This design comes from an exercise in tuning for small area, a short achievable clock period and few clock cycles per item on the open sky130 flow, not from production work. RTL that was checked went through simulation tests only; none was proved equivalent to the original. Not every run is shown, and edits may drop behaviour that the tests do not exercise. Function not checked in run 1: the RTL went through the layout flow alone.

## flow/design.v in outline (module list and top-level ports)
// module Convolution_without_pipeline: 1197 lines
// module fa3: 4 lines
module Convolution_without_pipeline(
    clk, rst_n, in_valid,
    In_IFM_1, In_IFM_2, In_IFM_3, In_IFM_4, In_IFM_5, In_IFM_6, In_IFM_7, In_IFM_8, In_IFM_9,
    In_Weight_1, In_Weight_2, In_Weight_3, In_Weight_4, In_Weight_5, In_Weight_6, In_Weight_7, In_Weight_8, In_Weight_9,
    out_valid, Out_OFM
    );
  // ...
==> flow/run.sh <==
#!/bin/bash
# synth_recipe.tcl (not shown) runs the flow's synth.tcl, then flattens the netlist and writes it again
# the make line also repeats each setting of config.mk as NAME=value (left out here)
make -C /OpenROAD-flow-scripts/flow DESIGN_CONFIG=/design/flow/config.mk WORK_HOME=/design/flow/orfs CLKGATE_MAP_FILE= SYNTH_SCRIPT=/design/flow/synth_recipe.tcl finish
==> flow/config.mk <==
export PLATFORM = sky130hd
export DESIGN_NAME = Convolution_without_pipeline
export DESIGN_NICKNAME = Convolution_without_pipeline
export VERILOG_FILES = /design/flow/design.v
export SDC_FILE = /design/flow/constraint.sdc
export NUM_CORES = 4
export LEC_CHECK = 0
export CAP_MARGIN = 20
export CORE_MARGIN = 2
export CORE_UTILIZATION = 40
export SETUP_SLACK_MARGIN = 4.5
export SLEW_MARGIN = 20
export SYNTH_HIERARCHICAL = 1
export SYNTH_MINIMUM_KEEP_SIZE = 0
==> flow/constraint.sdc <==
create_clock -name core_clock -period 10.0 [get_ports {clk}]
set_input_delay 2.0000 -clock core_clock [delete_from_list [all_inputs] [get_ports {clk}]]
set_output_delay 2.0000 -clock core_clock [all_outputs]
set_load 0.01 [all_outputs]
Figure 1. Layout detail (run 1).
Bar = 10 um. Window x 85 to 115, y 125 to 155 um. Cells in gray, sequential cells in the stronger gray; small squares are vias.
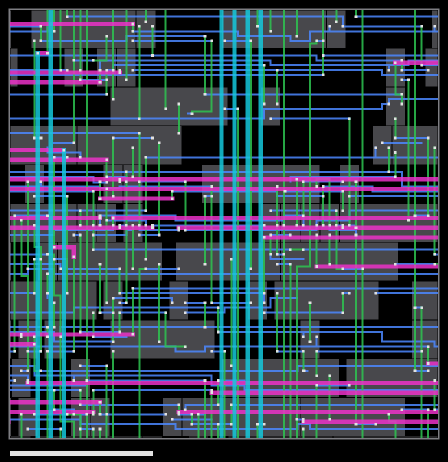
legend:
  met2:
    color: green
  met1:
    color: blue
  met4:
    color: cyan
  met3:
    color: magenta
most frequent: nand2_1 (34), fa_1 (11), fa_2 (7)
sequential cells in the window: 0
cells with their middle in the window: 52

Figure 2. Selected gate families (run 1).
Bar = 50 um.
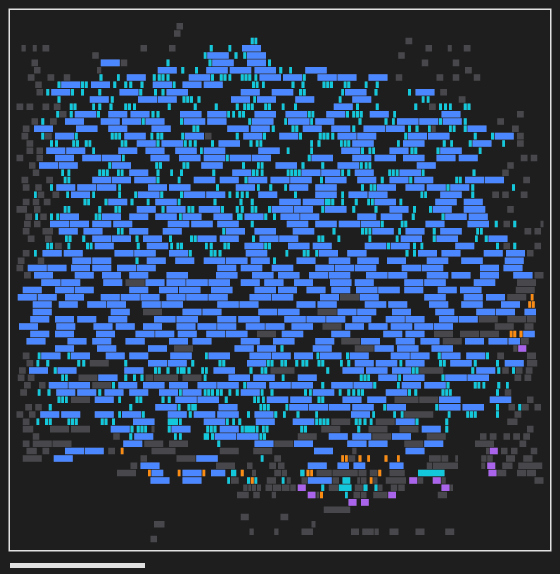
legend:
  XOR/XNOR gates:
    color: purple
    cells: 12
    where: south-east
  inverters:
    color: orange
    cells: 23
  adder and majority cells:
    color: blue
    cells: 558
  NAND gates:
    color: cyan
    cells: 589
    where: all over the die

Figure 3. The whole layout, all layers (run 1).
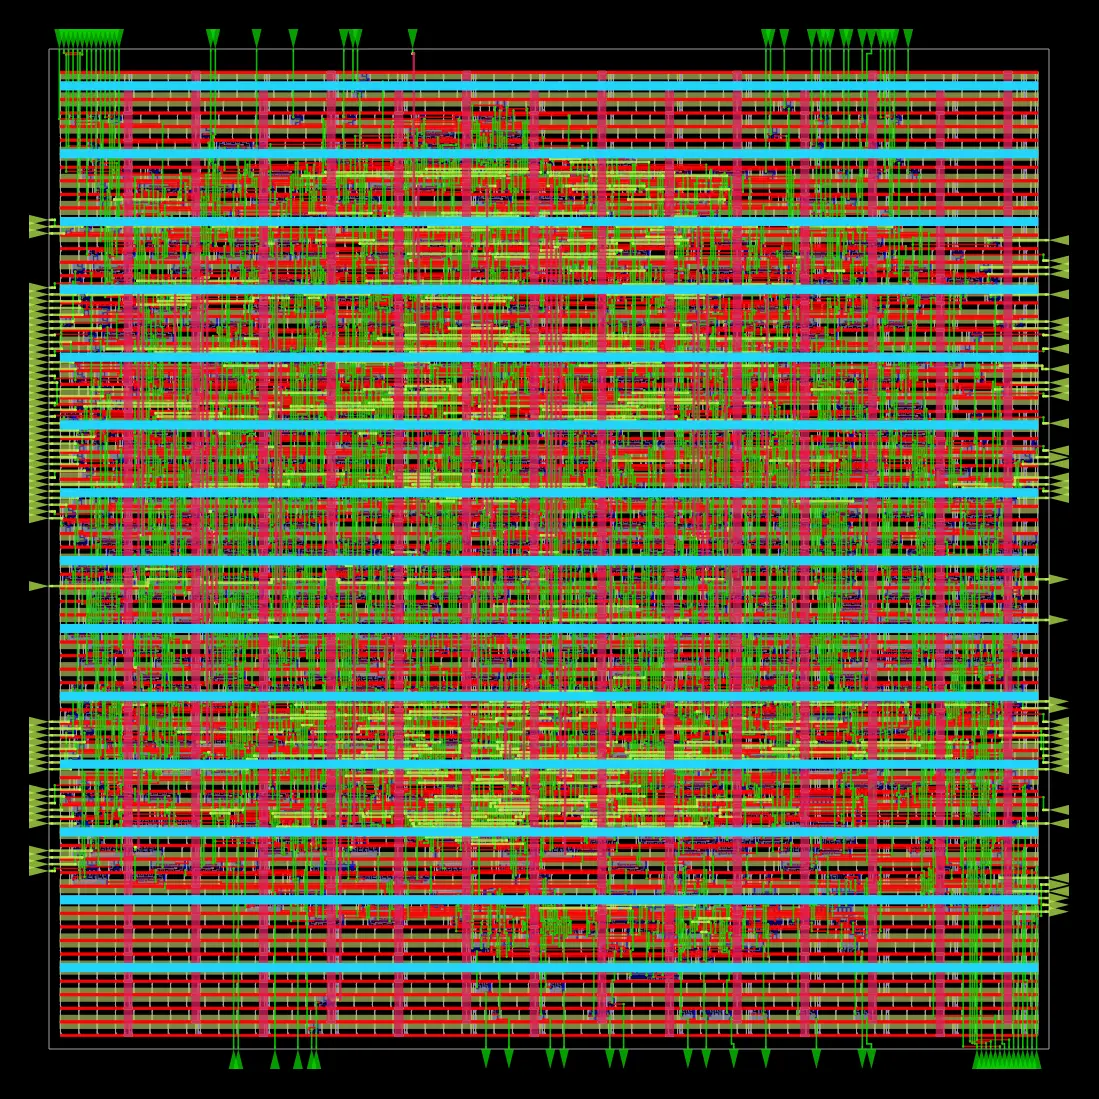
final core utilization: 46.59%
chip height: 200.5 um

==> impl_metrics.py, run 1 <==
metrics = {
    "sta": {
        "fmax_mhz": 181.8,
        "setup_tns_ps": 0,
        "final_period_minus_worst_setup_slack_ps": 5501,
        "setup_repair_after_global_routing_missed_its_margin": "yes",
        "maxSlewViolCount": 0,
        "finalHoldViolCount": 0,
    },
    "job": {
        "maxCapViolCount": 0,
    },
    "floorplan": {
        "fp.coreArea_um2": 37840,
        "ioPinCount": 169,
        "initial_utilization_pct": 40.82,
        "floorplan.die.width_um": 200.5,
        "fp.dieArea_um2": 40210,
        "placementRows": 71,
    },
    "layout": {
        "finish.net_count": 2170,
        "layout_common_cells": "sky130_fd_sc_hd__nand2_1, sky130_fd_sc_hd__fa_1, sky130_fd_sc_hd__fa_2",
        "final_common_cell": "sky130_fd_sc_hd__nand2_1",
        "final_layout_size_suffix_gt1_share_pct": 24.42,
    },
    "worst_setup_path": {
        "critPathMaxStageDelay_ps": 510,
        "worstPathArrival_ps": 3500,
        "critical_path.max_fanout": 4,
        "crit_path_cell_trace": "fa_1, fa_2, fa_1, inv_1, ha_4, nand4b_1, buf_4, nor4_4, buf_4, o211ai_1, nor3b_2, dlygate4sd2_1",
        "crit_path_top_delay_cell": "sky130_fd_sc_hd__fa_1",
        "setup.worst_path.start_class": "register",
        "critical_path_class": "reg2out",
        "cp.required_ps": 8000,
    },
    "detailed_routing": {
        "antenna_violating_nets_left": 0,
        "routed_wirelength_mm": 50.11,
        "avgViaCountPerCell": 5.487,
        "drc": 0,
        "drtIter0Drc": 1133,
        "dr_total_vias": 10853,
    },
    "synth": {
        "synthCells": 1431,
        "post_synth.cell_area_avg_um2": 10.79,
        "dominantRegCellSynth": "sky130_fd_sc_hd__dfxtp_1",
        "asyncSetResetFlopFracSynth_pct": 2.041,
        "synth.yosys.warnings": 7,
        "ys_ff_latch": 49,
        "mappedNetlistNets": 2136,
        "netlist_area_um2": 15450,
        "synth_edf_count": 0,
    },
    "cts": {
        "clock_sinks": 49,
        "cts_htree_levels": 2,
        "cts.reportedPaths.clkPinSlew_ps": 70,
        "cts.hold.buffers_added": 0,
        "cts_root_buf": "sky130_fd_sc_hd__clkbuf_16",
    },
    "global_routing": {
        "grt_max_degree": 16,
        "gr_ovfl_total": 0,
        "vias_in_the_first_global_route": 12200,
        "grt_first_pass_wirelength_mm": 76.38,
    },
    "placement": {
        "gpl.final_weighted_congestion": 0.9618,
        "placement.cell_area_um2": 17540,
        "placement.io_buffers": 167,
    },
    "outcome": {
        "outcome": "finished clean",
    },
    "min_path": {
        "timing.hold.worst.class": "in2async",
    },
}
==> run 1: timing repair <==
item,4_1_cts,5_1_grt
setup endpoints to repair,49,25
gates resized for setup,840,121
pin swaps,11,38
setup buffers,5,1
==> run 1: metrics by stage <==
step                      instances  hold WS [ps]  setup slack (ps)
after floorplan                1431          1704              4437
after CTS                      1976          1826              4440
after global routing           1977          1831              4382
after global placement         1963          2149              3514
after detailed placement       1963          2152              3500
final                          1978          1837              4499
==> run 1: metal layers <==
| metal | track usage, % | wire length [um] | up-vias |
|---|---|---|---|
| li1 | - | - | 4284 |
| met1 | 36.32 | 19680 | 5800 |
| met2 | 41.59 | 23870 | 679 |
| met3 | 4.123 | 4409 | 90 |
| met4 | 8.677 | 2153 | 0 |
| met5 | 0 | 0 | - |
==> run 1: critical path, delay by kind of cell (launching register included) <==
kind	cells	cell delay [ps]
adder cells (fa/ha/maj)	4	1670
AND/OR/NAND/NOR	3	400
flip-flops	1	320
buffers and inverters	4	740
AO/OA/AOI/OAI	1	90
==> run 1: area by class of cell <==
type	count	area (um^2)
fillers	3617	20210
multi-input cells	1212	14390
repair buffers	174	1363
flip-flops and latches	49	985.9
well taps	511	639.4
clock buffers	6	128.9
inverters	23	86.33
clock inverters	2	38.79
diodes	1	2.502
==> run 1: cells in the mapped netlist (2+ instances only) <==
master / count / area, um^2
sky130_fd_sc_hd__nor2_1: 7 / 26.28
sky130_fd_sc_hd__o221ai_1: 3 / 26.28
sky130_fd_sc_hd__xor2_1: 5 / 43.79
sky130_fd_sc_hd__nor3_1: 4 / 20.02
sky130_fd_sc_hd__dfxtp_1: 48 / 960.9
sky130_fd_sc_hd__fa_1: 549 / 10990
sky130_fd_sc_hd__inv_1: 23 / 86.33
sky130_fd_sc_hd__o31ai_1: 2 / 15.01
sky130_fd_sc_hd__xnor2_1: 7 / 61.31
sky130_fd_sc_hd__nand2b_1: 2 / 12.51
sky130_fd_sc_hd__clkbuf_1: 143 / 536.8
sky130_fd_sc_hd__nand2_1: 583 / 2188
sky130_fd_sc_hd__nand3_1: 2 / 10.01
sky130_fd_sc_hd__ha_1: 9 / 112.6
sky130_fd_sc_hd__o21ai_0: 2 / 10.01
sky130_fd_sc_hd__or3_1: 4 / 25.02
sky130_fd_sc_hd__a21oi_1: 7 / 35.03
sky130_fd_sc_hd__o211ai_1: 2 / 15.01
==> run 1: kinds of logic after synthesis <==
group	synth area share, %
flops	6.383
xor+xnor	0.6804
compound gates	1.158
buf+inv	4.212
fa+ha+maj	71.88
other cells	0.02428
simple gates	15.67
Figure 4. Clock wires, drivers and flops (run 1).
Bar = 50 um.
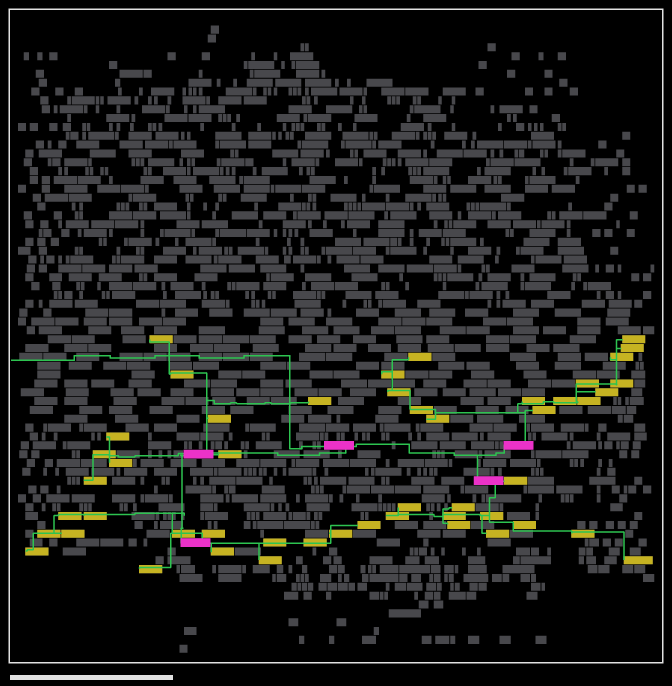

==> run 2: too many edits to list; what changed since run 1 <==
flow/design.v: 1201 -> 1457 lines; modules unchanged: 1
  Convolution_without_pipeline: edited, 1197 -> 1429 lines
  xnor2m: new, 3 lines
  xor2m: new, 3 lines
  or2m: new, 3 lines
  nor2m: new, 3 lines
  nand2m: new, 3 lines
  invm: new, 3 lines
  a21oim: new, 3 lines
  o21aim: new, 3 lines
==> module nand2m as of run 2 <==
module nand2m(input a, input b, output y);
assign y = ~(a & b);
endmodule
==> module or2m as of run 2 <==
module or2m(input a, input b, output y);
assign y = a | b;
endmodule
==> module xnor2m as of run 2 <==
module xnor2m(input a, input b, output y);
assign y = ~(a ^ b);
endmodule
==> module a21oim as of run 2 <==
module a21oim(input a, input b, input c, output y);
assign y = ~(a | (b & c));
endmodule
==> module invm as of run 2 <==
module invm(input a, output y);
assign y = ~a;
endmodule
==> module o21aim as of run 2 <==
module o21aim(input a, input b, input c, output y);
assign y = ~(a & (b | c));
endmodule
==> module nor2m as of run 2 <==
module nor2m(input a, input b, output y);
assign y = ~(a | b);
endmodule
==> module xor2m as of run 2 <==
module xor2m(input a, input b, output y);
assign y = a ^ b;
endmodule
Figure 5. Clock wires, drivers and flops (run 2).
Bar = 50 um.
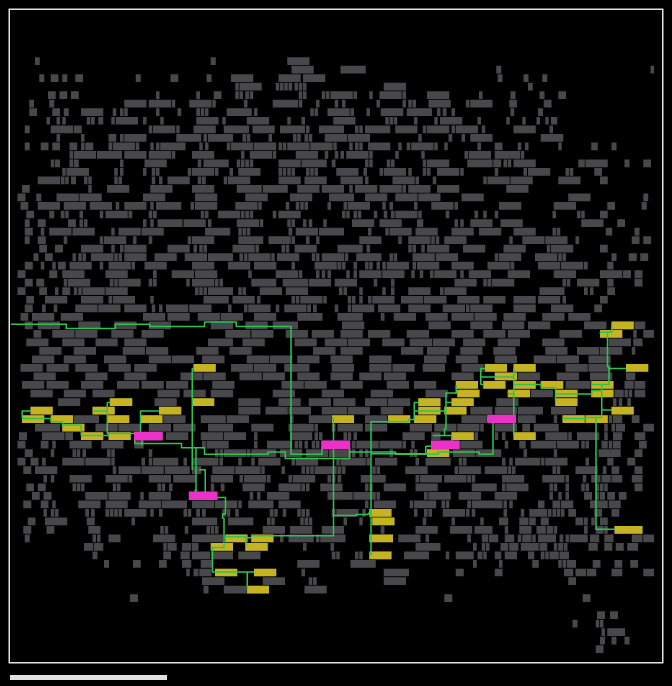
legend:
  clock wires:
    color: green
    length: 886 um
  cells driving clock nets:
    color: magenta
    count: 5
  flip-flops:
    color: yellow
    count: 54
routed clock nets: 6

Figure 6. The whole layout, all layers (run 2).
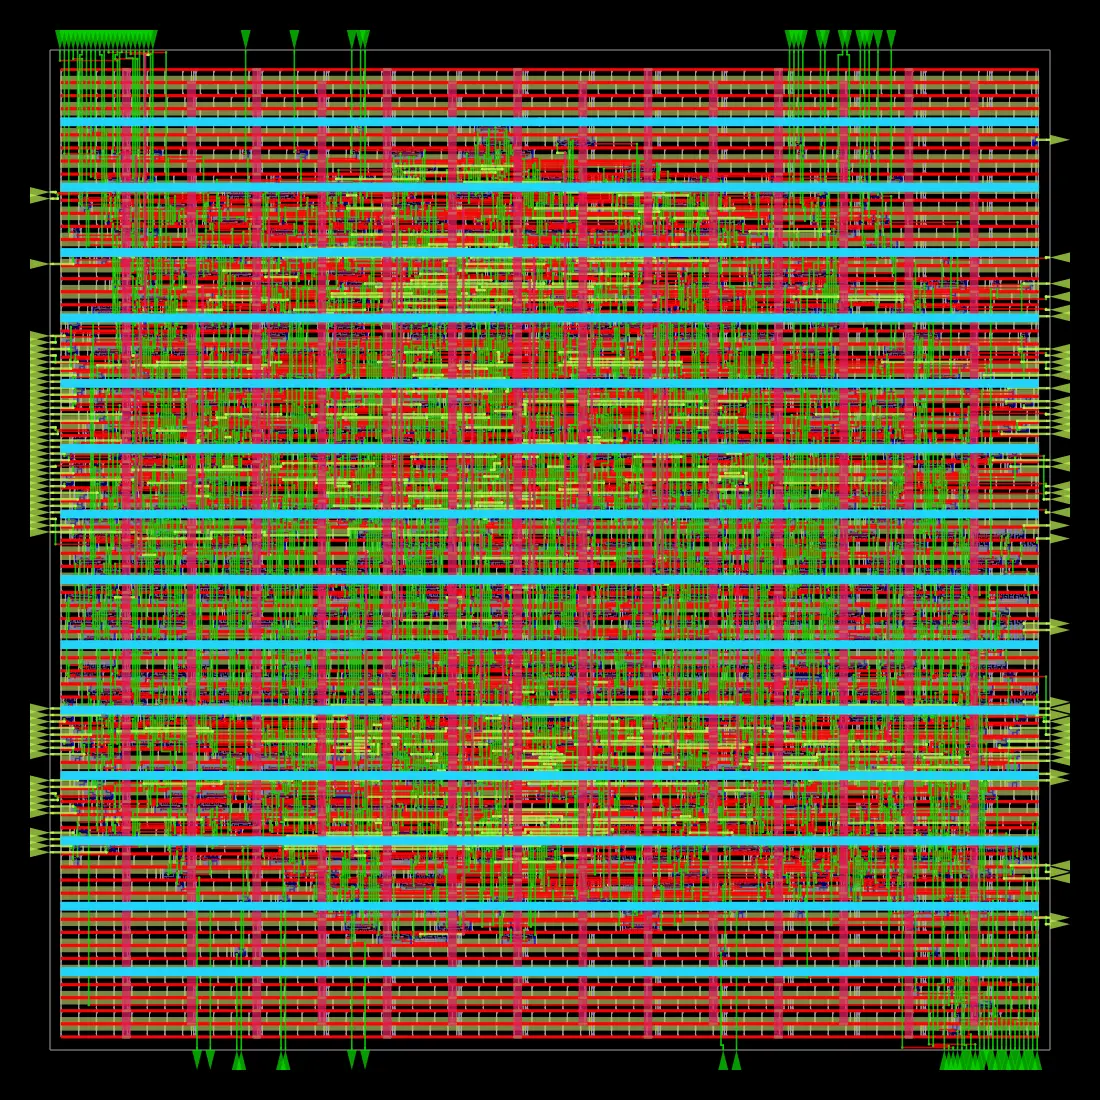
chip height: 208.1 um
Total Die Area: 43290 um^2
Routed WL: 51.19 mm
final core utilization: 42.46%
die boundary width: 208.1 um

==> impl_metrics.py, run 2 <==
metrics = {
    "floorplan": {
        "ioPinCount": 169,
        "placementRows": 74,
        "fp.coreArea_um2": 40920,
        "initial_utilization_pct": 40.70,
    },
    "synth": {
        "synth-seq-area-share_pct": 6.520,
        "dominantRegCellSynth": "sky130_fd_sc_hd__dfxtp_1",
        "post-synth-top-area-fraction_pct": 65.99,
        "netlist_top_cells_area": "sky130_fd_sc_hd__fa_1, sky130_fd_sc_hd__nand2_1, sky130_fd_sc_hd__buf_6, sky130_fd_sc_hd__dfxtp_1, sky130_fd_sc_hd__buf_4",
        "synth_largest_area_cell": "sky130_fd_sc_hd__fa_1",
        "asyncSetResetFlopFracSynth_pct": 1.852,
        "netlist-cell-type-count": 14,
        "ys_ff_latch": 54,
        "post_synth.cell_area_avg_um2": 11.41,
        "synth_top_cells_by_count": "sky130_fd_sc_hd__nand2_1, sky130_fd_sc_hd__fa_1, sky130_fd_sc_hd__buf_6",
        "synthCells": 1460,
        "synth.yosys.warnings": 7,
        "synth_edf_count": 0,
        "yosysMostFrequentCell": "sky130_fd_sc_hd__nand2_1",
        "mappedNetlistNets": 2156,
        "netlist_area_um2": 16660,
    },
    "placement": {
        "gpl.final_weighted_congestion": 0.9792,
        "dpl_worst_slack_ps": 3489,
        "dp_hpwl_mm": 47.05,
        "placement.io_buffers": 167,
    },
    "worst_setup_path": {
        "cp.required_ps": 8000,
        "setup.worst_path.end_class": "output pin",
        "worstPathArrival_ps": 3510,
        "critical_path.max_fanout": 3,
        "critical_path_class": "reg2out",
        "setup.worst_path.start_class": "register",
    },
    "global_routing": {
        "grt_antenna_before_repair": 1,
        "grt_first_pass_wirelength_mm": 77.22,
        "gr_ovfl_total": 0,
        "vias_in_the_first_global_route": 11994,
        "grt_max_degree": 20,
        "grt_usage_pct": 24.53,
    },
    "sta": {
        "setup_repair_after_global_routing_missed_its_margin": "yes",
        "fmax_mhz": 181.4,
        "post-route-worst-setup-slack_ps": 4489,
        "setup-violations-final": 0,
        "finalHoldViolCount": 0,
        "finalCritPeriodShare_pct": 55.11,
        "final_period_minus_worst_setup_slack_ps": 5511,
        "tightestPinTransition_ps": 565.4,
        "maxSlewViolCount": 0,
        "setup_tns_ps": 0,
        "max-slew-margin-rel_pct": 62.17,
    },
    "layout": {
        "syn_to_final_growth_pct": 4.319,
        "finish.net_count": 2178,
        "final_layout_size_suffix_gt1_share_pct": 20.03,
        "layout_common_cells": "sky130_fd_sc_hd__nand2_1, sky130_fd_sc_hd__fa_1, sky130_fd_sc_hd__clkbuf_4",
        "final_common_cell": "sky130_fd_sc_hd__nand2_1",
    },
    "min_path": {
        "timing.hold.worst.class": "in2async",
    },
    "cts": {
        "cts_htree_levels": 2,
        "cts.reportedPaths.clkPinSlew_ps": 80,
        "cts_root_buf": "sky130_fd_sc_hd__clkbuf_16",
        "clock_sinks": 54,
        "cts_tree": "built",
        "cts-buffers-inserted": 5,
        "cts.hold.buffers_added": 0,
        "cts.path.max_buffers": 2,
    },
    "outcome": {
        "outcome": "finished clean",
    },
    "detailed_routing": {
        "drc": 0,
        "antenna_violating_nets_left": 0,
        "avgViaCountPerCell": 5.323,
        "drt_pre_antenna_iters": 5,
        "drtIter0Drc": 953,
    },
    "job": {
        "maxCapViolCount": 0,
    },
}
Testbench counts for the RTL of run 2, summed over its fixed seeds: cycles 3,208, items 3,200.
Figure 7. Layout detail (run 2).
Bar = 10 um. Window x 89 to 119, y 131 to 161 um. Cells in gray, sequential cells in the stronger gray; small squares are vias.
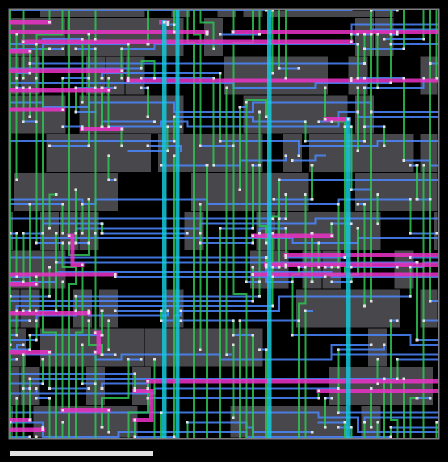
legend:
  met3:
    color: magenta
  met1:
    color: blue
  met4:
    color: cyan
  met2:
    color: green
cells with their middle in the window: 53
sequential cells in the window: 0
most frequent: nand2_1 (33), fa_1 (16), fa_2 (4)

Figure 8. Routing view (run 2).
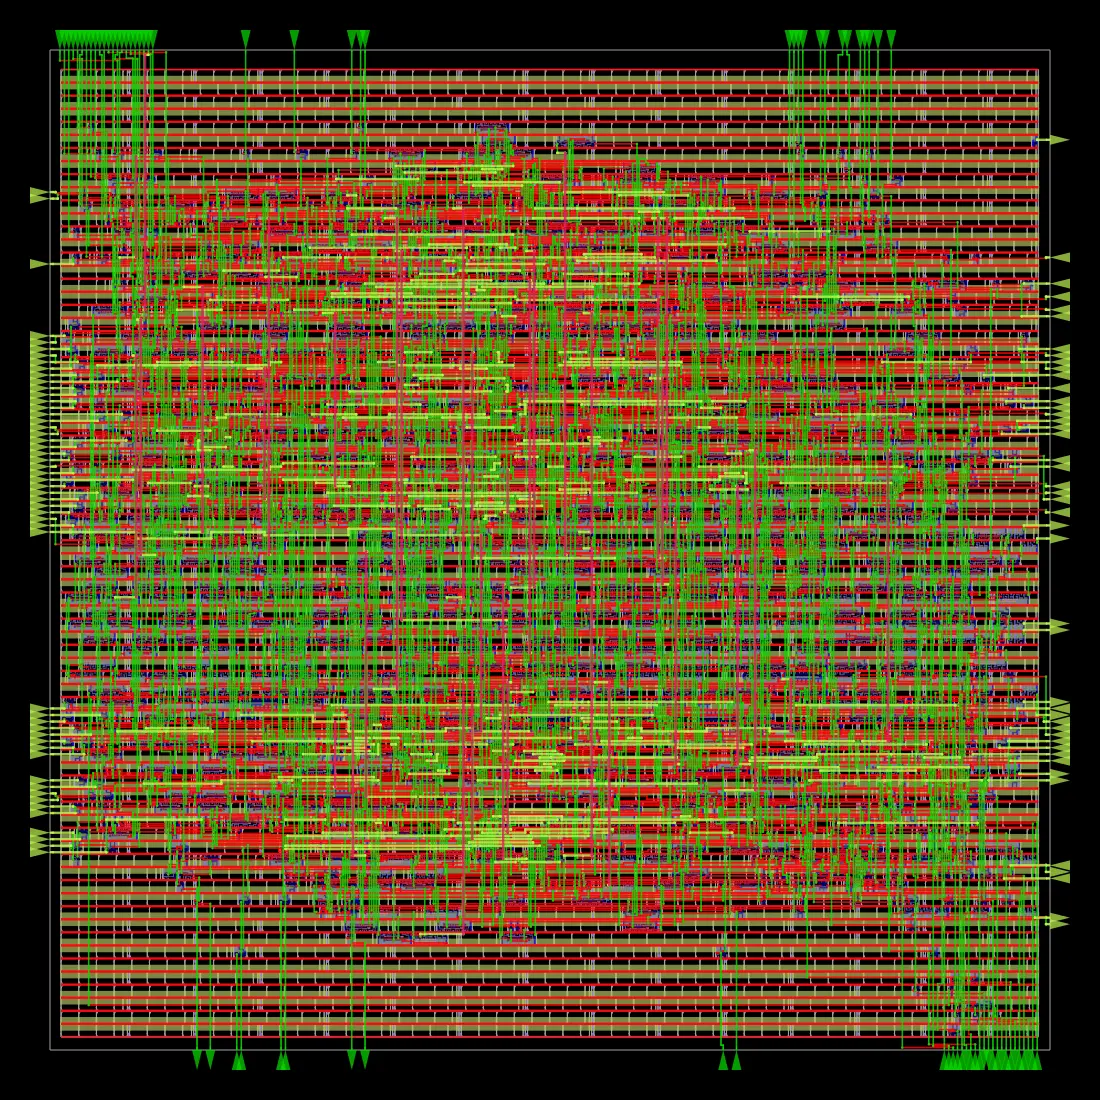
total length of routed met3 wires: 3.957 mm
average wire per standard cell: 25.39 um
met2 routed wirelength: 24.89 mm
Vias: 10732

## run 2: cell types whose count changed in the layout (fill, tap and decap cells not counted), moves of 6 or more
| cell | before | now |
|---|---|---|
| sky130_fd_sc_hd__buf_4 | 88 | 37 |
| sky130_fd_sc_hd__fa_2 | 172 | 74 |
| sky130_fd_sc_hd__clkbuf_4 | 50 | 82 |
| sky130_fd_sc_hd__fa_1 | 377 | 475 |
| sky130_fd_sc_hd__ha_1 | 6 | 0 |
| sky130_fd_sc_hd__a21oi_2 | 1 | 9 |
| sky130_fd_sc_hd__inv_1 | 23 | 31 |
| sky130_fd_sc_hd__nand2_2 | 5 | 16 |
| sky130_fd_sc_hd__buf_2 | 7 | 41 |
## run 2: final cells by class
cell class                      count  area (um^2)
Fill cell                        3969        23550
Antenna cell                        1        2.502
Inverter                           32        120.1
Multi-Input combinational cell   1209        14060
Timing Repair Buffer              180         1291
Clock inverter                      3        26.28
Tap cell                          532        665.6
Clock buffer                        5        125.1
Sequential cell                    54         1087
## run 2: stage by stage
stage / std cells / hold slack, ps / area (um^2) / utilization, %
after floorplan: 1460 / 1704 / 16670 / -
after CTS: 2012 / 1810 / 17080 / 41.73
after global placement: 1994 / 2150 / 17230 / 42.10
after global routing: 2016 / 1816 / 17380 / 42.46
after detailed placement: 1994 / 2150 / 17230 / 42.10
final: 2016 / 1814 / 17380 / 42.46
## run 2: what timing repair did
item | in CTS | in global routing
pin swaps | 18 | 26
resized for setup | 805 | 173
setup endpoints to repair | 56 | 25
buffers inserted | 10 | 3
## run 2: kinds of logic after synthesis
group | after synthesis | synth area share (%)
AND/OR/NAND/NOR | 615 | 13.98
adder cells (fa/ha/maj) | 549 | 65.99
buffers and inverters | 197 | 11.40
flip-flops | 54 | 6.520
XOR/XNOR | 25 | 1.315
AO/OA/AOI/OAI | 19 | 0.7738
other | 1 | 0.02251
## run 2: worst max-delay path, cell delays in order (launching register included)
cell                      delay [ps]
sky130_fd_sc_hd__dfxtp_2         330
sky130_fd_sc_hd__fa_2            380
sky130_fd_sc_hd__fa_1            470
sky130_fd_sc_hd__fa_2            360
sky130_fd_sc_hd__fa_2            380
sky130_fd_sc_hd__xor2_2          180
sky130_fd_sc_hd__nand2_2         140
sky130_fd_sc_hd__nor2_4          150
sky130_fd_sc_hd__nand2_2          80
sky130_fd_sc_hd__o21ai_4         250
sky130_fd_sc_hd__buf_6           140
sky130_fd_sc_hd__a21oi_2          40
sky130_fd_sc_hd__xnor2_1         140
sky130_fd_sc_hd__buf_2           150
## run 2: per-layer routing
metal | vias to the layer above | wire length (um) | track usage [%]
met5 | - | 0 | 0
met4 | 0 | 1784 | 6.725
met3 | 70 | 3957 | 3.351
met2 | 632 | 24890 | 40.04
met1 | 5783 | 20560 | 34.62
li1 | 4247 | - | -
Figure 9. Selected gate families (run 2).
Bar = 50 um.
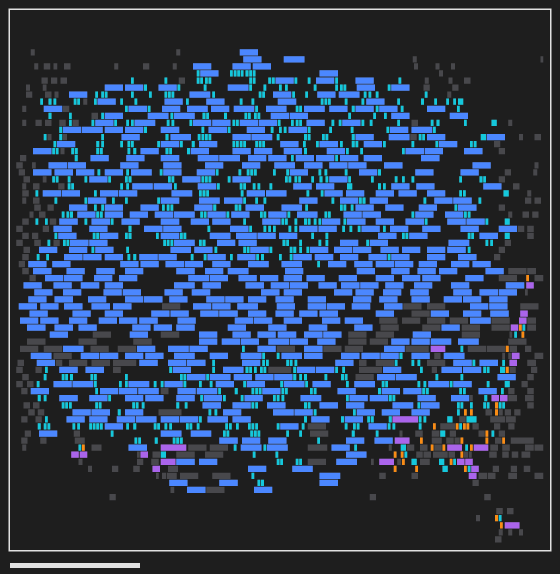

==> run 3, diff against run 2 <==
--- a/flow/config.mk
+++ b/flow/config.mk
@@ -8,7 +8,7 @@
 export CAP_MARGIN = 20
 export CORE_MARGIN = 2
 export CORE_UTILIZATION = 40
-export SETUP_SLACK_MARGIN = 4.5
+export SETUP_SLACK_MARGIN = 4.7
 export SLEW_MARGIN = 20
 export SYNTH_HIERARCHICAL = 1
 export SYNTH_MINIMUM_KEEP_SIZE = 0
Figure 10. Selected gate families (run 3).
Bar = 50 um.
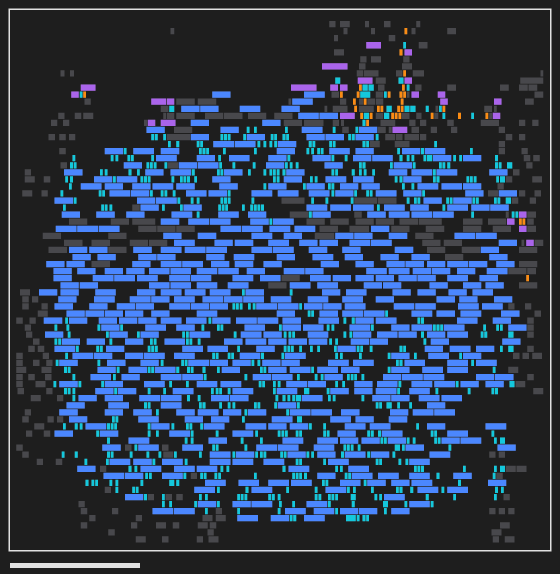
legend:
  inverters:
    color: orange
    cells: 32
    where: north-east
  NAND gates:
    color: cyan
    cells: 598
    where: all over the die
  XOR/XNOR gates:
    color: purple
    cells: 25
  adder and majority cells:
    color: blue
    cells: 549

Figure 11. Layout detail (run 3).
Bar = 10 um. Window x 89 to 119, y 131 to 161 um. Cells in gray, sequential cells in the stronger gray; small squares are vias.
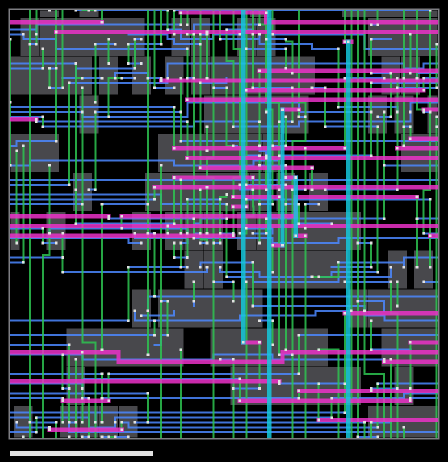
legend:
  met1:
    color: blue
  met3:
    color: magenta
  met4:
    color: cyan
  met2:
    color: green
cells with their middle in the window: 54
sequential cells in the window: 0
most frequent: nand2_1 (39), fa_1 (10), fa_2 (4)

Figure 12. Clock wires, drivers and flops (run 3).
Bar = 50 um.
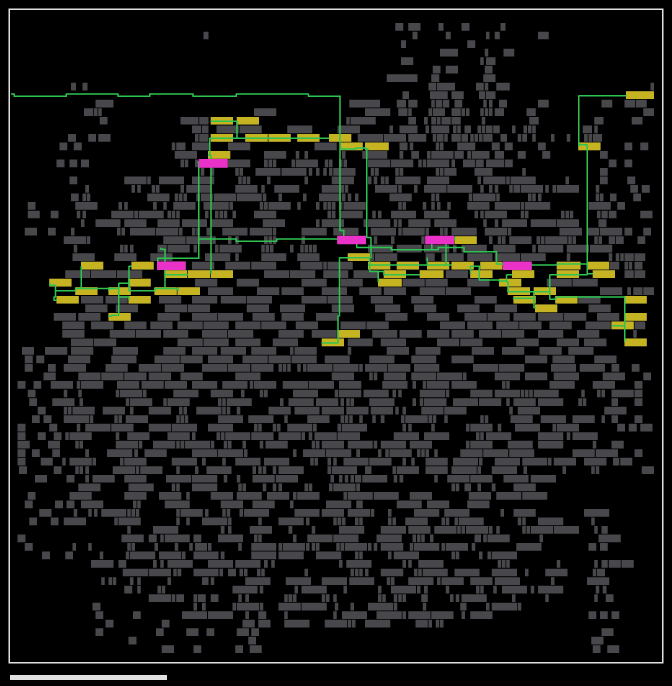
legend:
  flip-flops:
    color: yellow
    count: 54
  cells driving clock nets:
    color: magenta
    count: 5
  clock wires:
    color: green
    length: 893 um
routed clock nets: 6

Figure 13. Nets reached from selected ports (run 3).
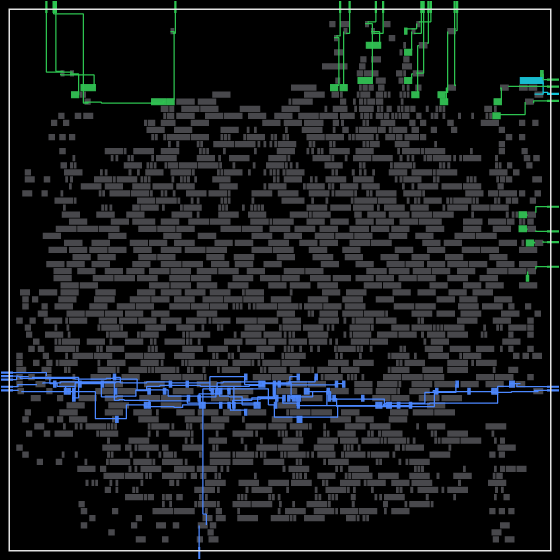
legend:
  out_valid:
    color: cyan
    bits: 1
    direction: output
    end_cells: 1
    buffers: 1
    wire: 10.2 um
  Out_OFM:
    color: green
    bits: 21
    direction: output
    end_cells: 21
    buffers: 20
    wire: 555 um
  In_IFM_4:
    color: blue
    bits: 8
    direction: input
    end_cells: 64
    buffers: 8
    wire: 1160 um

==> impl_metrics.py, run 3 <==
metrics = {
    "placement": {
        "placement.io_buffers": 167,
        "gpl.final_weighted_congestion": 0.9526,
        "dp_hpwl_mm": 46.25,
        "dpl_worst_slack_ps": 3677,
    },
    "floorplan": {
        "floorplan.die.width_um": 208.1,
        "initial_utilization_pct": 40.70,
        "fp.dieArea_um2": 43290,
        "chipHeight_um": 208.1,
        "ioPinCount": 169,
        "placementRows": 74,
        "fp.coreArea_um2": 40920,
    },
    "synth": {
        "ys_ff_latch": 54,
        "synth-seq-area-share_pct": 6.520,
        "synth_edf_count": 0,
        "netlist-cell-type-count": 14,
        "synth_largest_area_cell": "sky130_fd_sc_hd__fa_1",
        "mappedNetlistNets": 2156,
        "dominantRegCellSynth": "sky130_fd_sc_hd__dfxtp_1",
        "yosysMostFrequentCell": "sky130_fd_sc_hd__nand2_1",
        "post-synth-top-area-fraction_pct": 65.99,
        "netlist_top_cells_area": "sky130_fd_sc_hd__fa_1, sky130_fd_sc_hd__nand2_1, sky130_fd_sc_hd__buf_6, sky130_fd_sc_hd__dfxtp_1, sky130_fd_sc_hd__buf_4",
        "asyncSetResetFlopFracSynth_pct": 1.852,
        "post_synth.cell_area_avg_um2": 11.41,
        "netlist_area_um2": 16660,
        "synth_top_cells_by_count": "sky130_fd_sc_hd__nand2_1, sky130_fd_sc_hd__fa_1, sky130_fd_sc_hd__buf_6",
        "synth.yosys.warnings": 7,
        "synthCells": 1460,
    },
    "layout": {
        "layout.core_utilization_pct": 44.12,
        "syn_to_final_growth_pct": 8.413,
        "final_common_cell": "sky130_fd_sc_hd__nand2_1",
        "finish.net_count": 2176,
        "regArea_um2": 1091,
        "number_of_filler_cells_placed_in_the_layout": 3815,
        "antenna_cells_inserted": 0,
        "final_layout_size_suffix_gt1_share_pct": 33.15,
        "layout_common_cells": "sky130_fd_sc_hd__nand2_1, sky130_fd_sc_hd__fa_1, sky130_fd_sc_hd__fa_2",
        "multiInputGateArea_um2": 14560,
    },
    "job": {
        "maxCapViolCount": 0,
    },
    "cts": {
        "cts_htree_levels": 2,
        "cts.hold.buffers_added": 0,
        "cts-buffers-inserted": 5,
        "clock_sinks": 54,
        "cts.reportedPaths.clkPinSlew_ps": 80,
        "cts.path.max_buffers": 2,
        "cts_tree": "built",
        "cts_root_buf": "sky130_fd_sc_hd__clkbuf_16",
    },
    "worst_setup_path": {
        "setup.worst_path.end_class": "output pin",
        "critical_path.max_fanout": 3,
        "cp.required_ps": 8000,
        "worstPathArrival_ps": 3420,
        "critical_path_class": "reg2out",
        "setup.worst_path.start_class": "register",
    },
    "sta": {
        "setup_tns_ps": 0,
        "final_period_minus_worst_setup_slack_ps": 5417,
        "tightestPinTransition_ps": 629.1,
        "post-route-worst-setup-slack_ps": 4583,
        "finalHoldViolCount": 0,
        "setup-violations-final": 0,
        "maxSlewViolCount": 0,
        "finalCritPeriodShare_pct": 54.17,
        "max-slew-margin-rel_pct": 57.90,
        "fmax_mhz": 184.6,
        "setup_repair_after_global_routing_missed_its_margin": "yes",
    },
    "global_routing": {
        "grt_antenna_before_repair": 0,
        "vias_in_the_first_global_route": 11958,
        "grt_first_pass_wirelength_mm": 75.90,
        "grt_max_degree": 20,
        "grt_usage_pct": 24.30,
        "gr_ovfl_total": 0,
    },
    "min_path": {
        "timing.hold.worst.class": "in2async",
    },
    "detailed_routing": {
        "avgViaCountPerCell": 5.336,
        "routed_wire_length_per_instance_um": 25.31,
        "routed_wirelength_mm": 50.94,
        "drt_pre_antenna_iters": 5,
        "antenna_violating_nets_left": 0,
        "dr_total_vias": 10741,
        "drtIter0Drc": 1022,
        "drc": 0,
    },
    "outcome": {
        "outcome": "finished clean",
    },
}
run 3: cell count changes in the layout (fill, tap and decap cells not counted), moves of 2 or more:
| cell | delta |
|---|---|
| sky130_fd_sc_hd__buf_4 | +63 |
| sky130_fd_sc_hd__clkbuf_4 | -57 |
| sky130_fd_sc_hd__dfxtp_1 | -3 |
| sky130_fd_sc_hd__dfxtp_2 | +3 |
| sky130_fd_sc_hd__fa_2 | +178 |
| sky130_fd_sc_hd__fa_1 | -178 |
| sky130_fd_sc_hd__a21oi_2 | -2 |
| sky130_fd_sc_hd__nand2_2 | +11 |
| sky130_fd_sc_hd__a21oi_4 | +2 |
| sky130_fd_sc_hd__clkbuf_2 | -2 |
| sky130_fd_sc_hd__buf_6 | +28 |
| sky130_fd_sc_hd__nand2_1 | -12 |
| sky130_fd_sc_hd__inv_6 | -2 |
| sky130_fd_sc_hd__buf_2 | -32 |
run 3: cell families (layout without fill, tap and decap cells):
kind of cell             Yosys count  in the layout  synth area share (%)
adder cells (fa/ha/maj)          549            549                 65.99
flip-flops                        54             54                 6.520
XOR/XNOR                          25             25                 1.315
AO/OA/AOI/OAI                     19             19                0.7738
AND/OR/NAND/NOR                  615            615                 13.98
buffers and inverters            197            218                 11.40
other                              1              1               0.02251
run 3: metal layers:
layer / up-vias / track usage [%] / share of wire, %
met4: 0 / 7.092 / 3.6
met5: - / 0 / 0
li1: 4243 / - / -
met1: 5763 / 33.01 / 38
met3: 77 / 3.487 / 8.7
met2: 658 / 40.77 / 50
run 3: final cells by class:
class,instances,area share (%)
multi-input cells,1209,80.64
flip-flops and latches,54,6.042
repair buffers,178,8.114
clock inverters,3,0.1594
inverters,32,0.6652
clock buffers,5,0.6929
well taps,532,3.686
run 3: critical path, stage by stage, from the launching register on:
cell	delay (ps)
sky130_fd_sc_hd__dfxtp_2	330
sky130_fd_sc_hd__fa_2	380
sky130_fd_sc_hd__fa_1	470
sky130_fd_sc_hd__fa_2	350
sky130_fd_sc_hd__fa_2	570
sky130_fd_sc_hd__inv_1	80
sky130_fd_sc_hd__nand2_4	110
sky130_fd_sc_hd__nor2_4	60
sky130_fd_sc_hd__a21oi_2	180
sky130_fd_sc_hd__o21ai_4	110
sky130_fd_sc_hd__a21oi_2	170
sky130_fd_sc_hd__xnor2_2	140
sky130_fd_sc_hd__buf_4	160
run 3: stage by stage:
stage | instance area [um^2] | instances | hold WS (ps)
6_report | 18060 | 2013 | 1813
3_3_place_gp | 17630 | 1994 | 2149
5_1_grt | 18060 | 2013 | 1798
4_1_cts | 17500 | 2009 | 1803
3_5_place_dp | 17630 | 1994 | 2153
2_1_floorplan | 17090 | 1460 | 1704
run 3: what timing repair did:
item,in CTS,in global routing
setup buffers,7,4
gates resized for setup,915,201
endpoints found under the setup margin,57,27
pin swaps,27,78
Figure 14. Routing view (run 3).
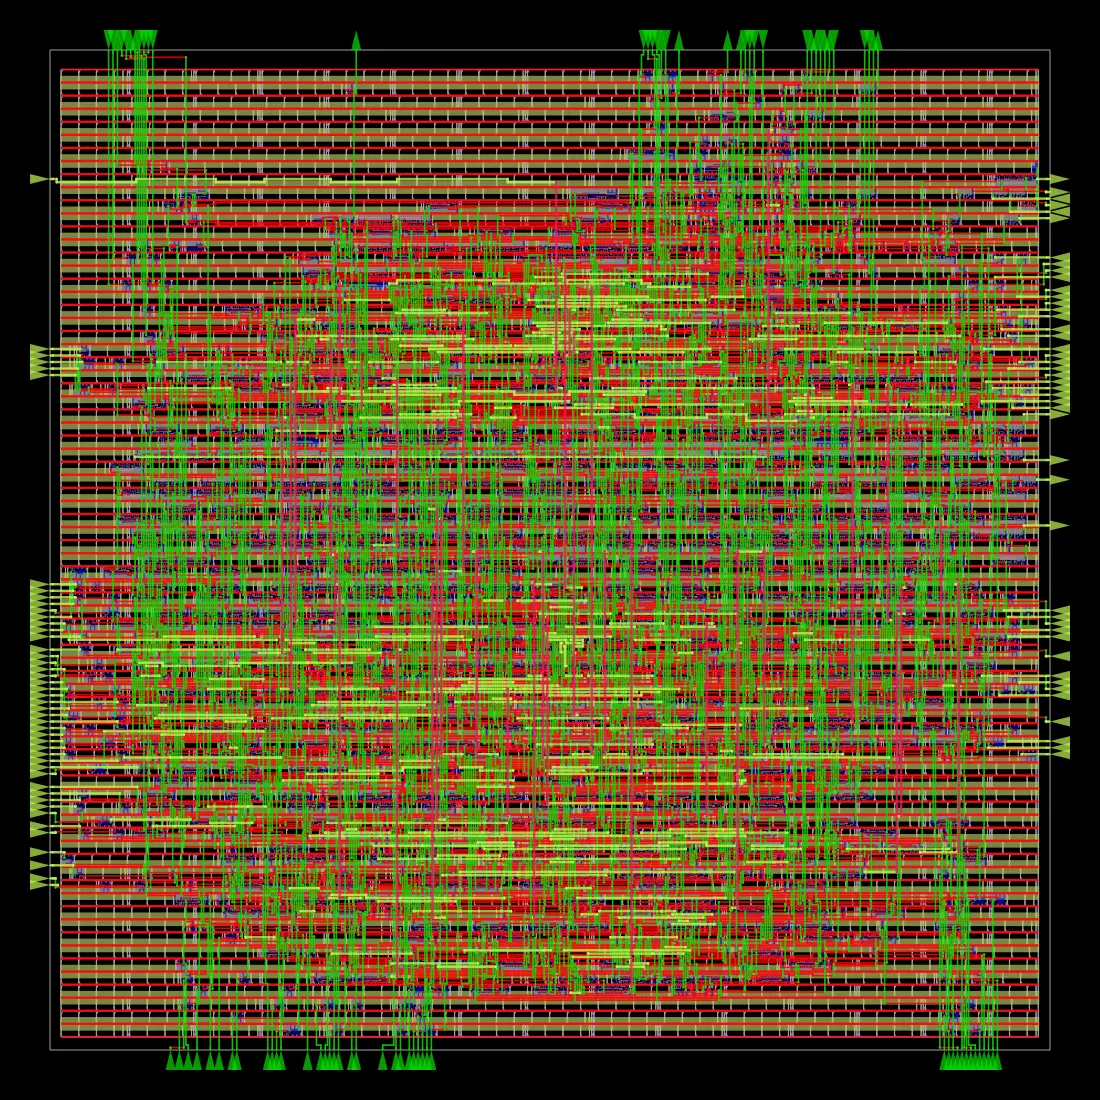

==> run 4, diff against run 3 <==
==> flow/flow/run.sh (new file) <==
#!/bin/bash
# Own flow: the standard flow (standard.sh) with its synthesis unchanged.
# The layout steps only differ in two ways:
#  * the delay cells (clkdlybuf4s*, dlygate*, dlymetal*) are not used, so the
#    port buffers and the resizer use ordinary buffers instead;
#  * buffer_ports uses buf_2 for the port buffers.
set -euo pipefail
bash standard.sh synth > synth.log 2>&1
PLATFORM_DONT_USE="sky130_fd_sc_hd__probe_p_8 sky130_fd_sc_hd__probec_p_8 sky130_fd_sc_hd__lpflow_bleeder_1 sky130_fd_sc_hd__lpflow_clkbufkapwr_1 sky130_fd_sc_hd__lpflow_clkbufkapwr_16 sky130_fd_sc_hd__lpflow_clkbufkapwr_2 sky130_fd_sc_hd__lpflow_clkbufkapwr_4 sky130_fd_sc_hd__lpflow_clkbufkapwr_8 sky130_fd_sc_hd__lpflow_clkinvkapwr_1 sky130_fd_sc_hd__lpflow_clkinvkapwr_16 sky130_fd_sc_hd__lpflow_clkinvkapwr_2 sky130_fd_sc_hd__lpflow_clkinvkapwr_4 sky130_fd_sc_hd__lpflow_clkinvkapwr_8 sky130_fd_sc_hd__lpflow_decapkapwr_12 sky130_fd_sc_hd__lpflow_decapkapwr_3 sky130_fd_sc_hd__lpflow_decapkapwr_4 sky130_fd_sc_hd__lpflow_decapkapwr_6 sky130_fd_sc_hd__lpflow_decapkapwr_8 sky130_fd_sc_hd__lpflow_inputiso0n_1 sky130_fd_sc_hd__lpflow_inputiso0p_1 sky130_fd_sc_hd__lpflow_inputiso1n_1 sky130_fd_sc_hd__lpflow_inputiso1p_1 sky130_fd_sc_hd__lpflow_inputisolatch_1 sky130_fd_sc_hd__lpflow_isobufsrc_1 sky130_fd_sc_hd__lpflow_isobufsrc_16 sky130_fd_sc_hd__lpflow_isobufsrc_2 sky130_fd_sc_hd__lpflow_isobufsrc_4 sky130_fd_sc_hd__lpflow_isobufsrc_8 sky130_fd_sc_hd__lpflow_isobufsrckapwr_16 sky130_fd_sc_hd__lpflow_lsbuf_lh_hl_isowell_tap_1 sky130_fd_sc_hd__lpflow_lsbuf_lh_hl_isowell_tap_2 sky130_fd_sc_hd__lpflow_lsbuf_lh_hl_isowell_tap_4 sky130_fd_sc_hd__lpflow_lsbuf_lh_isowell_4 sky130_fd_sc_hd__lpflow_lsbuf_lh_isowell_tap_1 sky130_fd_sc_hd__lpflow_lsbuf_lh_isowell_tap_2 sky130_fd_sc_hd__lpflow_lsbuf_lh_isowell_tap_4"
DELAY_CELLS="sky130_fd_sc_hd__clkdlybuf4s15_1 sky130_fd_sc_hd__clkdlybuf4s15_2 sky130_fd_sc_hd__clkdlybuf4s18_1 sky130_fd_sc_hd__clkdlybuf4s18_2 sky130_fd_sc_hd__clkdlybuf4s25_1 sky130_fd_sc_hd__clkdlybuf4s25_2 sky130_fd_sc_hd__clkdlybuf4s50_1 sky130_fd_sc_hd__clkdlybuf4s50_2 sky130_fd_sc_hd__dlygate4sd1_1 sky130_fd_sc_hd__dlygate4sd2_1 sky130_fd_sc_hd__dlygate4sd3_1 sky130_fd_sc_hd__dlymetal6s2s_1 sky130_fd_sc_hd__dlymetal6s4s_1 sky130_fd_sc_hd__dlymetal6s6s_1"
bash standard.sh "DONT_USE_CELLS=$PLATFORM_DONT_USE $DELAY_CELLS" \
  "BUFFER_PORTS_ARGS=-buffer_cell sky130_fd_sc_hd__buf_2" finish > layout.log 2>&1
==> flow/standard.sh (new file) <==
#!/bin/bash
# synth_recipe.tcl (not shown) runs the flow's synth.tcl, then flattens the netlist and writes it again
# the make line also repeats each setting of config.mk as NAME=value (left out here)
make -C /OpenROAD-flow-scripts/flow DESIGN_CONFIG=/design/flow/config.mk WORK_HOME=/design/flow/orfs CLKGATE_MAP_FILE= SYNTH_SCRIPT=/design/flow/synth_recipe.tcl "${@:-finish}"
--- a/flow/config.mk
+++ b/flow/config.mk
@@ -8,7 +8,7 @@
 export CAP_MARGIN = 20
 export CORE_MARGIN = 2
 export CORE_UTILIZATION = 40
-export SETUP_SLACK_MARGIN = 4.7
+export SETUP_SLACK_MARGIN = 4.6
 export SLEW_MARGIN = 20
 export SYNTH_HIERARCHICAL = 1
 export SYNTH_MINIMUM_KEEP_SIZE = 0
removed: flow/run.sh
Figure 15. Routing view (run 4).
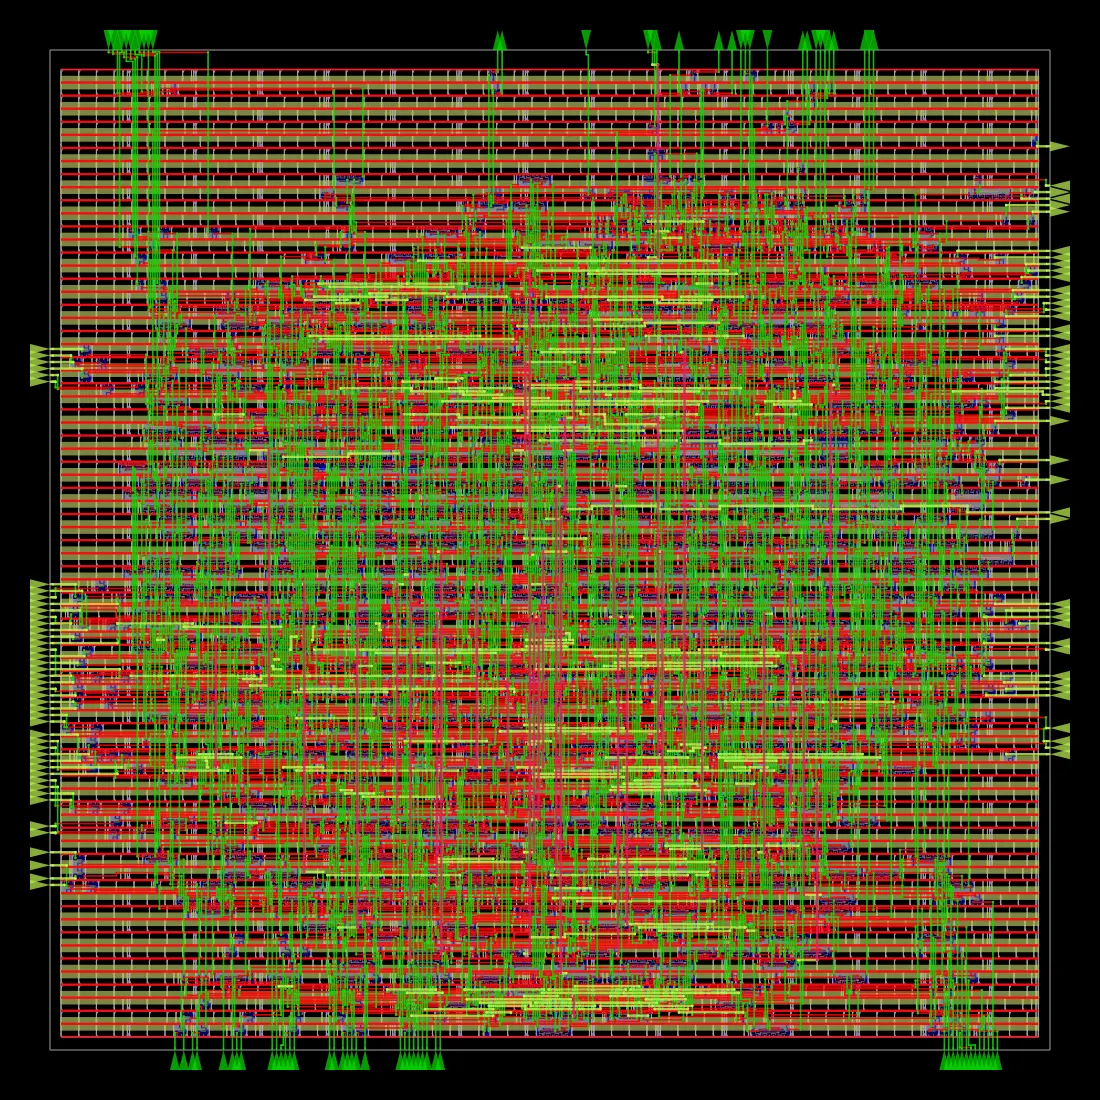
total length of routed met3 wires: 3.427 mm
wire length the detailed router placed on met1: 19.75 mm
Vias: 10670
average wire per standard cell: 25.06 um

Figure 16. The whole layout, all layers (run 4).
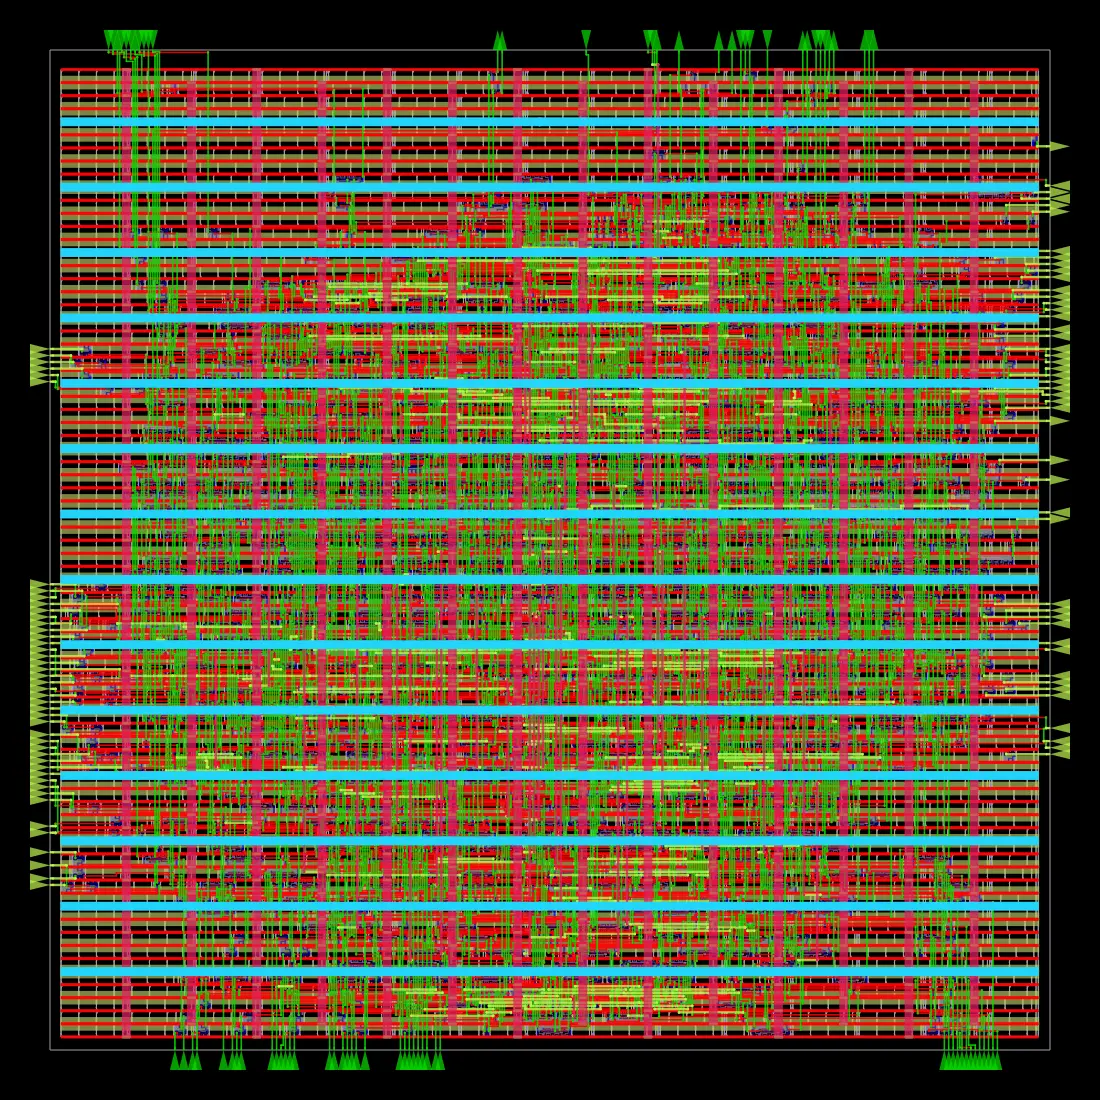
I/O pin count: 169
number of rows in the core area: 74
Finished Cell Area: 17540 um^2
number of non-filler instances in the completed layout: 2014

==> impl_metrics.py, run 4 <==
metrics = {
    "outcome": {
        "outcome": "finished clean",
    },
    "floorplan": {
        "fp.coreArea_um2": 40920,
        "chipHeight_um": 208.1,
        "floorplan.die.width_um": 208.1,
        "initial_utilization_pct": 40.70,
        "fp.dieArea_um2": 43290,
    },
    "worst_setup_path": {
        "setup.worst_path.start_class": "register",
        "worstPathArrival_ps": 3440,
        "cp.required_ps": 8000,
        "cpMostUsedCell": "sky130_fd_sc_hd__fa_2",
        "crit_path_top_delay_cell": "sky130_fd_sc_hd__fa_1",
        "critPathMaxStageDelay_ps": 470,
        "crit_path_cell_trace": "fa_2, fa_1, fa_2, fa_2, xor2_2, nand2_4, nor2_4, nand2_1, o21ai_4, a21oi_2, xnor2_2, buf_2",
        "critical_path_class": "reg2out",
        "critical_path.max_fanout": 3,
        "setup.worst_path.end_class": "output pin",
    },
    "detailed_routing": {
        "routed_wirelength_mm": 50.46,
        "drc": 0,
        "drtIter0Drc": 787,
        "drt_pre_antenna_iters": 7,
        "avgViaCountPerCell": 5.298,
        "antenna_violating_nets_left": 0,
    },
    "cts": {
        "cts.reportedPaths.clkPinSlew_ps": 80,
        "cts-buffers-inserted": 5,
        "cts.path.max_buffers": 2,
        "cts_root_buf": "sky130_fd_sc_hd__clkbuf_16",
        "cts_htree_levels": 2,
        "cts.hold.buffers_added": 0,
        "clock_sinks": 54,
        "cts_tree": "built",
    },
    "sta": {
        "finalHoldViolCount": 0,
        "final_period_minus_worst_setup_slack_ps": 5439,
        "tightestPinTransition_ps": 643.2,
        "fmax_mhz": 183.9,
        "fin_hold_ws_ps": 1451,
        "max-slew-margin-rel_pct": 56.96,
        "setup_repair_after_global_routing_missed_its_margin": "yes",
        "maxSlewViolCount": 0,
        "setup_tns_ps": 0,
        "setup-violations-final": 0,
        "finalCritPeriodShare_pct": 54.39,
        "post-route-worst-setup-slack_ps": 4561,
    },
    "global_routing": {
        "vias_in_the_first_global_route": 12228,
        "grt_usage_pct": 24.34,
        "grt_max_degree": 19,
        "gr_ovfl_total": 0,
        "grt_first_pass_wirelength_mm": 77.16,
        "grt_antenna_before_repair": 1,
    },
    "layout": {
        "layout_common_cells": "sky130_fd_sc_hd__nand2_1, sky130_fd_sc_hd__fa_1, sky130_fd_sc_hd__fa_2",
        "number_of_filler_cells_placed_in_the_layout": 3873,
        "final_common_cell": "sky130_fd_sc_hd__nand2_1",
        "finish.net_count": 2176,
        "final_layout_size_suffix_gt1_share_pct": 26.81,
        "syn_to_final_growth_pct": 5.288,
        "regArea_um2": 1087,
        "layout.core_utilization_pct": 42.85,
        "multiInputGateArea_um2": 14260,
    },
    "placement": {
        "dpl_worst_slack_ps": 4173,
        "number_of_placed_instances_taps_included": 1994,
        "gpl.final_weighted_congestion": 0.9360,
        "placement.io_buffers": 167,
        "dp_hpwl_mm": 46.63,
    },
    "synth": {
        "netlist_area_um2": 16660,
        "ys_ff_latch": 54,
        "post_synth.cell_area_avg_um2": 11.41,
        "netlist_top_cells_area": "sky130_fd_sc_hd__fa_1, sky130_fd_sc_hd__nand2_1, sky130_fd_sc_hd__buf_6, sky130_fd_sc_hd__dfxtp_1, sky130_fd_sc_hd__buf_4",
        "synth_xor_area_share_pct": 1.315,
        "netlist-cell-type-count": 14,
        "post_synth_and_or_nand_nor_area_fraction_pct": 13.98,
        "dominantRegCellSynth": "sky130_fd_sc_hd__dfxtp_1",
        "mappedNetlistNets": 2156,
        "yosysMostFrequentCell": "sky130_fd_sc_hd__nand2_1",
        "synth.area.mux_share_pct": 0,
        "synth_top_cells_by_count": "sky130_fd_sc_hd__nand2_1, sky130_fd_sc_hd__fa_1, sky130_fd_sc_hd__buf_6",
        "synth_largest_area_cell": "sky130_fd_sc_hd__fa_1",
        "synth-adder-area-share_pct": 65.99,
        "synth.yosys.warnings": 7,
        "synth-compound-area-share_pct": 0.7737,
        "synth_edf_count": 0,
        "synth_top_family_by_area": "adder cells",
        "synthCells": 1460,
        "asyncSetResetFlopFracSynth_pct": 1.852,
        "synth-seq-area-share_pct": 6.520,
        "post-synth-top-area-fraction_pct": 65.99,
    },
    "job": {
        "maxCapViolCount": 0,
    },
    "min_path": {
        "timing.hold.worst.class": "in2async",
    },
}
Figure 17. Layout detail (run 4).
Bar = 10 um. Window x 89 to 119, y 131 to 161 um. Cells in gray, sequential cells in the stronger gray; small squares are vias.
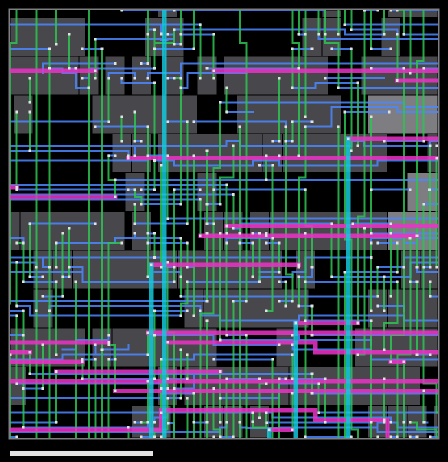
legend:
  met2:
    color: green
  met4:
    color: cyan
  met3:
    color: magenta
  met1:
    color: blue
most frequent: nand2_1 (39), fa_1 (15), fa_2 (2)
sequential cells in the window: 1
cells with their middle in the window: 58

Figure 18. Selected gate families (run 4).
Bar = 50 um.
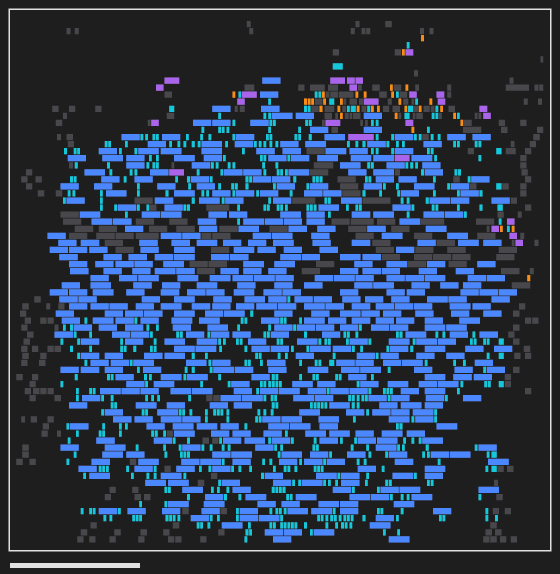
legend:
  inverters:
    color: orange
    cells: 32
  NAND gates:
    color: cyan
    cells: 598
  adder and majority cells:
    color: blue
    cells: 549
  XOR/XNOR gates:
    color: purple
    cells: 25

run 4: cell count changes in the layout (fill, tap and decap cells not counted), sizes merged:
cell           change
bufinv             +1
clkbuf            +80
dlymetal6s2s       -1
buf               -67
diode              +1
clkinvlp           +1
clkinv             -2
clkdlybuf4s50     -12
run 4: timing repair:
item	4_1_cts	5_1_grt
pin swaps	14	44
buffers inserted	7	4
setup endpoints to repair	21	25
endpoints found under the hold margin	0	0
resized for setup	69	196
run 4: stage by stage:
step | instance area, um^2
after floorplan | 16860
after global placement | 16590
after detailed placement | 16590
after CTS | 17020
after global routing | 17540
final | 17540
run 4: worst max-delay path: cells and delay by family, from the launching register on:
kind | cells | cell delay (ps)
DFF | 1 | 330
xor gates and xnor gates | 2 | 440
buffers and inverters | 1 | 170
AOI/OAI and AO/OA | 2 | 300
and+or+nand+nor | 3 | 320
adders and majority gates | 4 | 1580
run 4: metal layers:
metal	vias to the layer above	share of wire [%]	wire length [um]	track usage, %
met5	-	0	0	0
met4	0	3.5	1791	6.676
met3	72	6.8	3427	2.808
met2	526	51	25500	41.87
met1	5832	39	19750	32.80
li1	4240	-	-	-
run 4: kinds of logic after synthesis:
logic type / after synthesis
simple gates: 615
fa+ha+maj: 549
buf+inv: 197
flops: 54
xor+xnor: 25
compound gates: 19
other cells: 1
run 4: cell type report:
cell class / instances / share of cell area (%)
Inverter: 32 / 0.6849
Antenna cell: 1 / 0.01427
Multi-Input combinational cell: 1209 / 81.31
Sequential cell: 54 / 6.200
Tap cell: 532 / 3.796
Clock buffer: 5 / 0.7135
Timing Repair Buffer: 178 / 7.006
Clock inverter: 3 / 0.2783
Figure 19. Clock wires, drivers and flops (run 4).
Bar = 50 um.
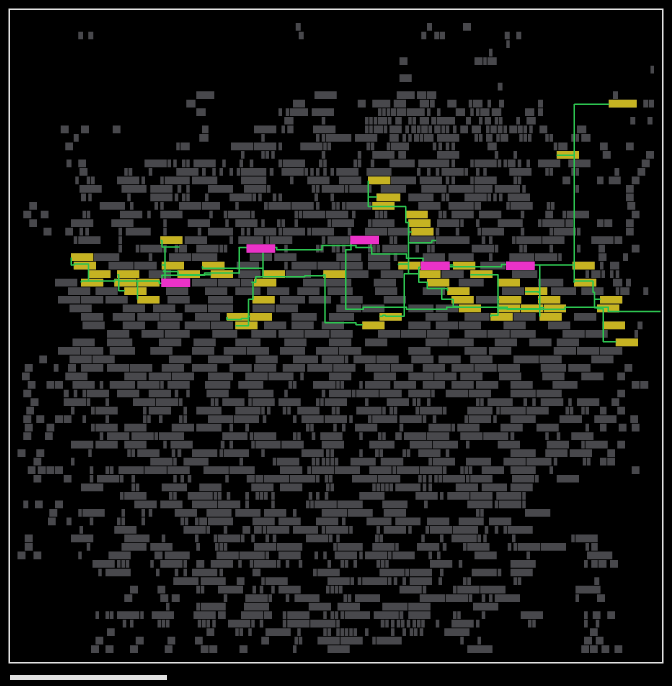

==> run 5, diff against run 4 <==
--- a/flow/config.mk
+++ b/flow/config.mk
@@ -8,7 +8,8 @@
 export CAP_MARGIN = 20
 export CORE_MARGIN = 2
 export CORE_UTILIZATION = 40
-export SETUP_SLACK_MARGIN = 4.6
+export PLACE_DENSITY = 0.75
+export SETUP_SLACK_MARGIN = 4.5
 export SLEW_MARGIN = 20
 export SYNTH_HIERARCHICAL = 1
 export SYNTH_MINIMUM_KEEP_SIZE = 0
Figure 20. Clock wires, drivers and flops (run 5).
Bar = 50 um.
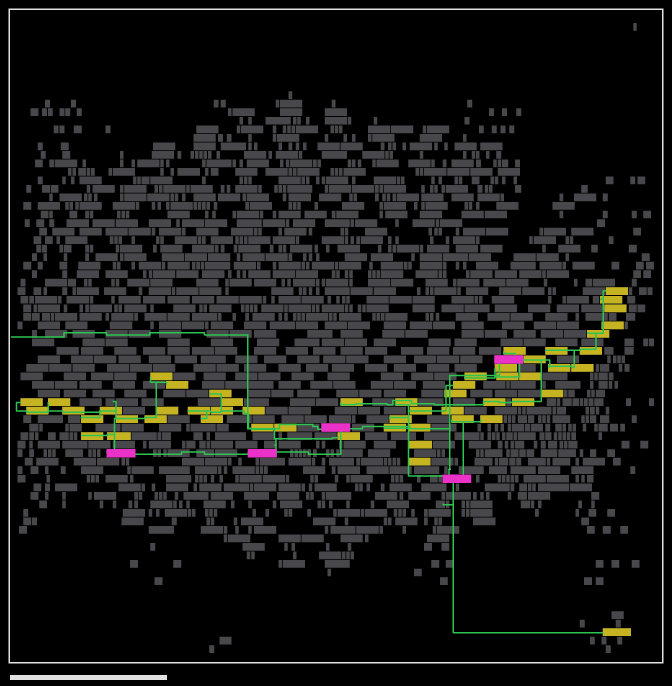

Figure 21. Nets reached from selected ports (run 5).
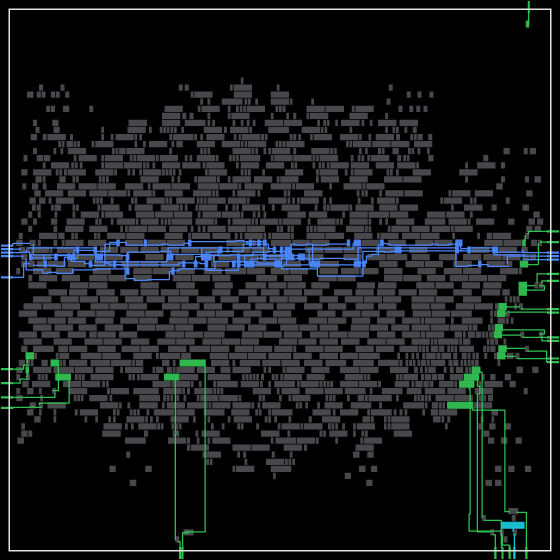
legend:
  out_valid:
    color: cyan
    bits: 1
    direction: output
    end_cells: 1
    buffers: 1
    wire: 11.9 um
  In_IFM_4:
    color: blue
    bits: 8
    direction: input
    end_cells: 64
    buffers: 8
    wire: 1200 um
  Out_OFM:
    color: green
    bits: 21
    direction: output
    end_cells: 21
    buffers: 20
    wire: 704 um

Figure 22. Routing view (run 5).
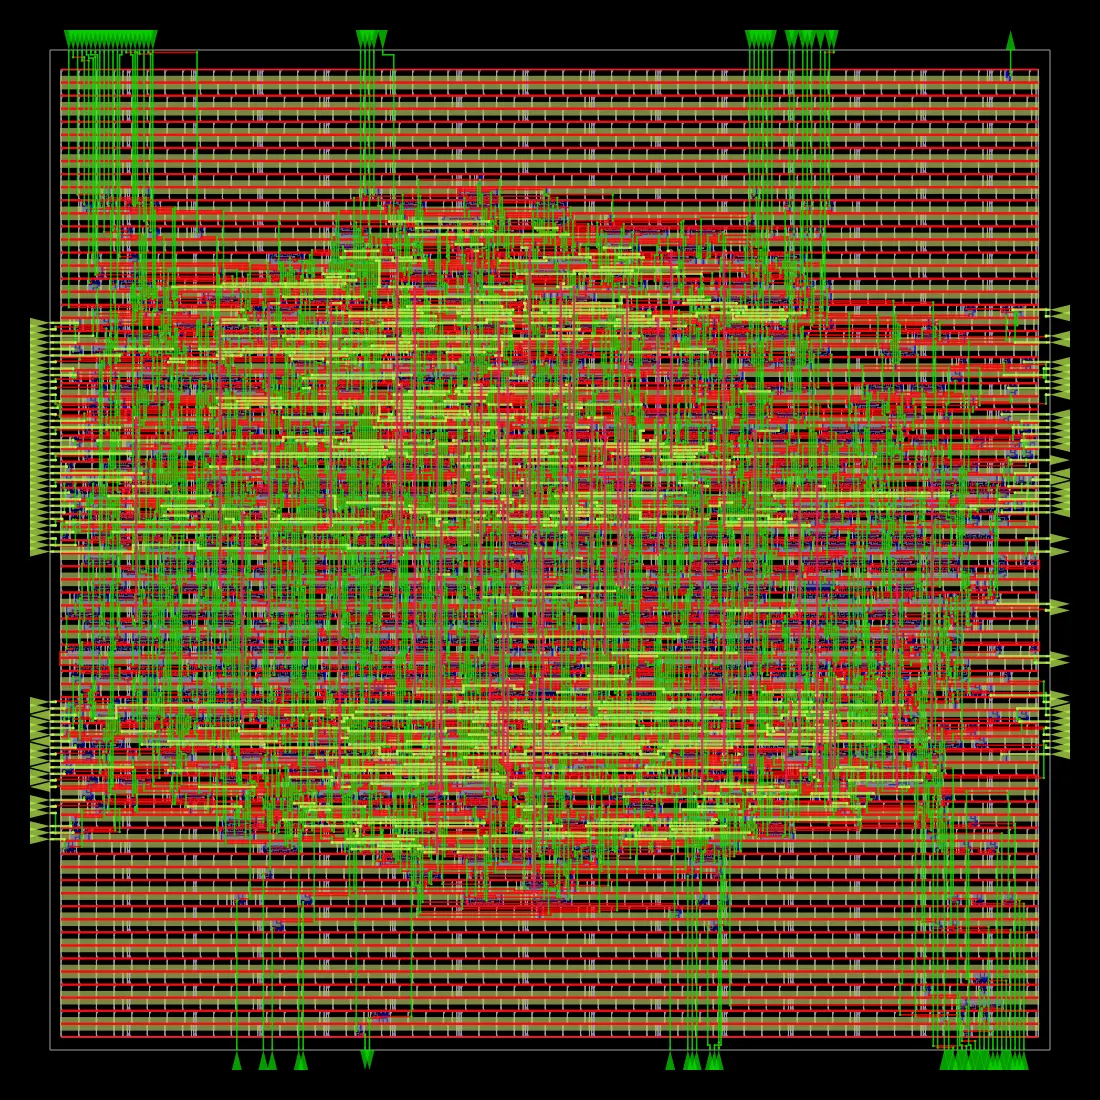
average wire per standard cell: 24.73 um
Max Used Layer: met4
met2 routed wirelength: 23.58 mm
Routed WL: 50.16 mm
total length of routed met3 wires: 5.765 mm

Figure 23. Selected gate families (run 5).
Bar = 50 um.
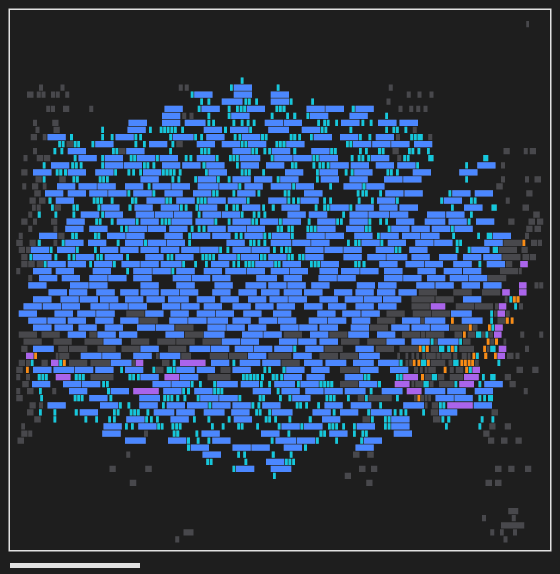
legend:
  NAND gates:
    color: cyan
    cells: 598
  adder and majority cells:
    color: blue
    cells: 549
  inverters:
    color: orange
    cells: 32
  XOR/XNOR gates:
    color: purple
    cells: 25

==> impl_metrics.py, run 5 <==
metrics = {
    "synth": {
        "netlist_top_cells_area": "sky130_fd_sc_hd__fa_1, sky130_fd_sc_hd__nand2_1, sky130_fd_sc_hd__buf_6, sky130_fd_sc_hd__dfxtp_1, sky130_fd_sc_hd__buf_4",
        "yosysMostFrequentCell": "sky130_fd_sc_hd__nand2_1",
        "mappedNetlistNets": 2156,
        "synth-adder-area-share_pct": 65.99,
        "synthCells": 1460,
        "dominantRegCellSynth": "sky130_fd_sc_hd__dfxtp_1",
        "synth_top_cells_by_count": "sky130_fd_sc_hd__nand2_1, sky130_fd_sc_hd__fa_1, sky130_fd_sc_hd__buf_6",
        "synth.yosys.warnings": 7,
        "synth_xor_area_share_pct": 1.315,
        "synth_edf_count": 0,
        "post_synth.cell_area_avg_um2": 11.41,
        "synth_top_family_by_area": "adder cells",
        "ys_ff_latch": 54,
        "synth.area.mux_share_pct": 0,
        "post-synth-top-area-fraction_pct": 65.99,
        "synth_largest_area_cell": "sky130_fd_sc_hd__fa_1",
        "synth-seq-area-share_pct": 6.520,
        "synth-compound-area-share_pct": 0.7737,
        "netlist-cell-type-count": 14,
    },
    "layout": {
        "finish.net_count": 2191,
        "final_layout_size_suffix_gt1_share_pct": 19.18,
        "antenna_cells_inserted": 0,
        "syn_to_final_growth_pct": 3.500,
        "number_of_filler_cells_placed_in_the_layout": 3911,
        "layout_common_cells": "sky130_fd_sc_hd__nand2_1, sky130_fd_sc_hd__fa_1, sky130_fd_sc_hd__buf_2",
    },
    "worst_setup_path": {
        "worstPathArrival_ps": 3590,
        "critical_path_class": "reg2out",
        "setup.worst_path.start_class": "register",
        "setup.worst_path.end_class": "output pin",
        "cp.required_ps": 8000,
        "critical_path.max_fanout": 3,
    },
    "placement": {
        "dp_hpwl_mm": 45.15,
        "dpl_worst_slack_ps": 4120,
        "gpl.final_weighted_congestion": 1.010,
        "placement.io_buffers": 167,
    },
    "cts": {
        "cts.reportedPaths.clkPinSlew_ps": 80,
        "cts.path.max_buffers": 2,
        "cts_tree": "built",
        "cts.hold.buffers_added": 0,
        "cts_root_buf": "sky130_fd_sc_hd__clkbuf_16",
        "cts-buffers-inserted": 5,
        "cts_htree_levels": 2,
    },
    "sta": {
        "post-route-worst-setup-slack_ps": 4414,
        "setup_tns_ps": 0,
        "final_period_minus_worst_setup_slack_ps": 5586,
        "finalHoldViolCount": 0,
        "setup_repair_after_global_routing_missed_its_margin": "yes",
        "fmax_mhz": 179.0,
        "max-slew-margin-rel_pct": 64.63,
        "fin_hold_ws_ps": 1432,
        "finalCritPeriodShare_pct": 55.86,
    },
    "global_routing": {
        "grt_antenna_before_repair": 0,
        "gr-usage-met3_pct": 5.540,
        "grt_first_pass_wirelength_mm": 76.33,
        "grt_usage_pct": 23.98,
        "met1_usage_pct": 32.69,
        "grt_max_degree": 20,
        "grt_util_met2_pct": 37.91,
        "grt.busiest_layer": "met2",
    },
    "detailed_routing": {
        "antenna_violating_nets_left": 0,
        "drc": 0,
        "drtIter0Drc": 1091,
        "drt_pre_antenna_iters": 7,
    },
    "min_path": {
        "timing.hold.worst.class": "in2async",
    },
    "floorplan": {
        "placementRows": 74,
        "initial_utilization_pct": 40.70,
        "fp.coreArea_um2": 40920,
        "fp.dieArea_um2": 43290,
        "floorplan.die.width_um": 208.1,
        "ioPinCount": 169,
    },
    "job": {
        "maxCapViolCount": 0,
    },
    "outcome": {
        "outcome": "finished clean",
    },
}
run 5: stage by stage:
stage | std cells | instance area, um^2 | util, %
detailed placement | 1994 | 16390 | 40.06
global placement | 1994 | 16390 | 40.06
CTS | 2020 | 16860 | 41.19
floorplan | 1460 | 16670 | -
finish | 2028 | 17240 | 42.12
global route | 2028 | 17240 | 42.12
run 5: cells by family (layout without fill, tap and decap cells):
group,count (synthesis),count (layout)
AOI/OAI and AO/OA,19,19
xor gates and xnor gates,25,25
adders and majority gates,549,549
buffers and inverters,197,233
DFF,54,54
other,1,1
and+or+nand+nor,615,615
run 5: critical path, stage by stage (launching register included):
cell and delay, ps:
sky130_fd_sc_hd__dfxtp_2 340, sky130_fd_sc_hd__fa_2 390, sky130_fd_sc_hd__fa_1 460, sky130_fd_sc_hd__fa_2 360
sky130_fd_sc_hd__fa_2 550, sky130_fd_sc_hd__inv_1 50, sky130_fd_sc_hd__nand2_2 120, sky130_fd_sc_hd__buf_2 150
sky130_fd_sc_hd__nor2_4 40, sky130_fd_sc_hd__a21oi_2 190, sky130_fd_sc_hd__o21ai_4 80, sky130_fd_sc_hd__buf_8 140
sky130_fd_sc_hd__buf_6 120, sky130_fd_sc_hd__xnor2_2 120, sky130_fd_sc_hd__buf_2 150
run 5: per-layer routing:
| layer | share of wire (%) | up-vias |
|---|---|---|
| met5 | 0 | - |
| met4 | 4.6 | 0 |
| met3 | 11 | 109 |
| met2 | 47 | 853 |
| met1 | 37 | 5913 |
| li1 | - | 4274 |
run 5: final cells by class:
cell class	instances	area [um^2]	area share, %
multi-input cells	1209	14010	81.27
inverters	32	120.1	0.6968
clock buffers	5	125.1	0.7258
repair buffers	193	1201	6.968
well taps	532	665.6	3.861
flip-flops and latches	54	1089	6.314
clock inverters	3	28.78	0.1669
run 5: what timing repair did:
action	CTS	global route
pin swaps	17	28
endpoints found under the setup margin	14	26
resized for setup	58	125
buffers inserted	18	8
cloned	0	0
Figure 24. Layout detail (run 5).
Bar = 10 um. Window x 89 to 119, y 131 to 161 um. Cells in gray, sequential cells in the stronger gray; small squares are vias.
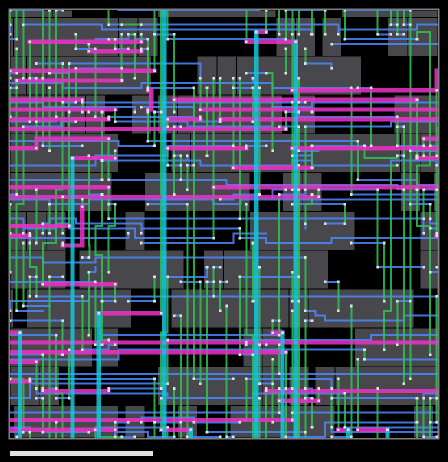

==> run 6, diff against run 5 <==
--- a/flow/config.mk
+++ b/flow/config.mk
@@ -8,8 +8,7 @@
 export CAP_MARGIN = 20
 export CORE_MARGIN = 2
 export CORE_UTILIZATION = 40
-export PLACE_DENSITY = 0.75
-export SETUP_SLACK_MARGIN = 4.5
+export SETUP_SLACK_MARGIN = 4.3
 export SLEW_MARGIN = 20
 export SYNTH_HIERARCHICAL = 1
 export SYNTH_MINIMUM_KEEP_SIZE = 0
Figure 25. Layout detail (run 6).
Bar = 10 um. Window x 89 to 119, y 131 to 161 um. Cells in gray, sequential cells in the stronger gray; small squares are vias.
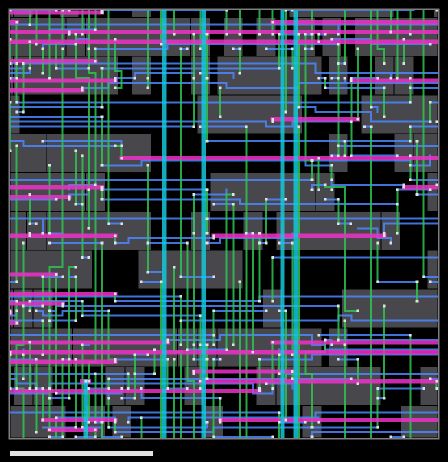
legend:
  met3:
    color: magenta
  met4:
    color: cyan
  met2:
    color: green
  met1:
    color: blue
cells with their middle in the window: 58
sequential cells in the window: 0
most frequent: nand2_1 (38), fa_1 (20)

Figure 26. Selected gate families (run 6).
Bar = 50 um.
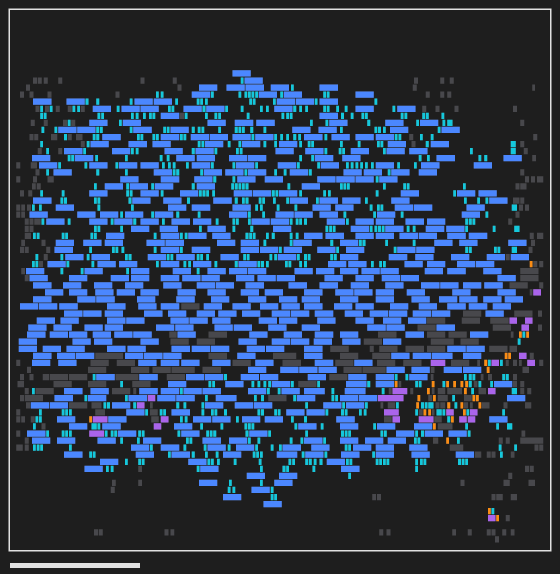
legend:
  NAND gates:
    color: cyan
    cells: 598
    where: all over the die
  adder and majority cells:
    color: blue
    cells: 549
  inverters:
    color: orange
    cells: 32
    where: south-east
  XOR/XNOR gates:
    color: purple
    cells: 25

Figure 27. Clock wires, drivers and flops (run 6).
Bar = 50 um.
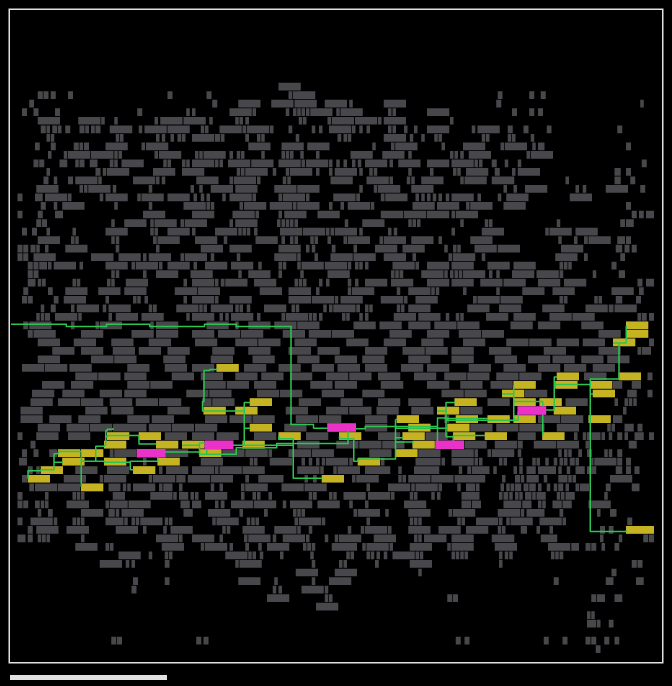

Figure 28. Nets reached from selected ports (run 6).
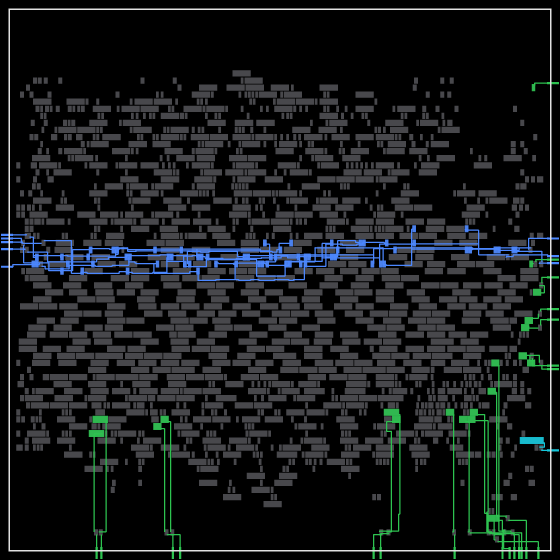
legend:
  Out_OFM:
    color: green
    bits: 21
    direction: output
    end_cells: 21
    buffers: 20
    wire: 822 um
  out_valid:
    color: cyan
    bits: 1
    direction: output
    end_cells: 1
    buffers: 1
    wire: 6.70 um
  In_IFM_4:
    color: blue
    bits: 8
    direction: input
    end_cells: 64
    buffers: 8
    wire: 1240 um

==> impl_metrics.py, run 6 <==
metrics = {
    "outcome": {
        "outcome": "finished clean",
    },
    "synth": {
        "post-synth-top-area-fraction_pct": 65.99,
        "ys_ff_latch": 54,
        "netlist_area_um2": 16660,
        "netlist-cell-type-count": 14,
        "synth.yosys.warnings": 7,
        "post_synth.cell_area_avg_um2": 11.41,
        "dominantRegCellSynth": "sky130_fd_sc_hd__dfxtp_1",
        "synth_largest_area_cell": "sky130_fd_sc_hd__fa_1",
        "synth_top_cells_by_count": "sky130_fd_sc_hd__nand2_1, sky130_fd_sc_hd__fa_1, sky130_fd_sc_hd__buf_6",
        "synthCells": 1460,
        "asyncSetResetFlopFracSynth_pct": 1.852,
        "synth-seq-area-share_pct": 6.520,
        "yosysMostFrequentCell": "sky130_fd_sc_hd__nand2_1",
        "synth_edf_count": 0,
        "mappedNetlistNets": 2156,
        "netlist_top_cells_area": "sky130_fd_sc_hd__fa_1, sky130_fd_sc_hd__nand2_1, sky130_fd_sc_hd__buf_6, sky130_fd_sc_hd__dfxtp_1, sky130_fd_sc_hd__buf_4",
    },
    "sta": {
        "finalCritPeriodShare_pct": 56.17,
        "max-slew-margin-rel_pct": 64.22,
        "setup_tns_ps": 0,
        "finalHoldViolCount": 0,
        "setup_repair_after_global_routing_missed_its_margin": "yes",
        "post-route-worst-setup-slack_ps": 4383,
        "final_period_minus_worst_setup_slack_ps": 5617,
        "fmax_mhz": 178.0,
        "setup-violations-final": 0,
        "tightestPinTransition_ps": 534.7,
        "maxSlewViolCount": 0,
    },
    "detailed_routing": {
        "drt_pre_antenna_iters": 5,
        "routedLengthMet1_mm": 19.58,
        "dr_total_vias": 10625,
        "drc": 0,
        "routed_wire_length_per_instance_um": 25.02,
        "routed_wirelength_mm": 50.22,
        "avgViaCountPerCell": 5.294,
        "met3_wirelength_mm": 4.794,
        "detailroute.wirelength.met2_mm": 24.25,
        "drtIter0Drc": 1104,
        "antenna_violating_nets_left": 0,
        "highest-signal-layer": "met4",
    },
    "layout": {
        "final_common_cell": "sky130_fd_sc_hd__nand2_1",
        "finish.cell_count_without_fillers": 2007,
        "layout.core_utilization_pct": 40.97,
        "syn_to_final_growth_pct": 0.6684,
        "finish.net_count": 2170,
        "number_of_filler_cells_placed_in_the_layout": 4010,
        "antenna_cells_inserted": 0,
        "layout_common_cells": "sky130_fd_sc_hd__nand2_1, sky130_fd_sc_hd__fa_1, sky130_fd_sc_hd__buf_2",
        "final_layout_size_suffix_gt1_share_pct": 14.71,
    },
    "global_routing": {
        "grt_usage_pct": 23.87,
        "grt_antenna_before_repair": 1,
        "grt_first_pass_wirelength_mm": 75.11,
        "vias_in_the_first_global_route": 11665,
        "grt_max_degree": 18,
        "gr_ovfl_total": 0,
    },
    "cts": {
        "cts_htree_levels": 2,
        "cts.hold.buffers_added": 0,
        "cts.reportedPaths.clkPinSlew_ps": 70,
        "clock_sinks": 54,
        "cts.path.max_buffers": 2,
        "cts-buffers-inserted": 5,
        "cts_root_buf": "sky130_fd_sc_hd__clkbuf_16",
        "cts_tree": "built",
    },
    "worst_setup_path": {
        "cp.required_ps": 8000,
        "setup.worst_path.end_class": "output pin",
        "critical_path_class": "reg2out",
        "setup.worst_path.start_class": "register",
        "worstPathArrival_ps": 3620,
        "critical_path.max_fanout": 3,
    },
    "placement": {
        "number_of_placed_instances_taps_included": 1994,
        "placement.io_buffers": 167,
        "dpl_worst_slack_ps": 4053,
        "dp_hpwl_mm": 46.62,
        "gpl.final_weighted_congestion": 0.9651,
    },
    "floorplan": {
        "fp.coreArea_um2": 40920,
        "chipHeight_um": 208.1,
        "fp.dieArea_um2": 43290,
        "floorplan.die.width_um": 208.1,
        "initial_utilization_pct": 40.70,
        "placementRows": 74,
        "ioPinCount": 169,
    },
    "job": {
        "maxCapViolCount": 0,
    },
    "min_path": {
        "timing.hold.worst.class": "in2async",
    },
}
run 6: cell counts after synthesis:
Identical to the previous run, type by type.
run 6: kinds of logic (layout without fill, tap and decap cells):
group | Yosys count | in the layout | synth area share, %
AO/OA/AOI/OAI | 19 | 19 | 0.7738
XOR/XNOR | 25 | 25 | 1.315
adder cells (fa/ha/maj) | 549 | 549 | 65.99
buffers and inverters | 197 | 212 | 11.40
flip-flops | 54 | 54 | 6.520
other | 1 | 1 | 0.02251
AND/OR/NAND/NOR | 615 | 615 | 13.98
run 6: layout make-up:
class / instances / area, um^2 / area share (%)
repair buffers: 172 / 923.4 / 5.507
clock buffers: 5 / 125.1 / 0.7462
inverters: 32 / 120.1 / 0.7164
multi-input cells: 1209 / 13800 / 82.32
flip-flops and latches: 54 / 1086 / 6.477
well taps: 532 / 665.6 / 3.970
clock inverters: 3 / 43.79 / 0.2612
run 6: repair_timing:
action / 4_1_cts / 5_1_grt
gates resized for setup: 10 / 41
pin swaps: 3 / 5
setup buffers: 1 / 4
setup endpoints to repair: 7 / 9
endpoints found under the hold margin: 0 / 0
run 6: through the flow:
| stage | cell area (um^2) | hold WS, ps |
|---|---|---|
| after detailed placement | 16380 | 1775 |
| after floorplan | 16660 | 1704 |
| after global routing | 16770 | 1434 |
| final | 16770 | 1455 |
| after global placement | 16380 | 1774 |
| after CTS | 16600 | 1441 |
run 6: worst max-delay path: stages (launching register included):
cell and delay, ps:
sky130_fd_sc_hd__dfxtp_1 320, sky130_fd_sc_hd__fa_1 450, sky130_fd_sc_hd__fa_1 480, sky130_fd_sc_hd__fa_2 370
sky130_fd_sc_hd__fa_2 440, sky130_fd_sc_hd__xor2_2 170, sky130_fd_sc_hd__nand2_2 120, sky130_fd_sc_hd__o21ai_1 210
sky130_fd_sc_hd__inv_1 70, sky130_fd_sc_hd__o21ai_1 220, sky130_fd_sc_hd__a21oi_2 60, sky130_fd_sc_hd__o21ai_2 100
sky130_fd_sc_hd__xnor2_1 140, sky130_fd_sc_hd__buf_2 160
run 6: routing by layer:
| layer | global-route usage (%) | up-vias |
|---|---|---|
| met4 | 6.432 | 0 |
| li1 | - | 4227 |
| met2 | 38.23 | 630 |
| met1 | 33.97 | 5710 |
| met5 | 0 | - |
| met3 | 3.879 | 58 |
Figure 29. Routing view (run 6).
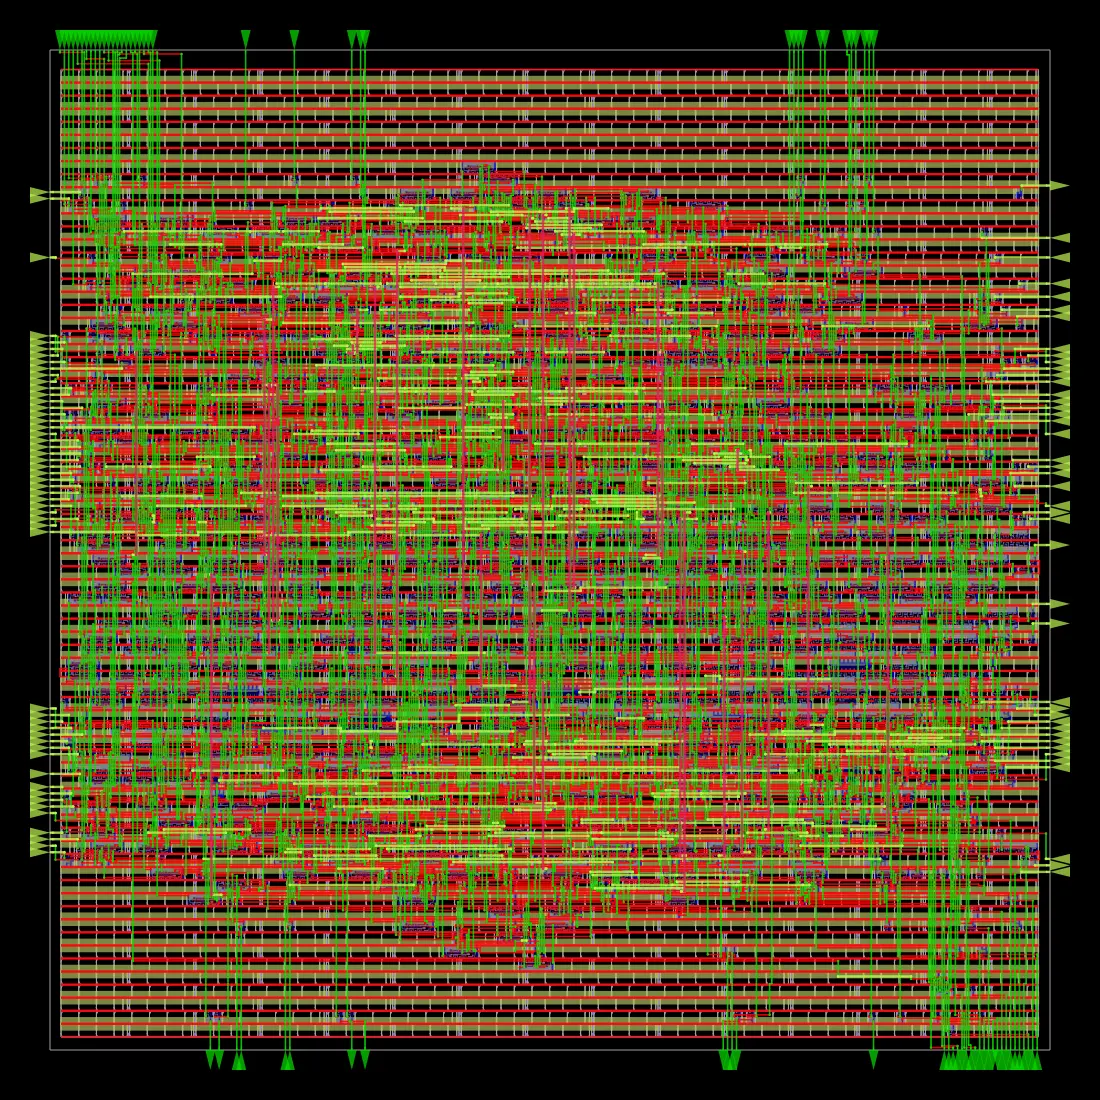

==> run 7, diff against run 6 <==
--- a/flow/config.mk
+++ b/flow/config.mk
@@ -8,7 +8,7 @@
 export CAP_MARGIN = 20
 export CORE_MARGIN = 2
 export CORE_UTILIZATION = 40
-export SETUP_SLACK_MARGIN = 4.3
+export SETUP_SLACK_MARGIN = 4.2
 export SLEW_MARGIN = 20
 export SYNTH_HIERARCHICAL = 1
 export SYNTH_MINIMUM_KEEP_SIZE = 0
Figure 30. Routing view (run 7).
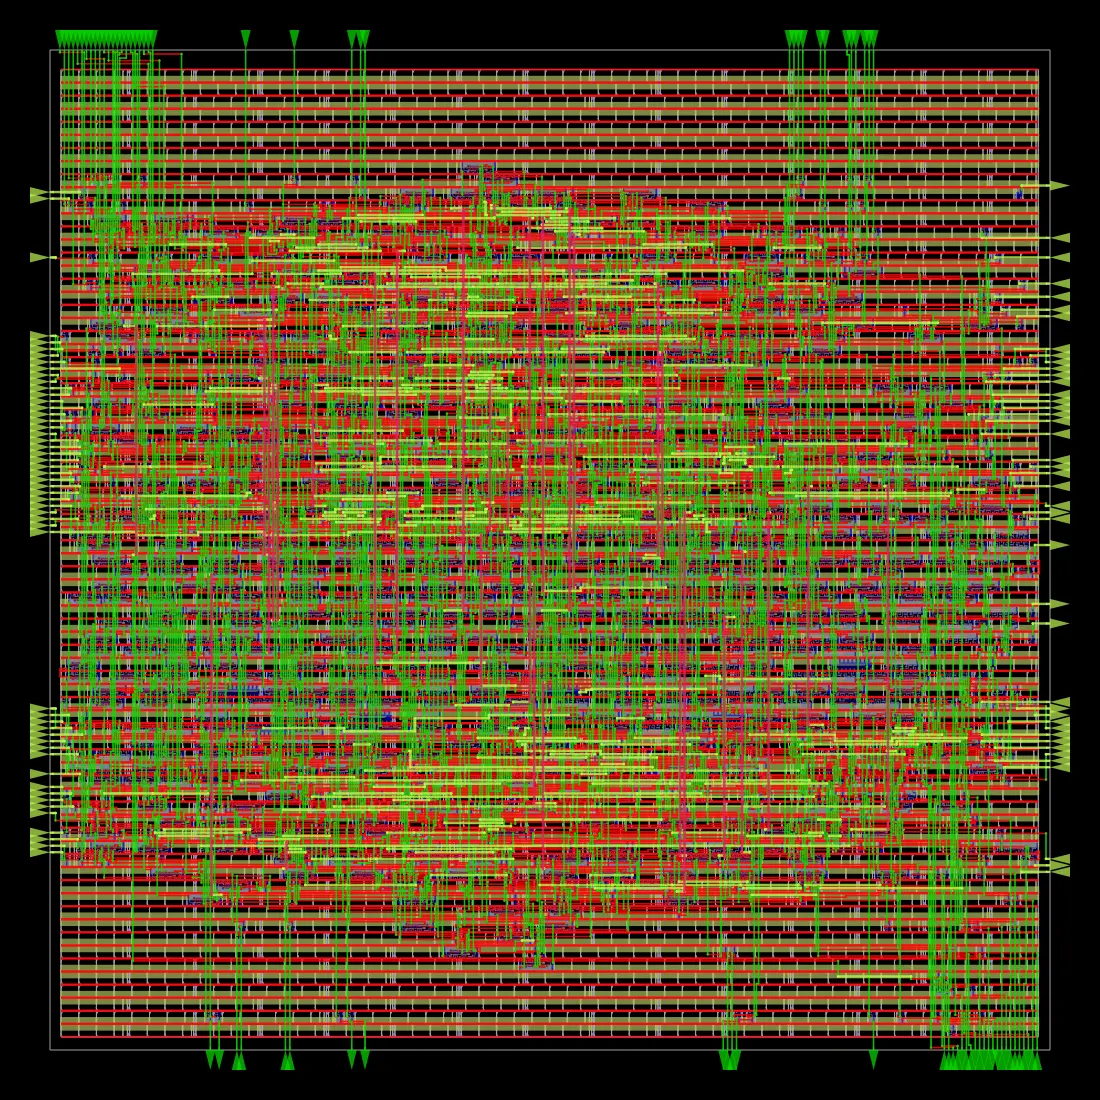
Routed WL: 50.04 mm
total length of routed met3 wires: 4.752 mm

Figure 31. Nets reached from selected ports (run 7).
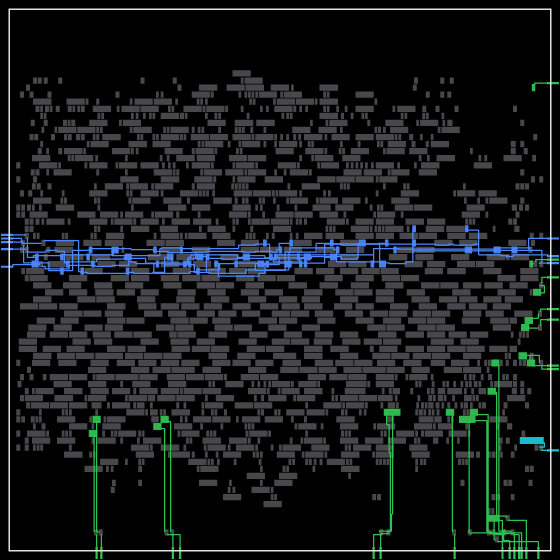
# port buffers: 167

Figure 32. The whole layout, all layers (run 7).
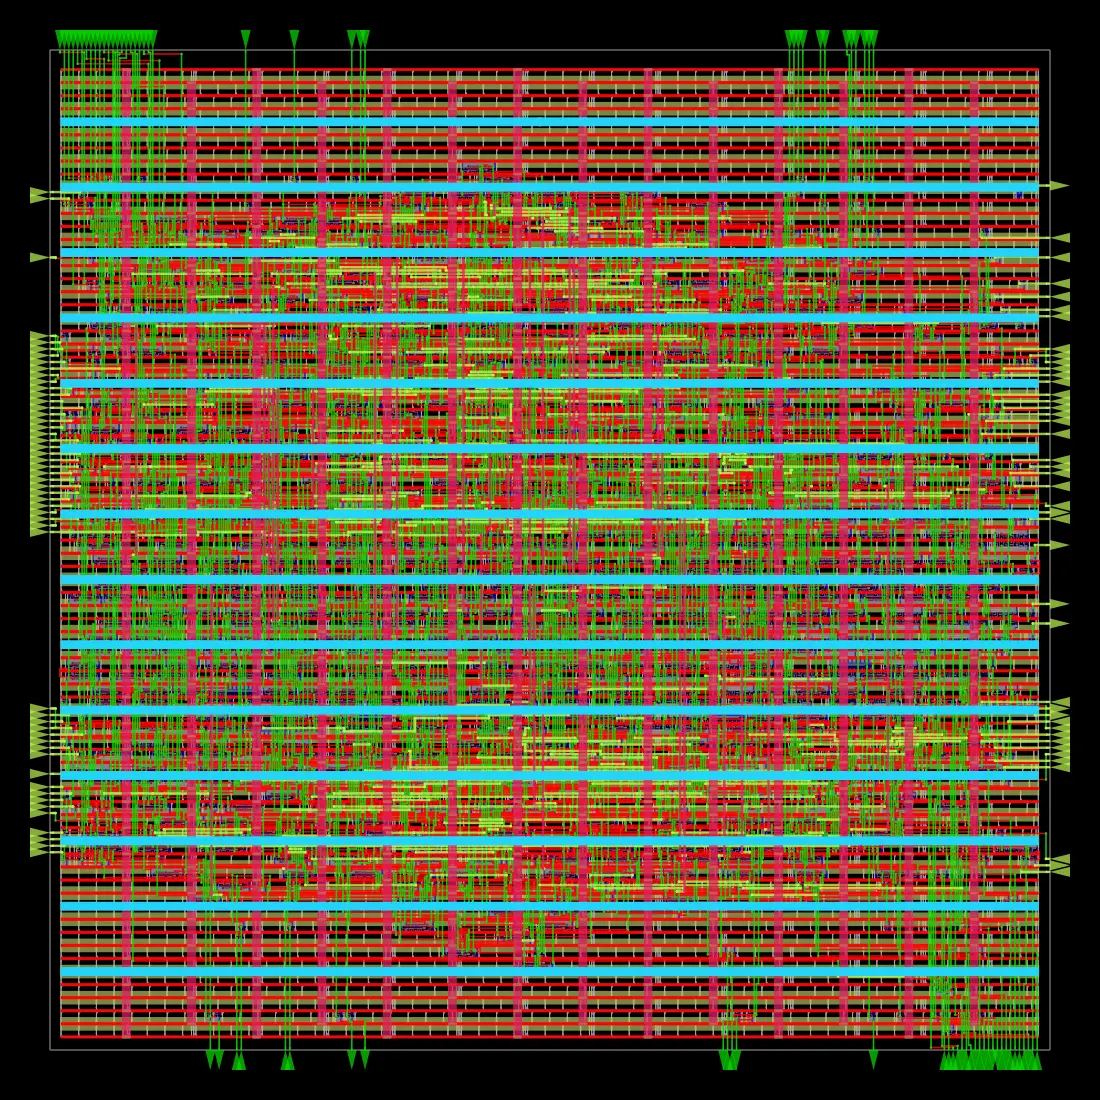
Finished Cell Area: 16620 um^2
number of non-filler instances in the completed layout: 2004
final core utilization: 40.61%

Figure 33. Selected gate families (run 7).
Bar = 50 um.
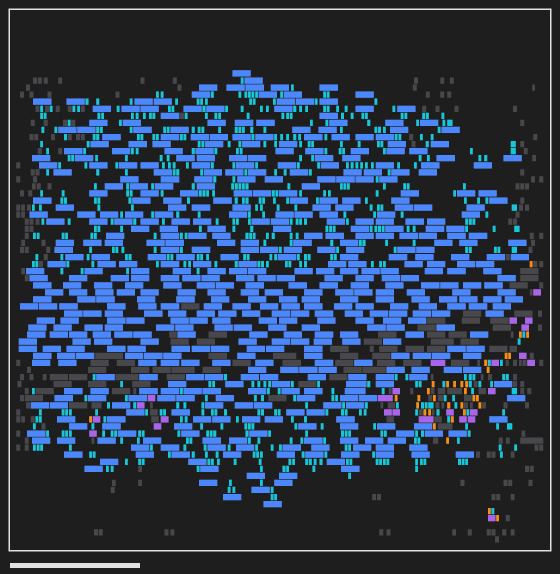
legend:
  adder and majority cells:
    color: blue
    cells: 549
  NAND gates:
    color: cyan
    cells: 598
    where: all over the die
  XOR/XNOR gates:
    color: purple
    cells: 25
  inverters:
    color: orange
    cells: 32
    where: south-east

==> impl_metrics.py, run 7 <==
metrics = {
    "sta": {
        "max-slew-margin-rel_pct": 65.26,
        "final_period_minus_worst_setup_slack_ps": 5658,
        "setup-violations-final": 0,
        "fmax_mhz": 176.7,
        "post-route-worst-setup-slack_ps": 4342,
        "setup_tns_ps": 0,
        "maxSlewViolCount": 0,
        "setup_repair_after_global_routing_missed_its_margin": "no",
        "tightestPinTransition_ps": 519.2,
        "finalCritPeriodShare_pct": 56.58,
    },
    "floorplan": {
        "fp.dieArea_um2": 43290,
        "placementRows": 74,
        "floorplan.die.width_um": 208.1,
        "chipHeight_um": 208.1,
        "ioPinCount": 169,
        "initial_utilization_pct": 40.70,
    },
    "synth": {
        "synth.area.mux_share_pct": 0,
        "netlist_area_um2": 16660,
        "synth_largest_area_cell": "sky130_fd_sc_hd__fa_1",
        "post_synth_and_or_nand_nor_area_fraction_pct": 13.98,
        "dominantRegCellSynth": "sky130_fd_sc_hd__dfxtp_1",
        "synth-compound-area-share_pct": 0.7737,
        "ys_ff_latch": 54,
        "synthCells": 1460,
        "post-synth-top-area-fraction_pct": 65.99,
        "synth_xor_area_share_pct": 1.315,
        "post_synth.cell_area_avg_um2": 11.41,
        "netlist-cell-type-count": 14,
        "mappedNetlistNets": 2156,
        "netlist_top_cells_area": "sky130_fd_sc_hd__fa_1, sky130_fd_sc_hd__nand2_1, sky130_fd_sc_hd__buf_6, sky130_fd_sc_hd__dfxtp_1, sky130_fd_sc_hd__buf_4",
        "synth-adder-area-share_pct": 65.99,
        "yosysMostFrequentCell": "sky130_fd_sc_hd__nand2_1",
        "asyncSetResetFlopFracSynth_pct": 1.852,
        "synth.yosys.warnings": 7,
    },
    "global_routing": {
        "gr-usage-met3_pct": 3.849,
        "grt_usage_pct": 23.88,
        "gr_ovfl_total": 0,
        "grt.busiest_layer": "met2",
        "grt_first_pass_wirelength_mm": 75.15,
        "grt_max_degree": 18,
    },
    "worst_setup_path": {
        "crit_path_top_delay_cell": "sky130_fd_sc_hd__fa_1",
        "setup.worst_path.end_class": "output pin",
        "critical_path.max_fanout": 3,
        "crit_path_cell_trace": "fa_1, fa_1, fa_2, fa_2, xor2_2, nand2_2, nor2_2, nand2_1, o21ai_4, buf_1, xnor2_1, buf_2",
        "critPathMaxStageDelay_ps": 480,
        "critical_path_class": "reg2out",
        "setup.worst_path.start_class": "register",
    },
    "layout": {
        "multiInputGateArea_um2": 13740,
        "number_of_filler_cells_placed_in_the_layout": 4019,
        "layout_common_cells": "sky130_fd_sc_hd__nand2_1, sky130_fd_sc_hd__fa_1, sky130_fd_sc_hd__buf_2",
        "antenna_cells_inserted": 0,
        "final_common_cell": "sky130_fd_sc_hd__nand2_1",
    },
    "cts": {
        "cts_htree_levels": 2,
        "cts_root_buf": "sky130_fd_sc_hd__clkbuf_16",
        "cts.reportedPaths.clkPinSlew_ps": 70,
        "cts.path.max_buffers": 2,
        "clock_sinks": 54,
    },
    "placement": {
        "dp_hpwl_mm": 46.62,
        "placement.cell_area_um2": 16380,
        "gpl.final_weighted_congestion": 0.9651,
    },
    "detailed_routing": {
        "drtIter0Drc": 970,
        "avgViaCountPerCell": 5.314,
        "drc": 0,
        "routed_wire_length_per_instance_um": 24.97,
        "dr_total_vias": 10650,
    },
    "job": {
        "maxCapViolCount": 0,
    },
    "outcome": {
        "outcome": "finished clean",
    },
}
run 7: final cells by class:
class | instances | share of cell area [%]
Multi-Input combinational cell | 1209 | 82.65
Sequential cell | 54 | 6.535
Timing Repair Buffer | 169 | 5.074
Tap cell | 532 | 4.005
Clock buffer | 5 | 0.7528
Inverter | 32 | 0.7227
Clock inverter | 3 | 0.2635
run 7: worst max-delay path: cells and delay by family, from the launching register on:
kind | cells | cell delay [ps]
adders and majority gates | 4 | 1740
and+or+nand+nor | 3 | 380
xor gates and xnor gates | 2 | 330
DFF | 1 | 320
buffers and inverters | 2 | 320
AOI/OAI and AO/OA | 1 | 280
run 7: stage by stage:
stage | std cells | hold slack [ps]
after floorplan | 1460 | 1704
final | 2004 | 1456
after global placement | 1994 | 1774
after global routing | 2004 | 1434
after CTS | 2002 | 1441
after detailed placement | 1994 | 1775
run 7: what timing repair did:
item,4_1_cts,5_1_grt
setup endpoints to repair,5,7
buffers inserted,0,2
gates resized for setup,6,8
hold buffers,0,0
cloned,0,0
pin swaps,1,3
run 7: cell families (layout without fill, tap and decap cells):
group,count (synthesis),after routing
simple gates,615,615
flops,54,54
xor+xnor,25,25
other cells,1,1
fa+ha+maj,549,549
compound gates,19,19
buf+inv,197,209
run 7: per-layer routing:
metal / routed length, um / vias to the layer above
met5: 0 / -
met4: 1670 / 0
met3: 4752 / 60
met2: 24050 / 643
met1: 19570 / 5725
li1: - / 4222
Figure 34. Clock wires, drivers and flops (run 7).
Bar = 50 um.
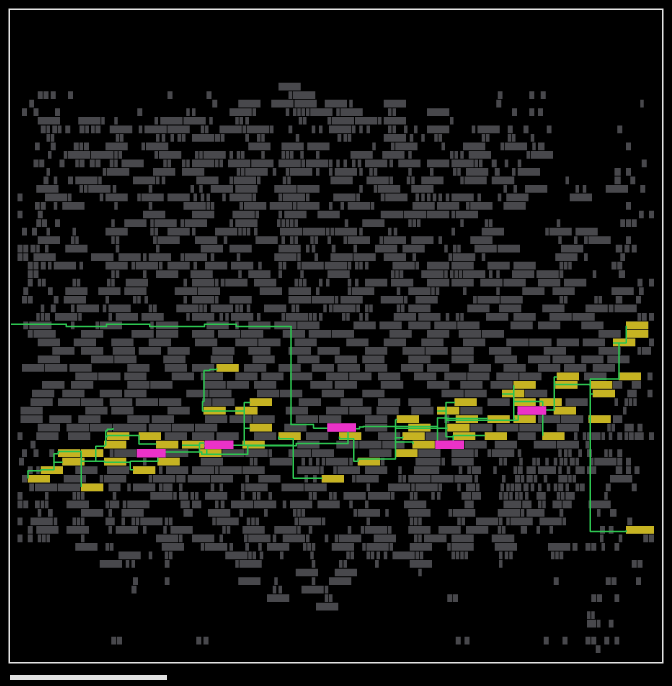

==> run 8, diff against run 7 <==
--- a/flow/config.mk
+++ b/flow/config.mk
@@ -8,7 +8,8 @@
 export CAP_MARGIN = 20
 export CORE_MARGIN = 2
 export CORE_UTILIZATION = 40
-export SETUP_SLACK_MARGIN = 4.2
+export GPL_ROUTABILITY_DRIVEN = 0
+export SETUP_SLACK_MARGIN = 4.5
 export SLEW_MARGIN = 20
 export SYNTH_HIERARCHICAL = 1
 export SYNTH_MINIMUM_KEEP_SIZE = 0
Figure 35. Clock wires, drivers and flops (run 8).
Bar = 50 um.
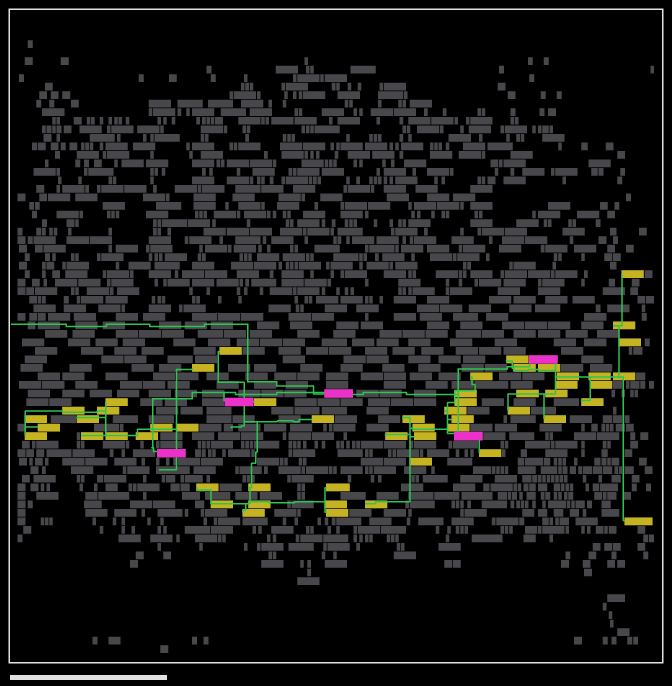
legend:
  clock wires:
    color: green
    length: 867 um
  cells driving clock nets:
    color: magenta
    count: 5
  flip-flops:
    color: yellow
    count: 54
routed clock nets: 6

Figure 36. Layout detail (run 8).
Bar = 10 um. Window x 89 to 119, y 131 to 161 um. Cells in gray, sequential cells in the stronger gray; small squares are vias.
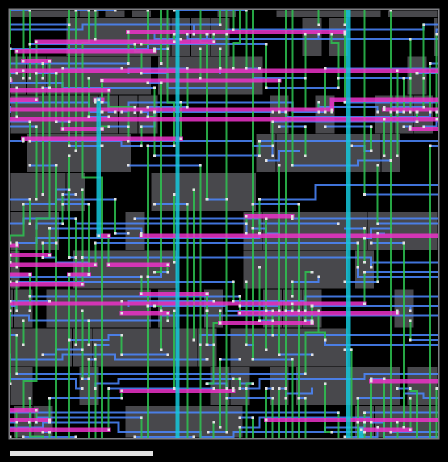

Figure 37. Routing view (run 8).
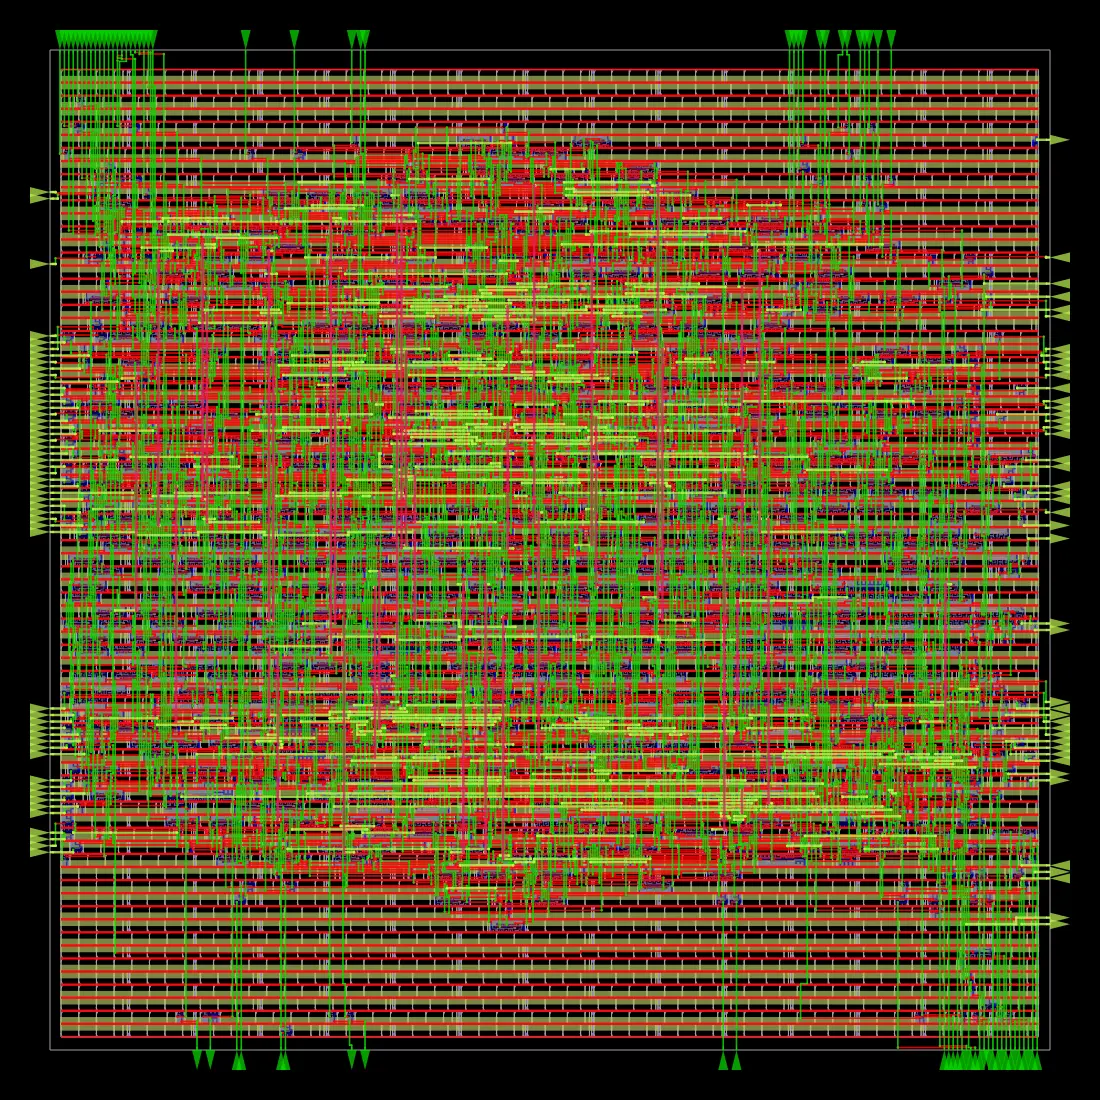
total length of routed met3 wires: 4.651 mm
met2 routed wirelength: 24.22 mm
average wire per standard cell: 25.09 um
total track usage: 24.35%

Figure 38. Nets reached from selected ports (run 8).
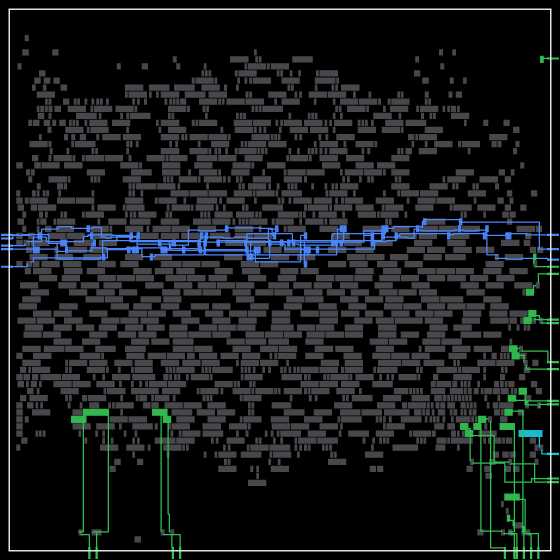
legend:
  In_IFM_4:
    color: blue
    bits: 8
    direction: input
    end_cells: 64
    buffers: 8
    wire: 1230 um
  out_valid:
    color: cyan
    bits: 1
    direction: output
    end_cells: 1
    buffers: 1
    wire: 9.40 um
  Out_OFM:
    color: green
    bits: 21
    direction: output
    end_cells: 21
    buffers: 20
    wire: 674 um

==> impl_metrics.py, run 8 <==
metrics = {
    "global_routing": {
        "grt.busiest_layer": "met2",
    },
    "sta": {
        "final_period_minus_worst_setup_slack_ps": 5480,
        "tightestPinTransition_ps": 511.5,
    },
    "worst_setup_path": {
        "setup.worst_path.end_class": "output pin",
    },
    "detailed_routing": {
        "routedLengthMet1_mm": 19.83,
        "dr_total_vias": 10813,
        "drt_pre_antenna_iters": 6,
    },
    "synth": {
        "dominantRegCellSynth": "sky130_fd_sc_hd__dfxtp_1",
        "synth-compound-area-share_pct": 0.7737,
    },
    "outcome": {
        "outcome": "finished clean",
    },
}
run 8: cell counts after synthesis:
Identical to the previous run, type by type.
run 8: through the flow:
stage                     cell area, um^2  utilization, %  hold slack, ps  cells
after floorplan                     16670               -            1704   1460
after global placement              16390           40.06            1775   1994
after detailed placement            16390           40.06            1778   1994
after CTS                           16770           40.99            1436   2006
after global routing                17260           42.19            1434   2012
final                               17260           42.19            1450   2012
run 8: layout make-up:
class	count	area (um^2)	area share, %
clock buffer	5	125.1	0.7247
clock inverter	3	68.82	0.3986
inverter	32	120.1	0.6958
multi-input combinational	1209	14030	81.29
sequential	54	1087	6.298
tap	532	665.6	3.856
timing repair buffer	177	1162	6.733
run 8: what timing repair did:
item / CTS / global route
setup endpoints to repair: 13 / 25
resized for setup: 44 / 163
gates cloned: 0 / 0
pin swaps: 9 / 25
buffers inserted: 4 / 6

==> layout pictures side by side <==
Nets reached from selected ports.
picture 1
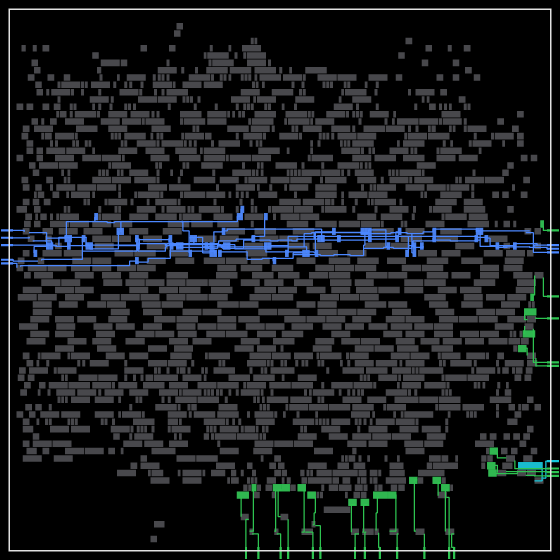
picture 2
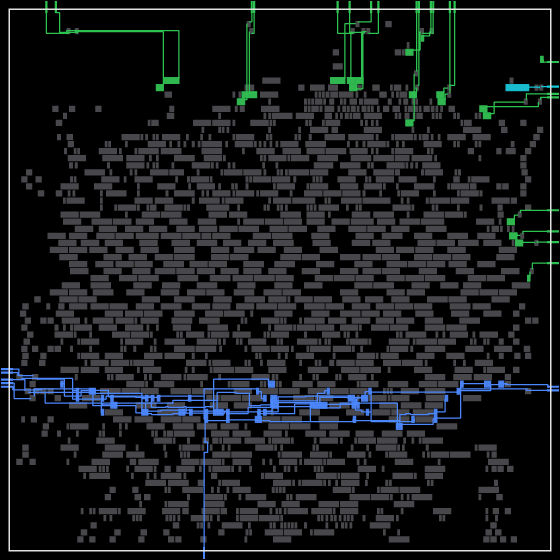
picture 3
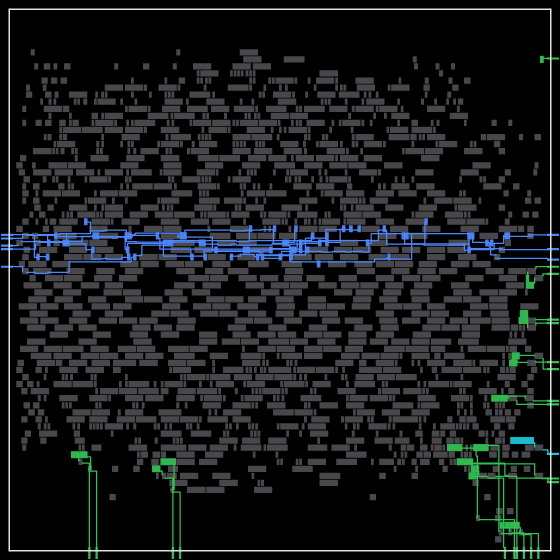
For run 2, see picture 3.
For run 4, see picture 2.
For run 1, see picture 1.

Key to picture 3:
legend:
  out_valid:
    color: cyan
    bits: 1
    direction: output
    end_cells: 1
    buffers: 1
    wire: 5.80 um
  Out_OFM:
    color: green
    bits: 21
    direction: output
    end_cells: 21
    buffers: 20
    wire: 521 um
  In_IFM_4:
    color: blue
    bits: 8
    direction: input
    end_cells: 64
    buffers: 8
    wire: 1210 um

## afterwards: timing with drivers on the ports
No port has a modelled driver above. Below, the same layouts with a new extraction and two added sets of constraints. Step 1: set_driving_cell puts a clkbuf_16 on clk and a buf_2 on each other input, an assumption about the parent block. Step 2 times the ports against the registers' clock, not the clock port: input delays grow and output delays shrink by t, the midpoint of the rising clock arrivals with the driver on. Slacks: ideal ports / drivers / drivers and shift; pairs: ideal ports / drivers.
run	t (ns)	setup WS [ns]	hold slack, ns	clock arrival spread, ns
run 1	0.347	4.499 / 4.452 / 4.135	1.837 / 1.818 / 2.165	0.006 / 0.006
run 2	0.358	4.489 / 4.439 / 4.211	1.814 / 1.793 / 2.152	0.014 / 0.013
run 3	0.355	4.583 / 4.537 / 4.382	1.813 / 1.794 / 2.149	0.013 / 0.013
run 4	0.345	4.561 / 4.517 / 4.301	1.451 / 1.429 / 1.773	0.007 / 0.007
run 5	0.361	4.414 / 4.366 / 4.183	1.432 / 1.409 / 1.770	0.015 / 0.014
run 6	0.345	4.383 / 4.336 / 4.085	1.455 / 1.430 / 1.775	0.006 / 0.006
run 7	0.345	4.342 / 4.293 / 4.040	1.456 / 1.430 / 1.775	0.006 / 0.006
run 8	0.350	4.520 / 4.476 / 4.211	1.450 / 1.428 / 1.779	0.007 / 0.007
After both steps setup and hold are still met in every run listed. The setup slack of run 1, which loses most, moves by -0.047 ns with the drivers and by -0.364 ns with both steps.
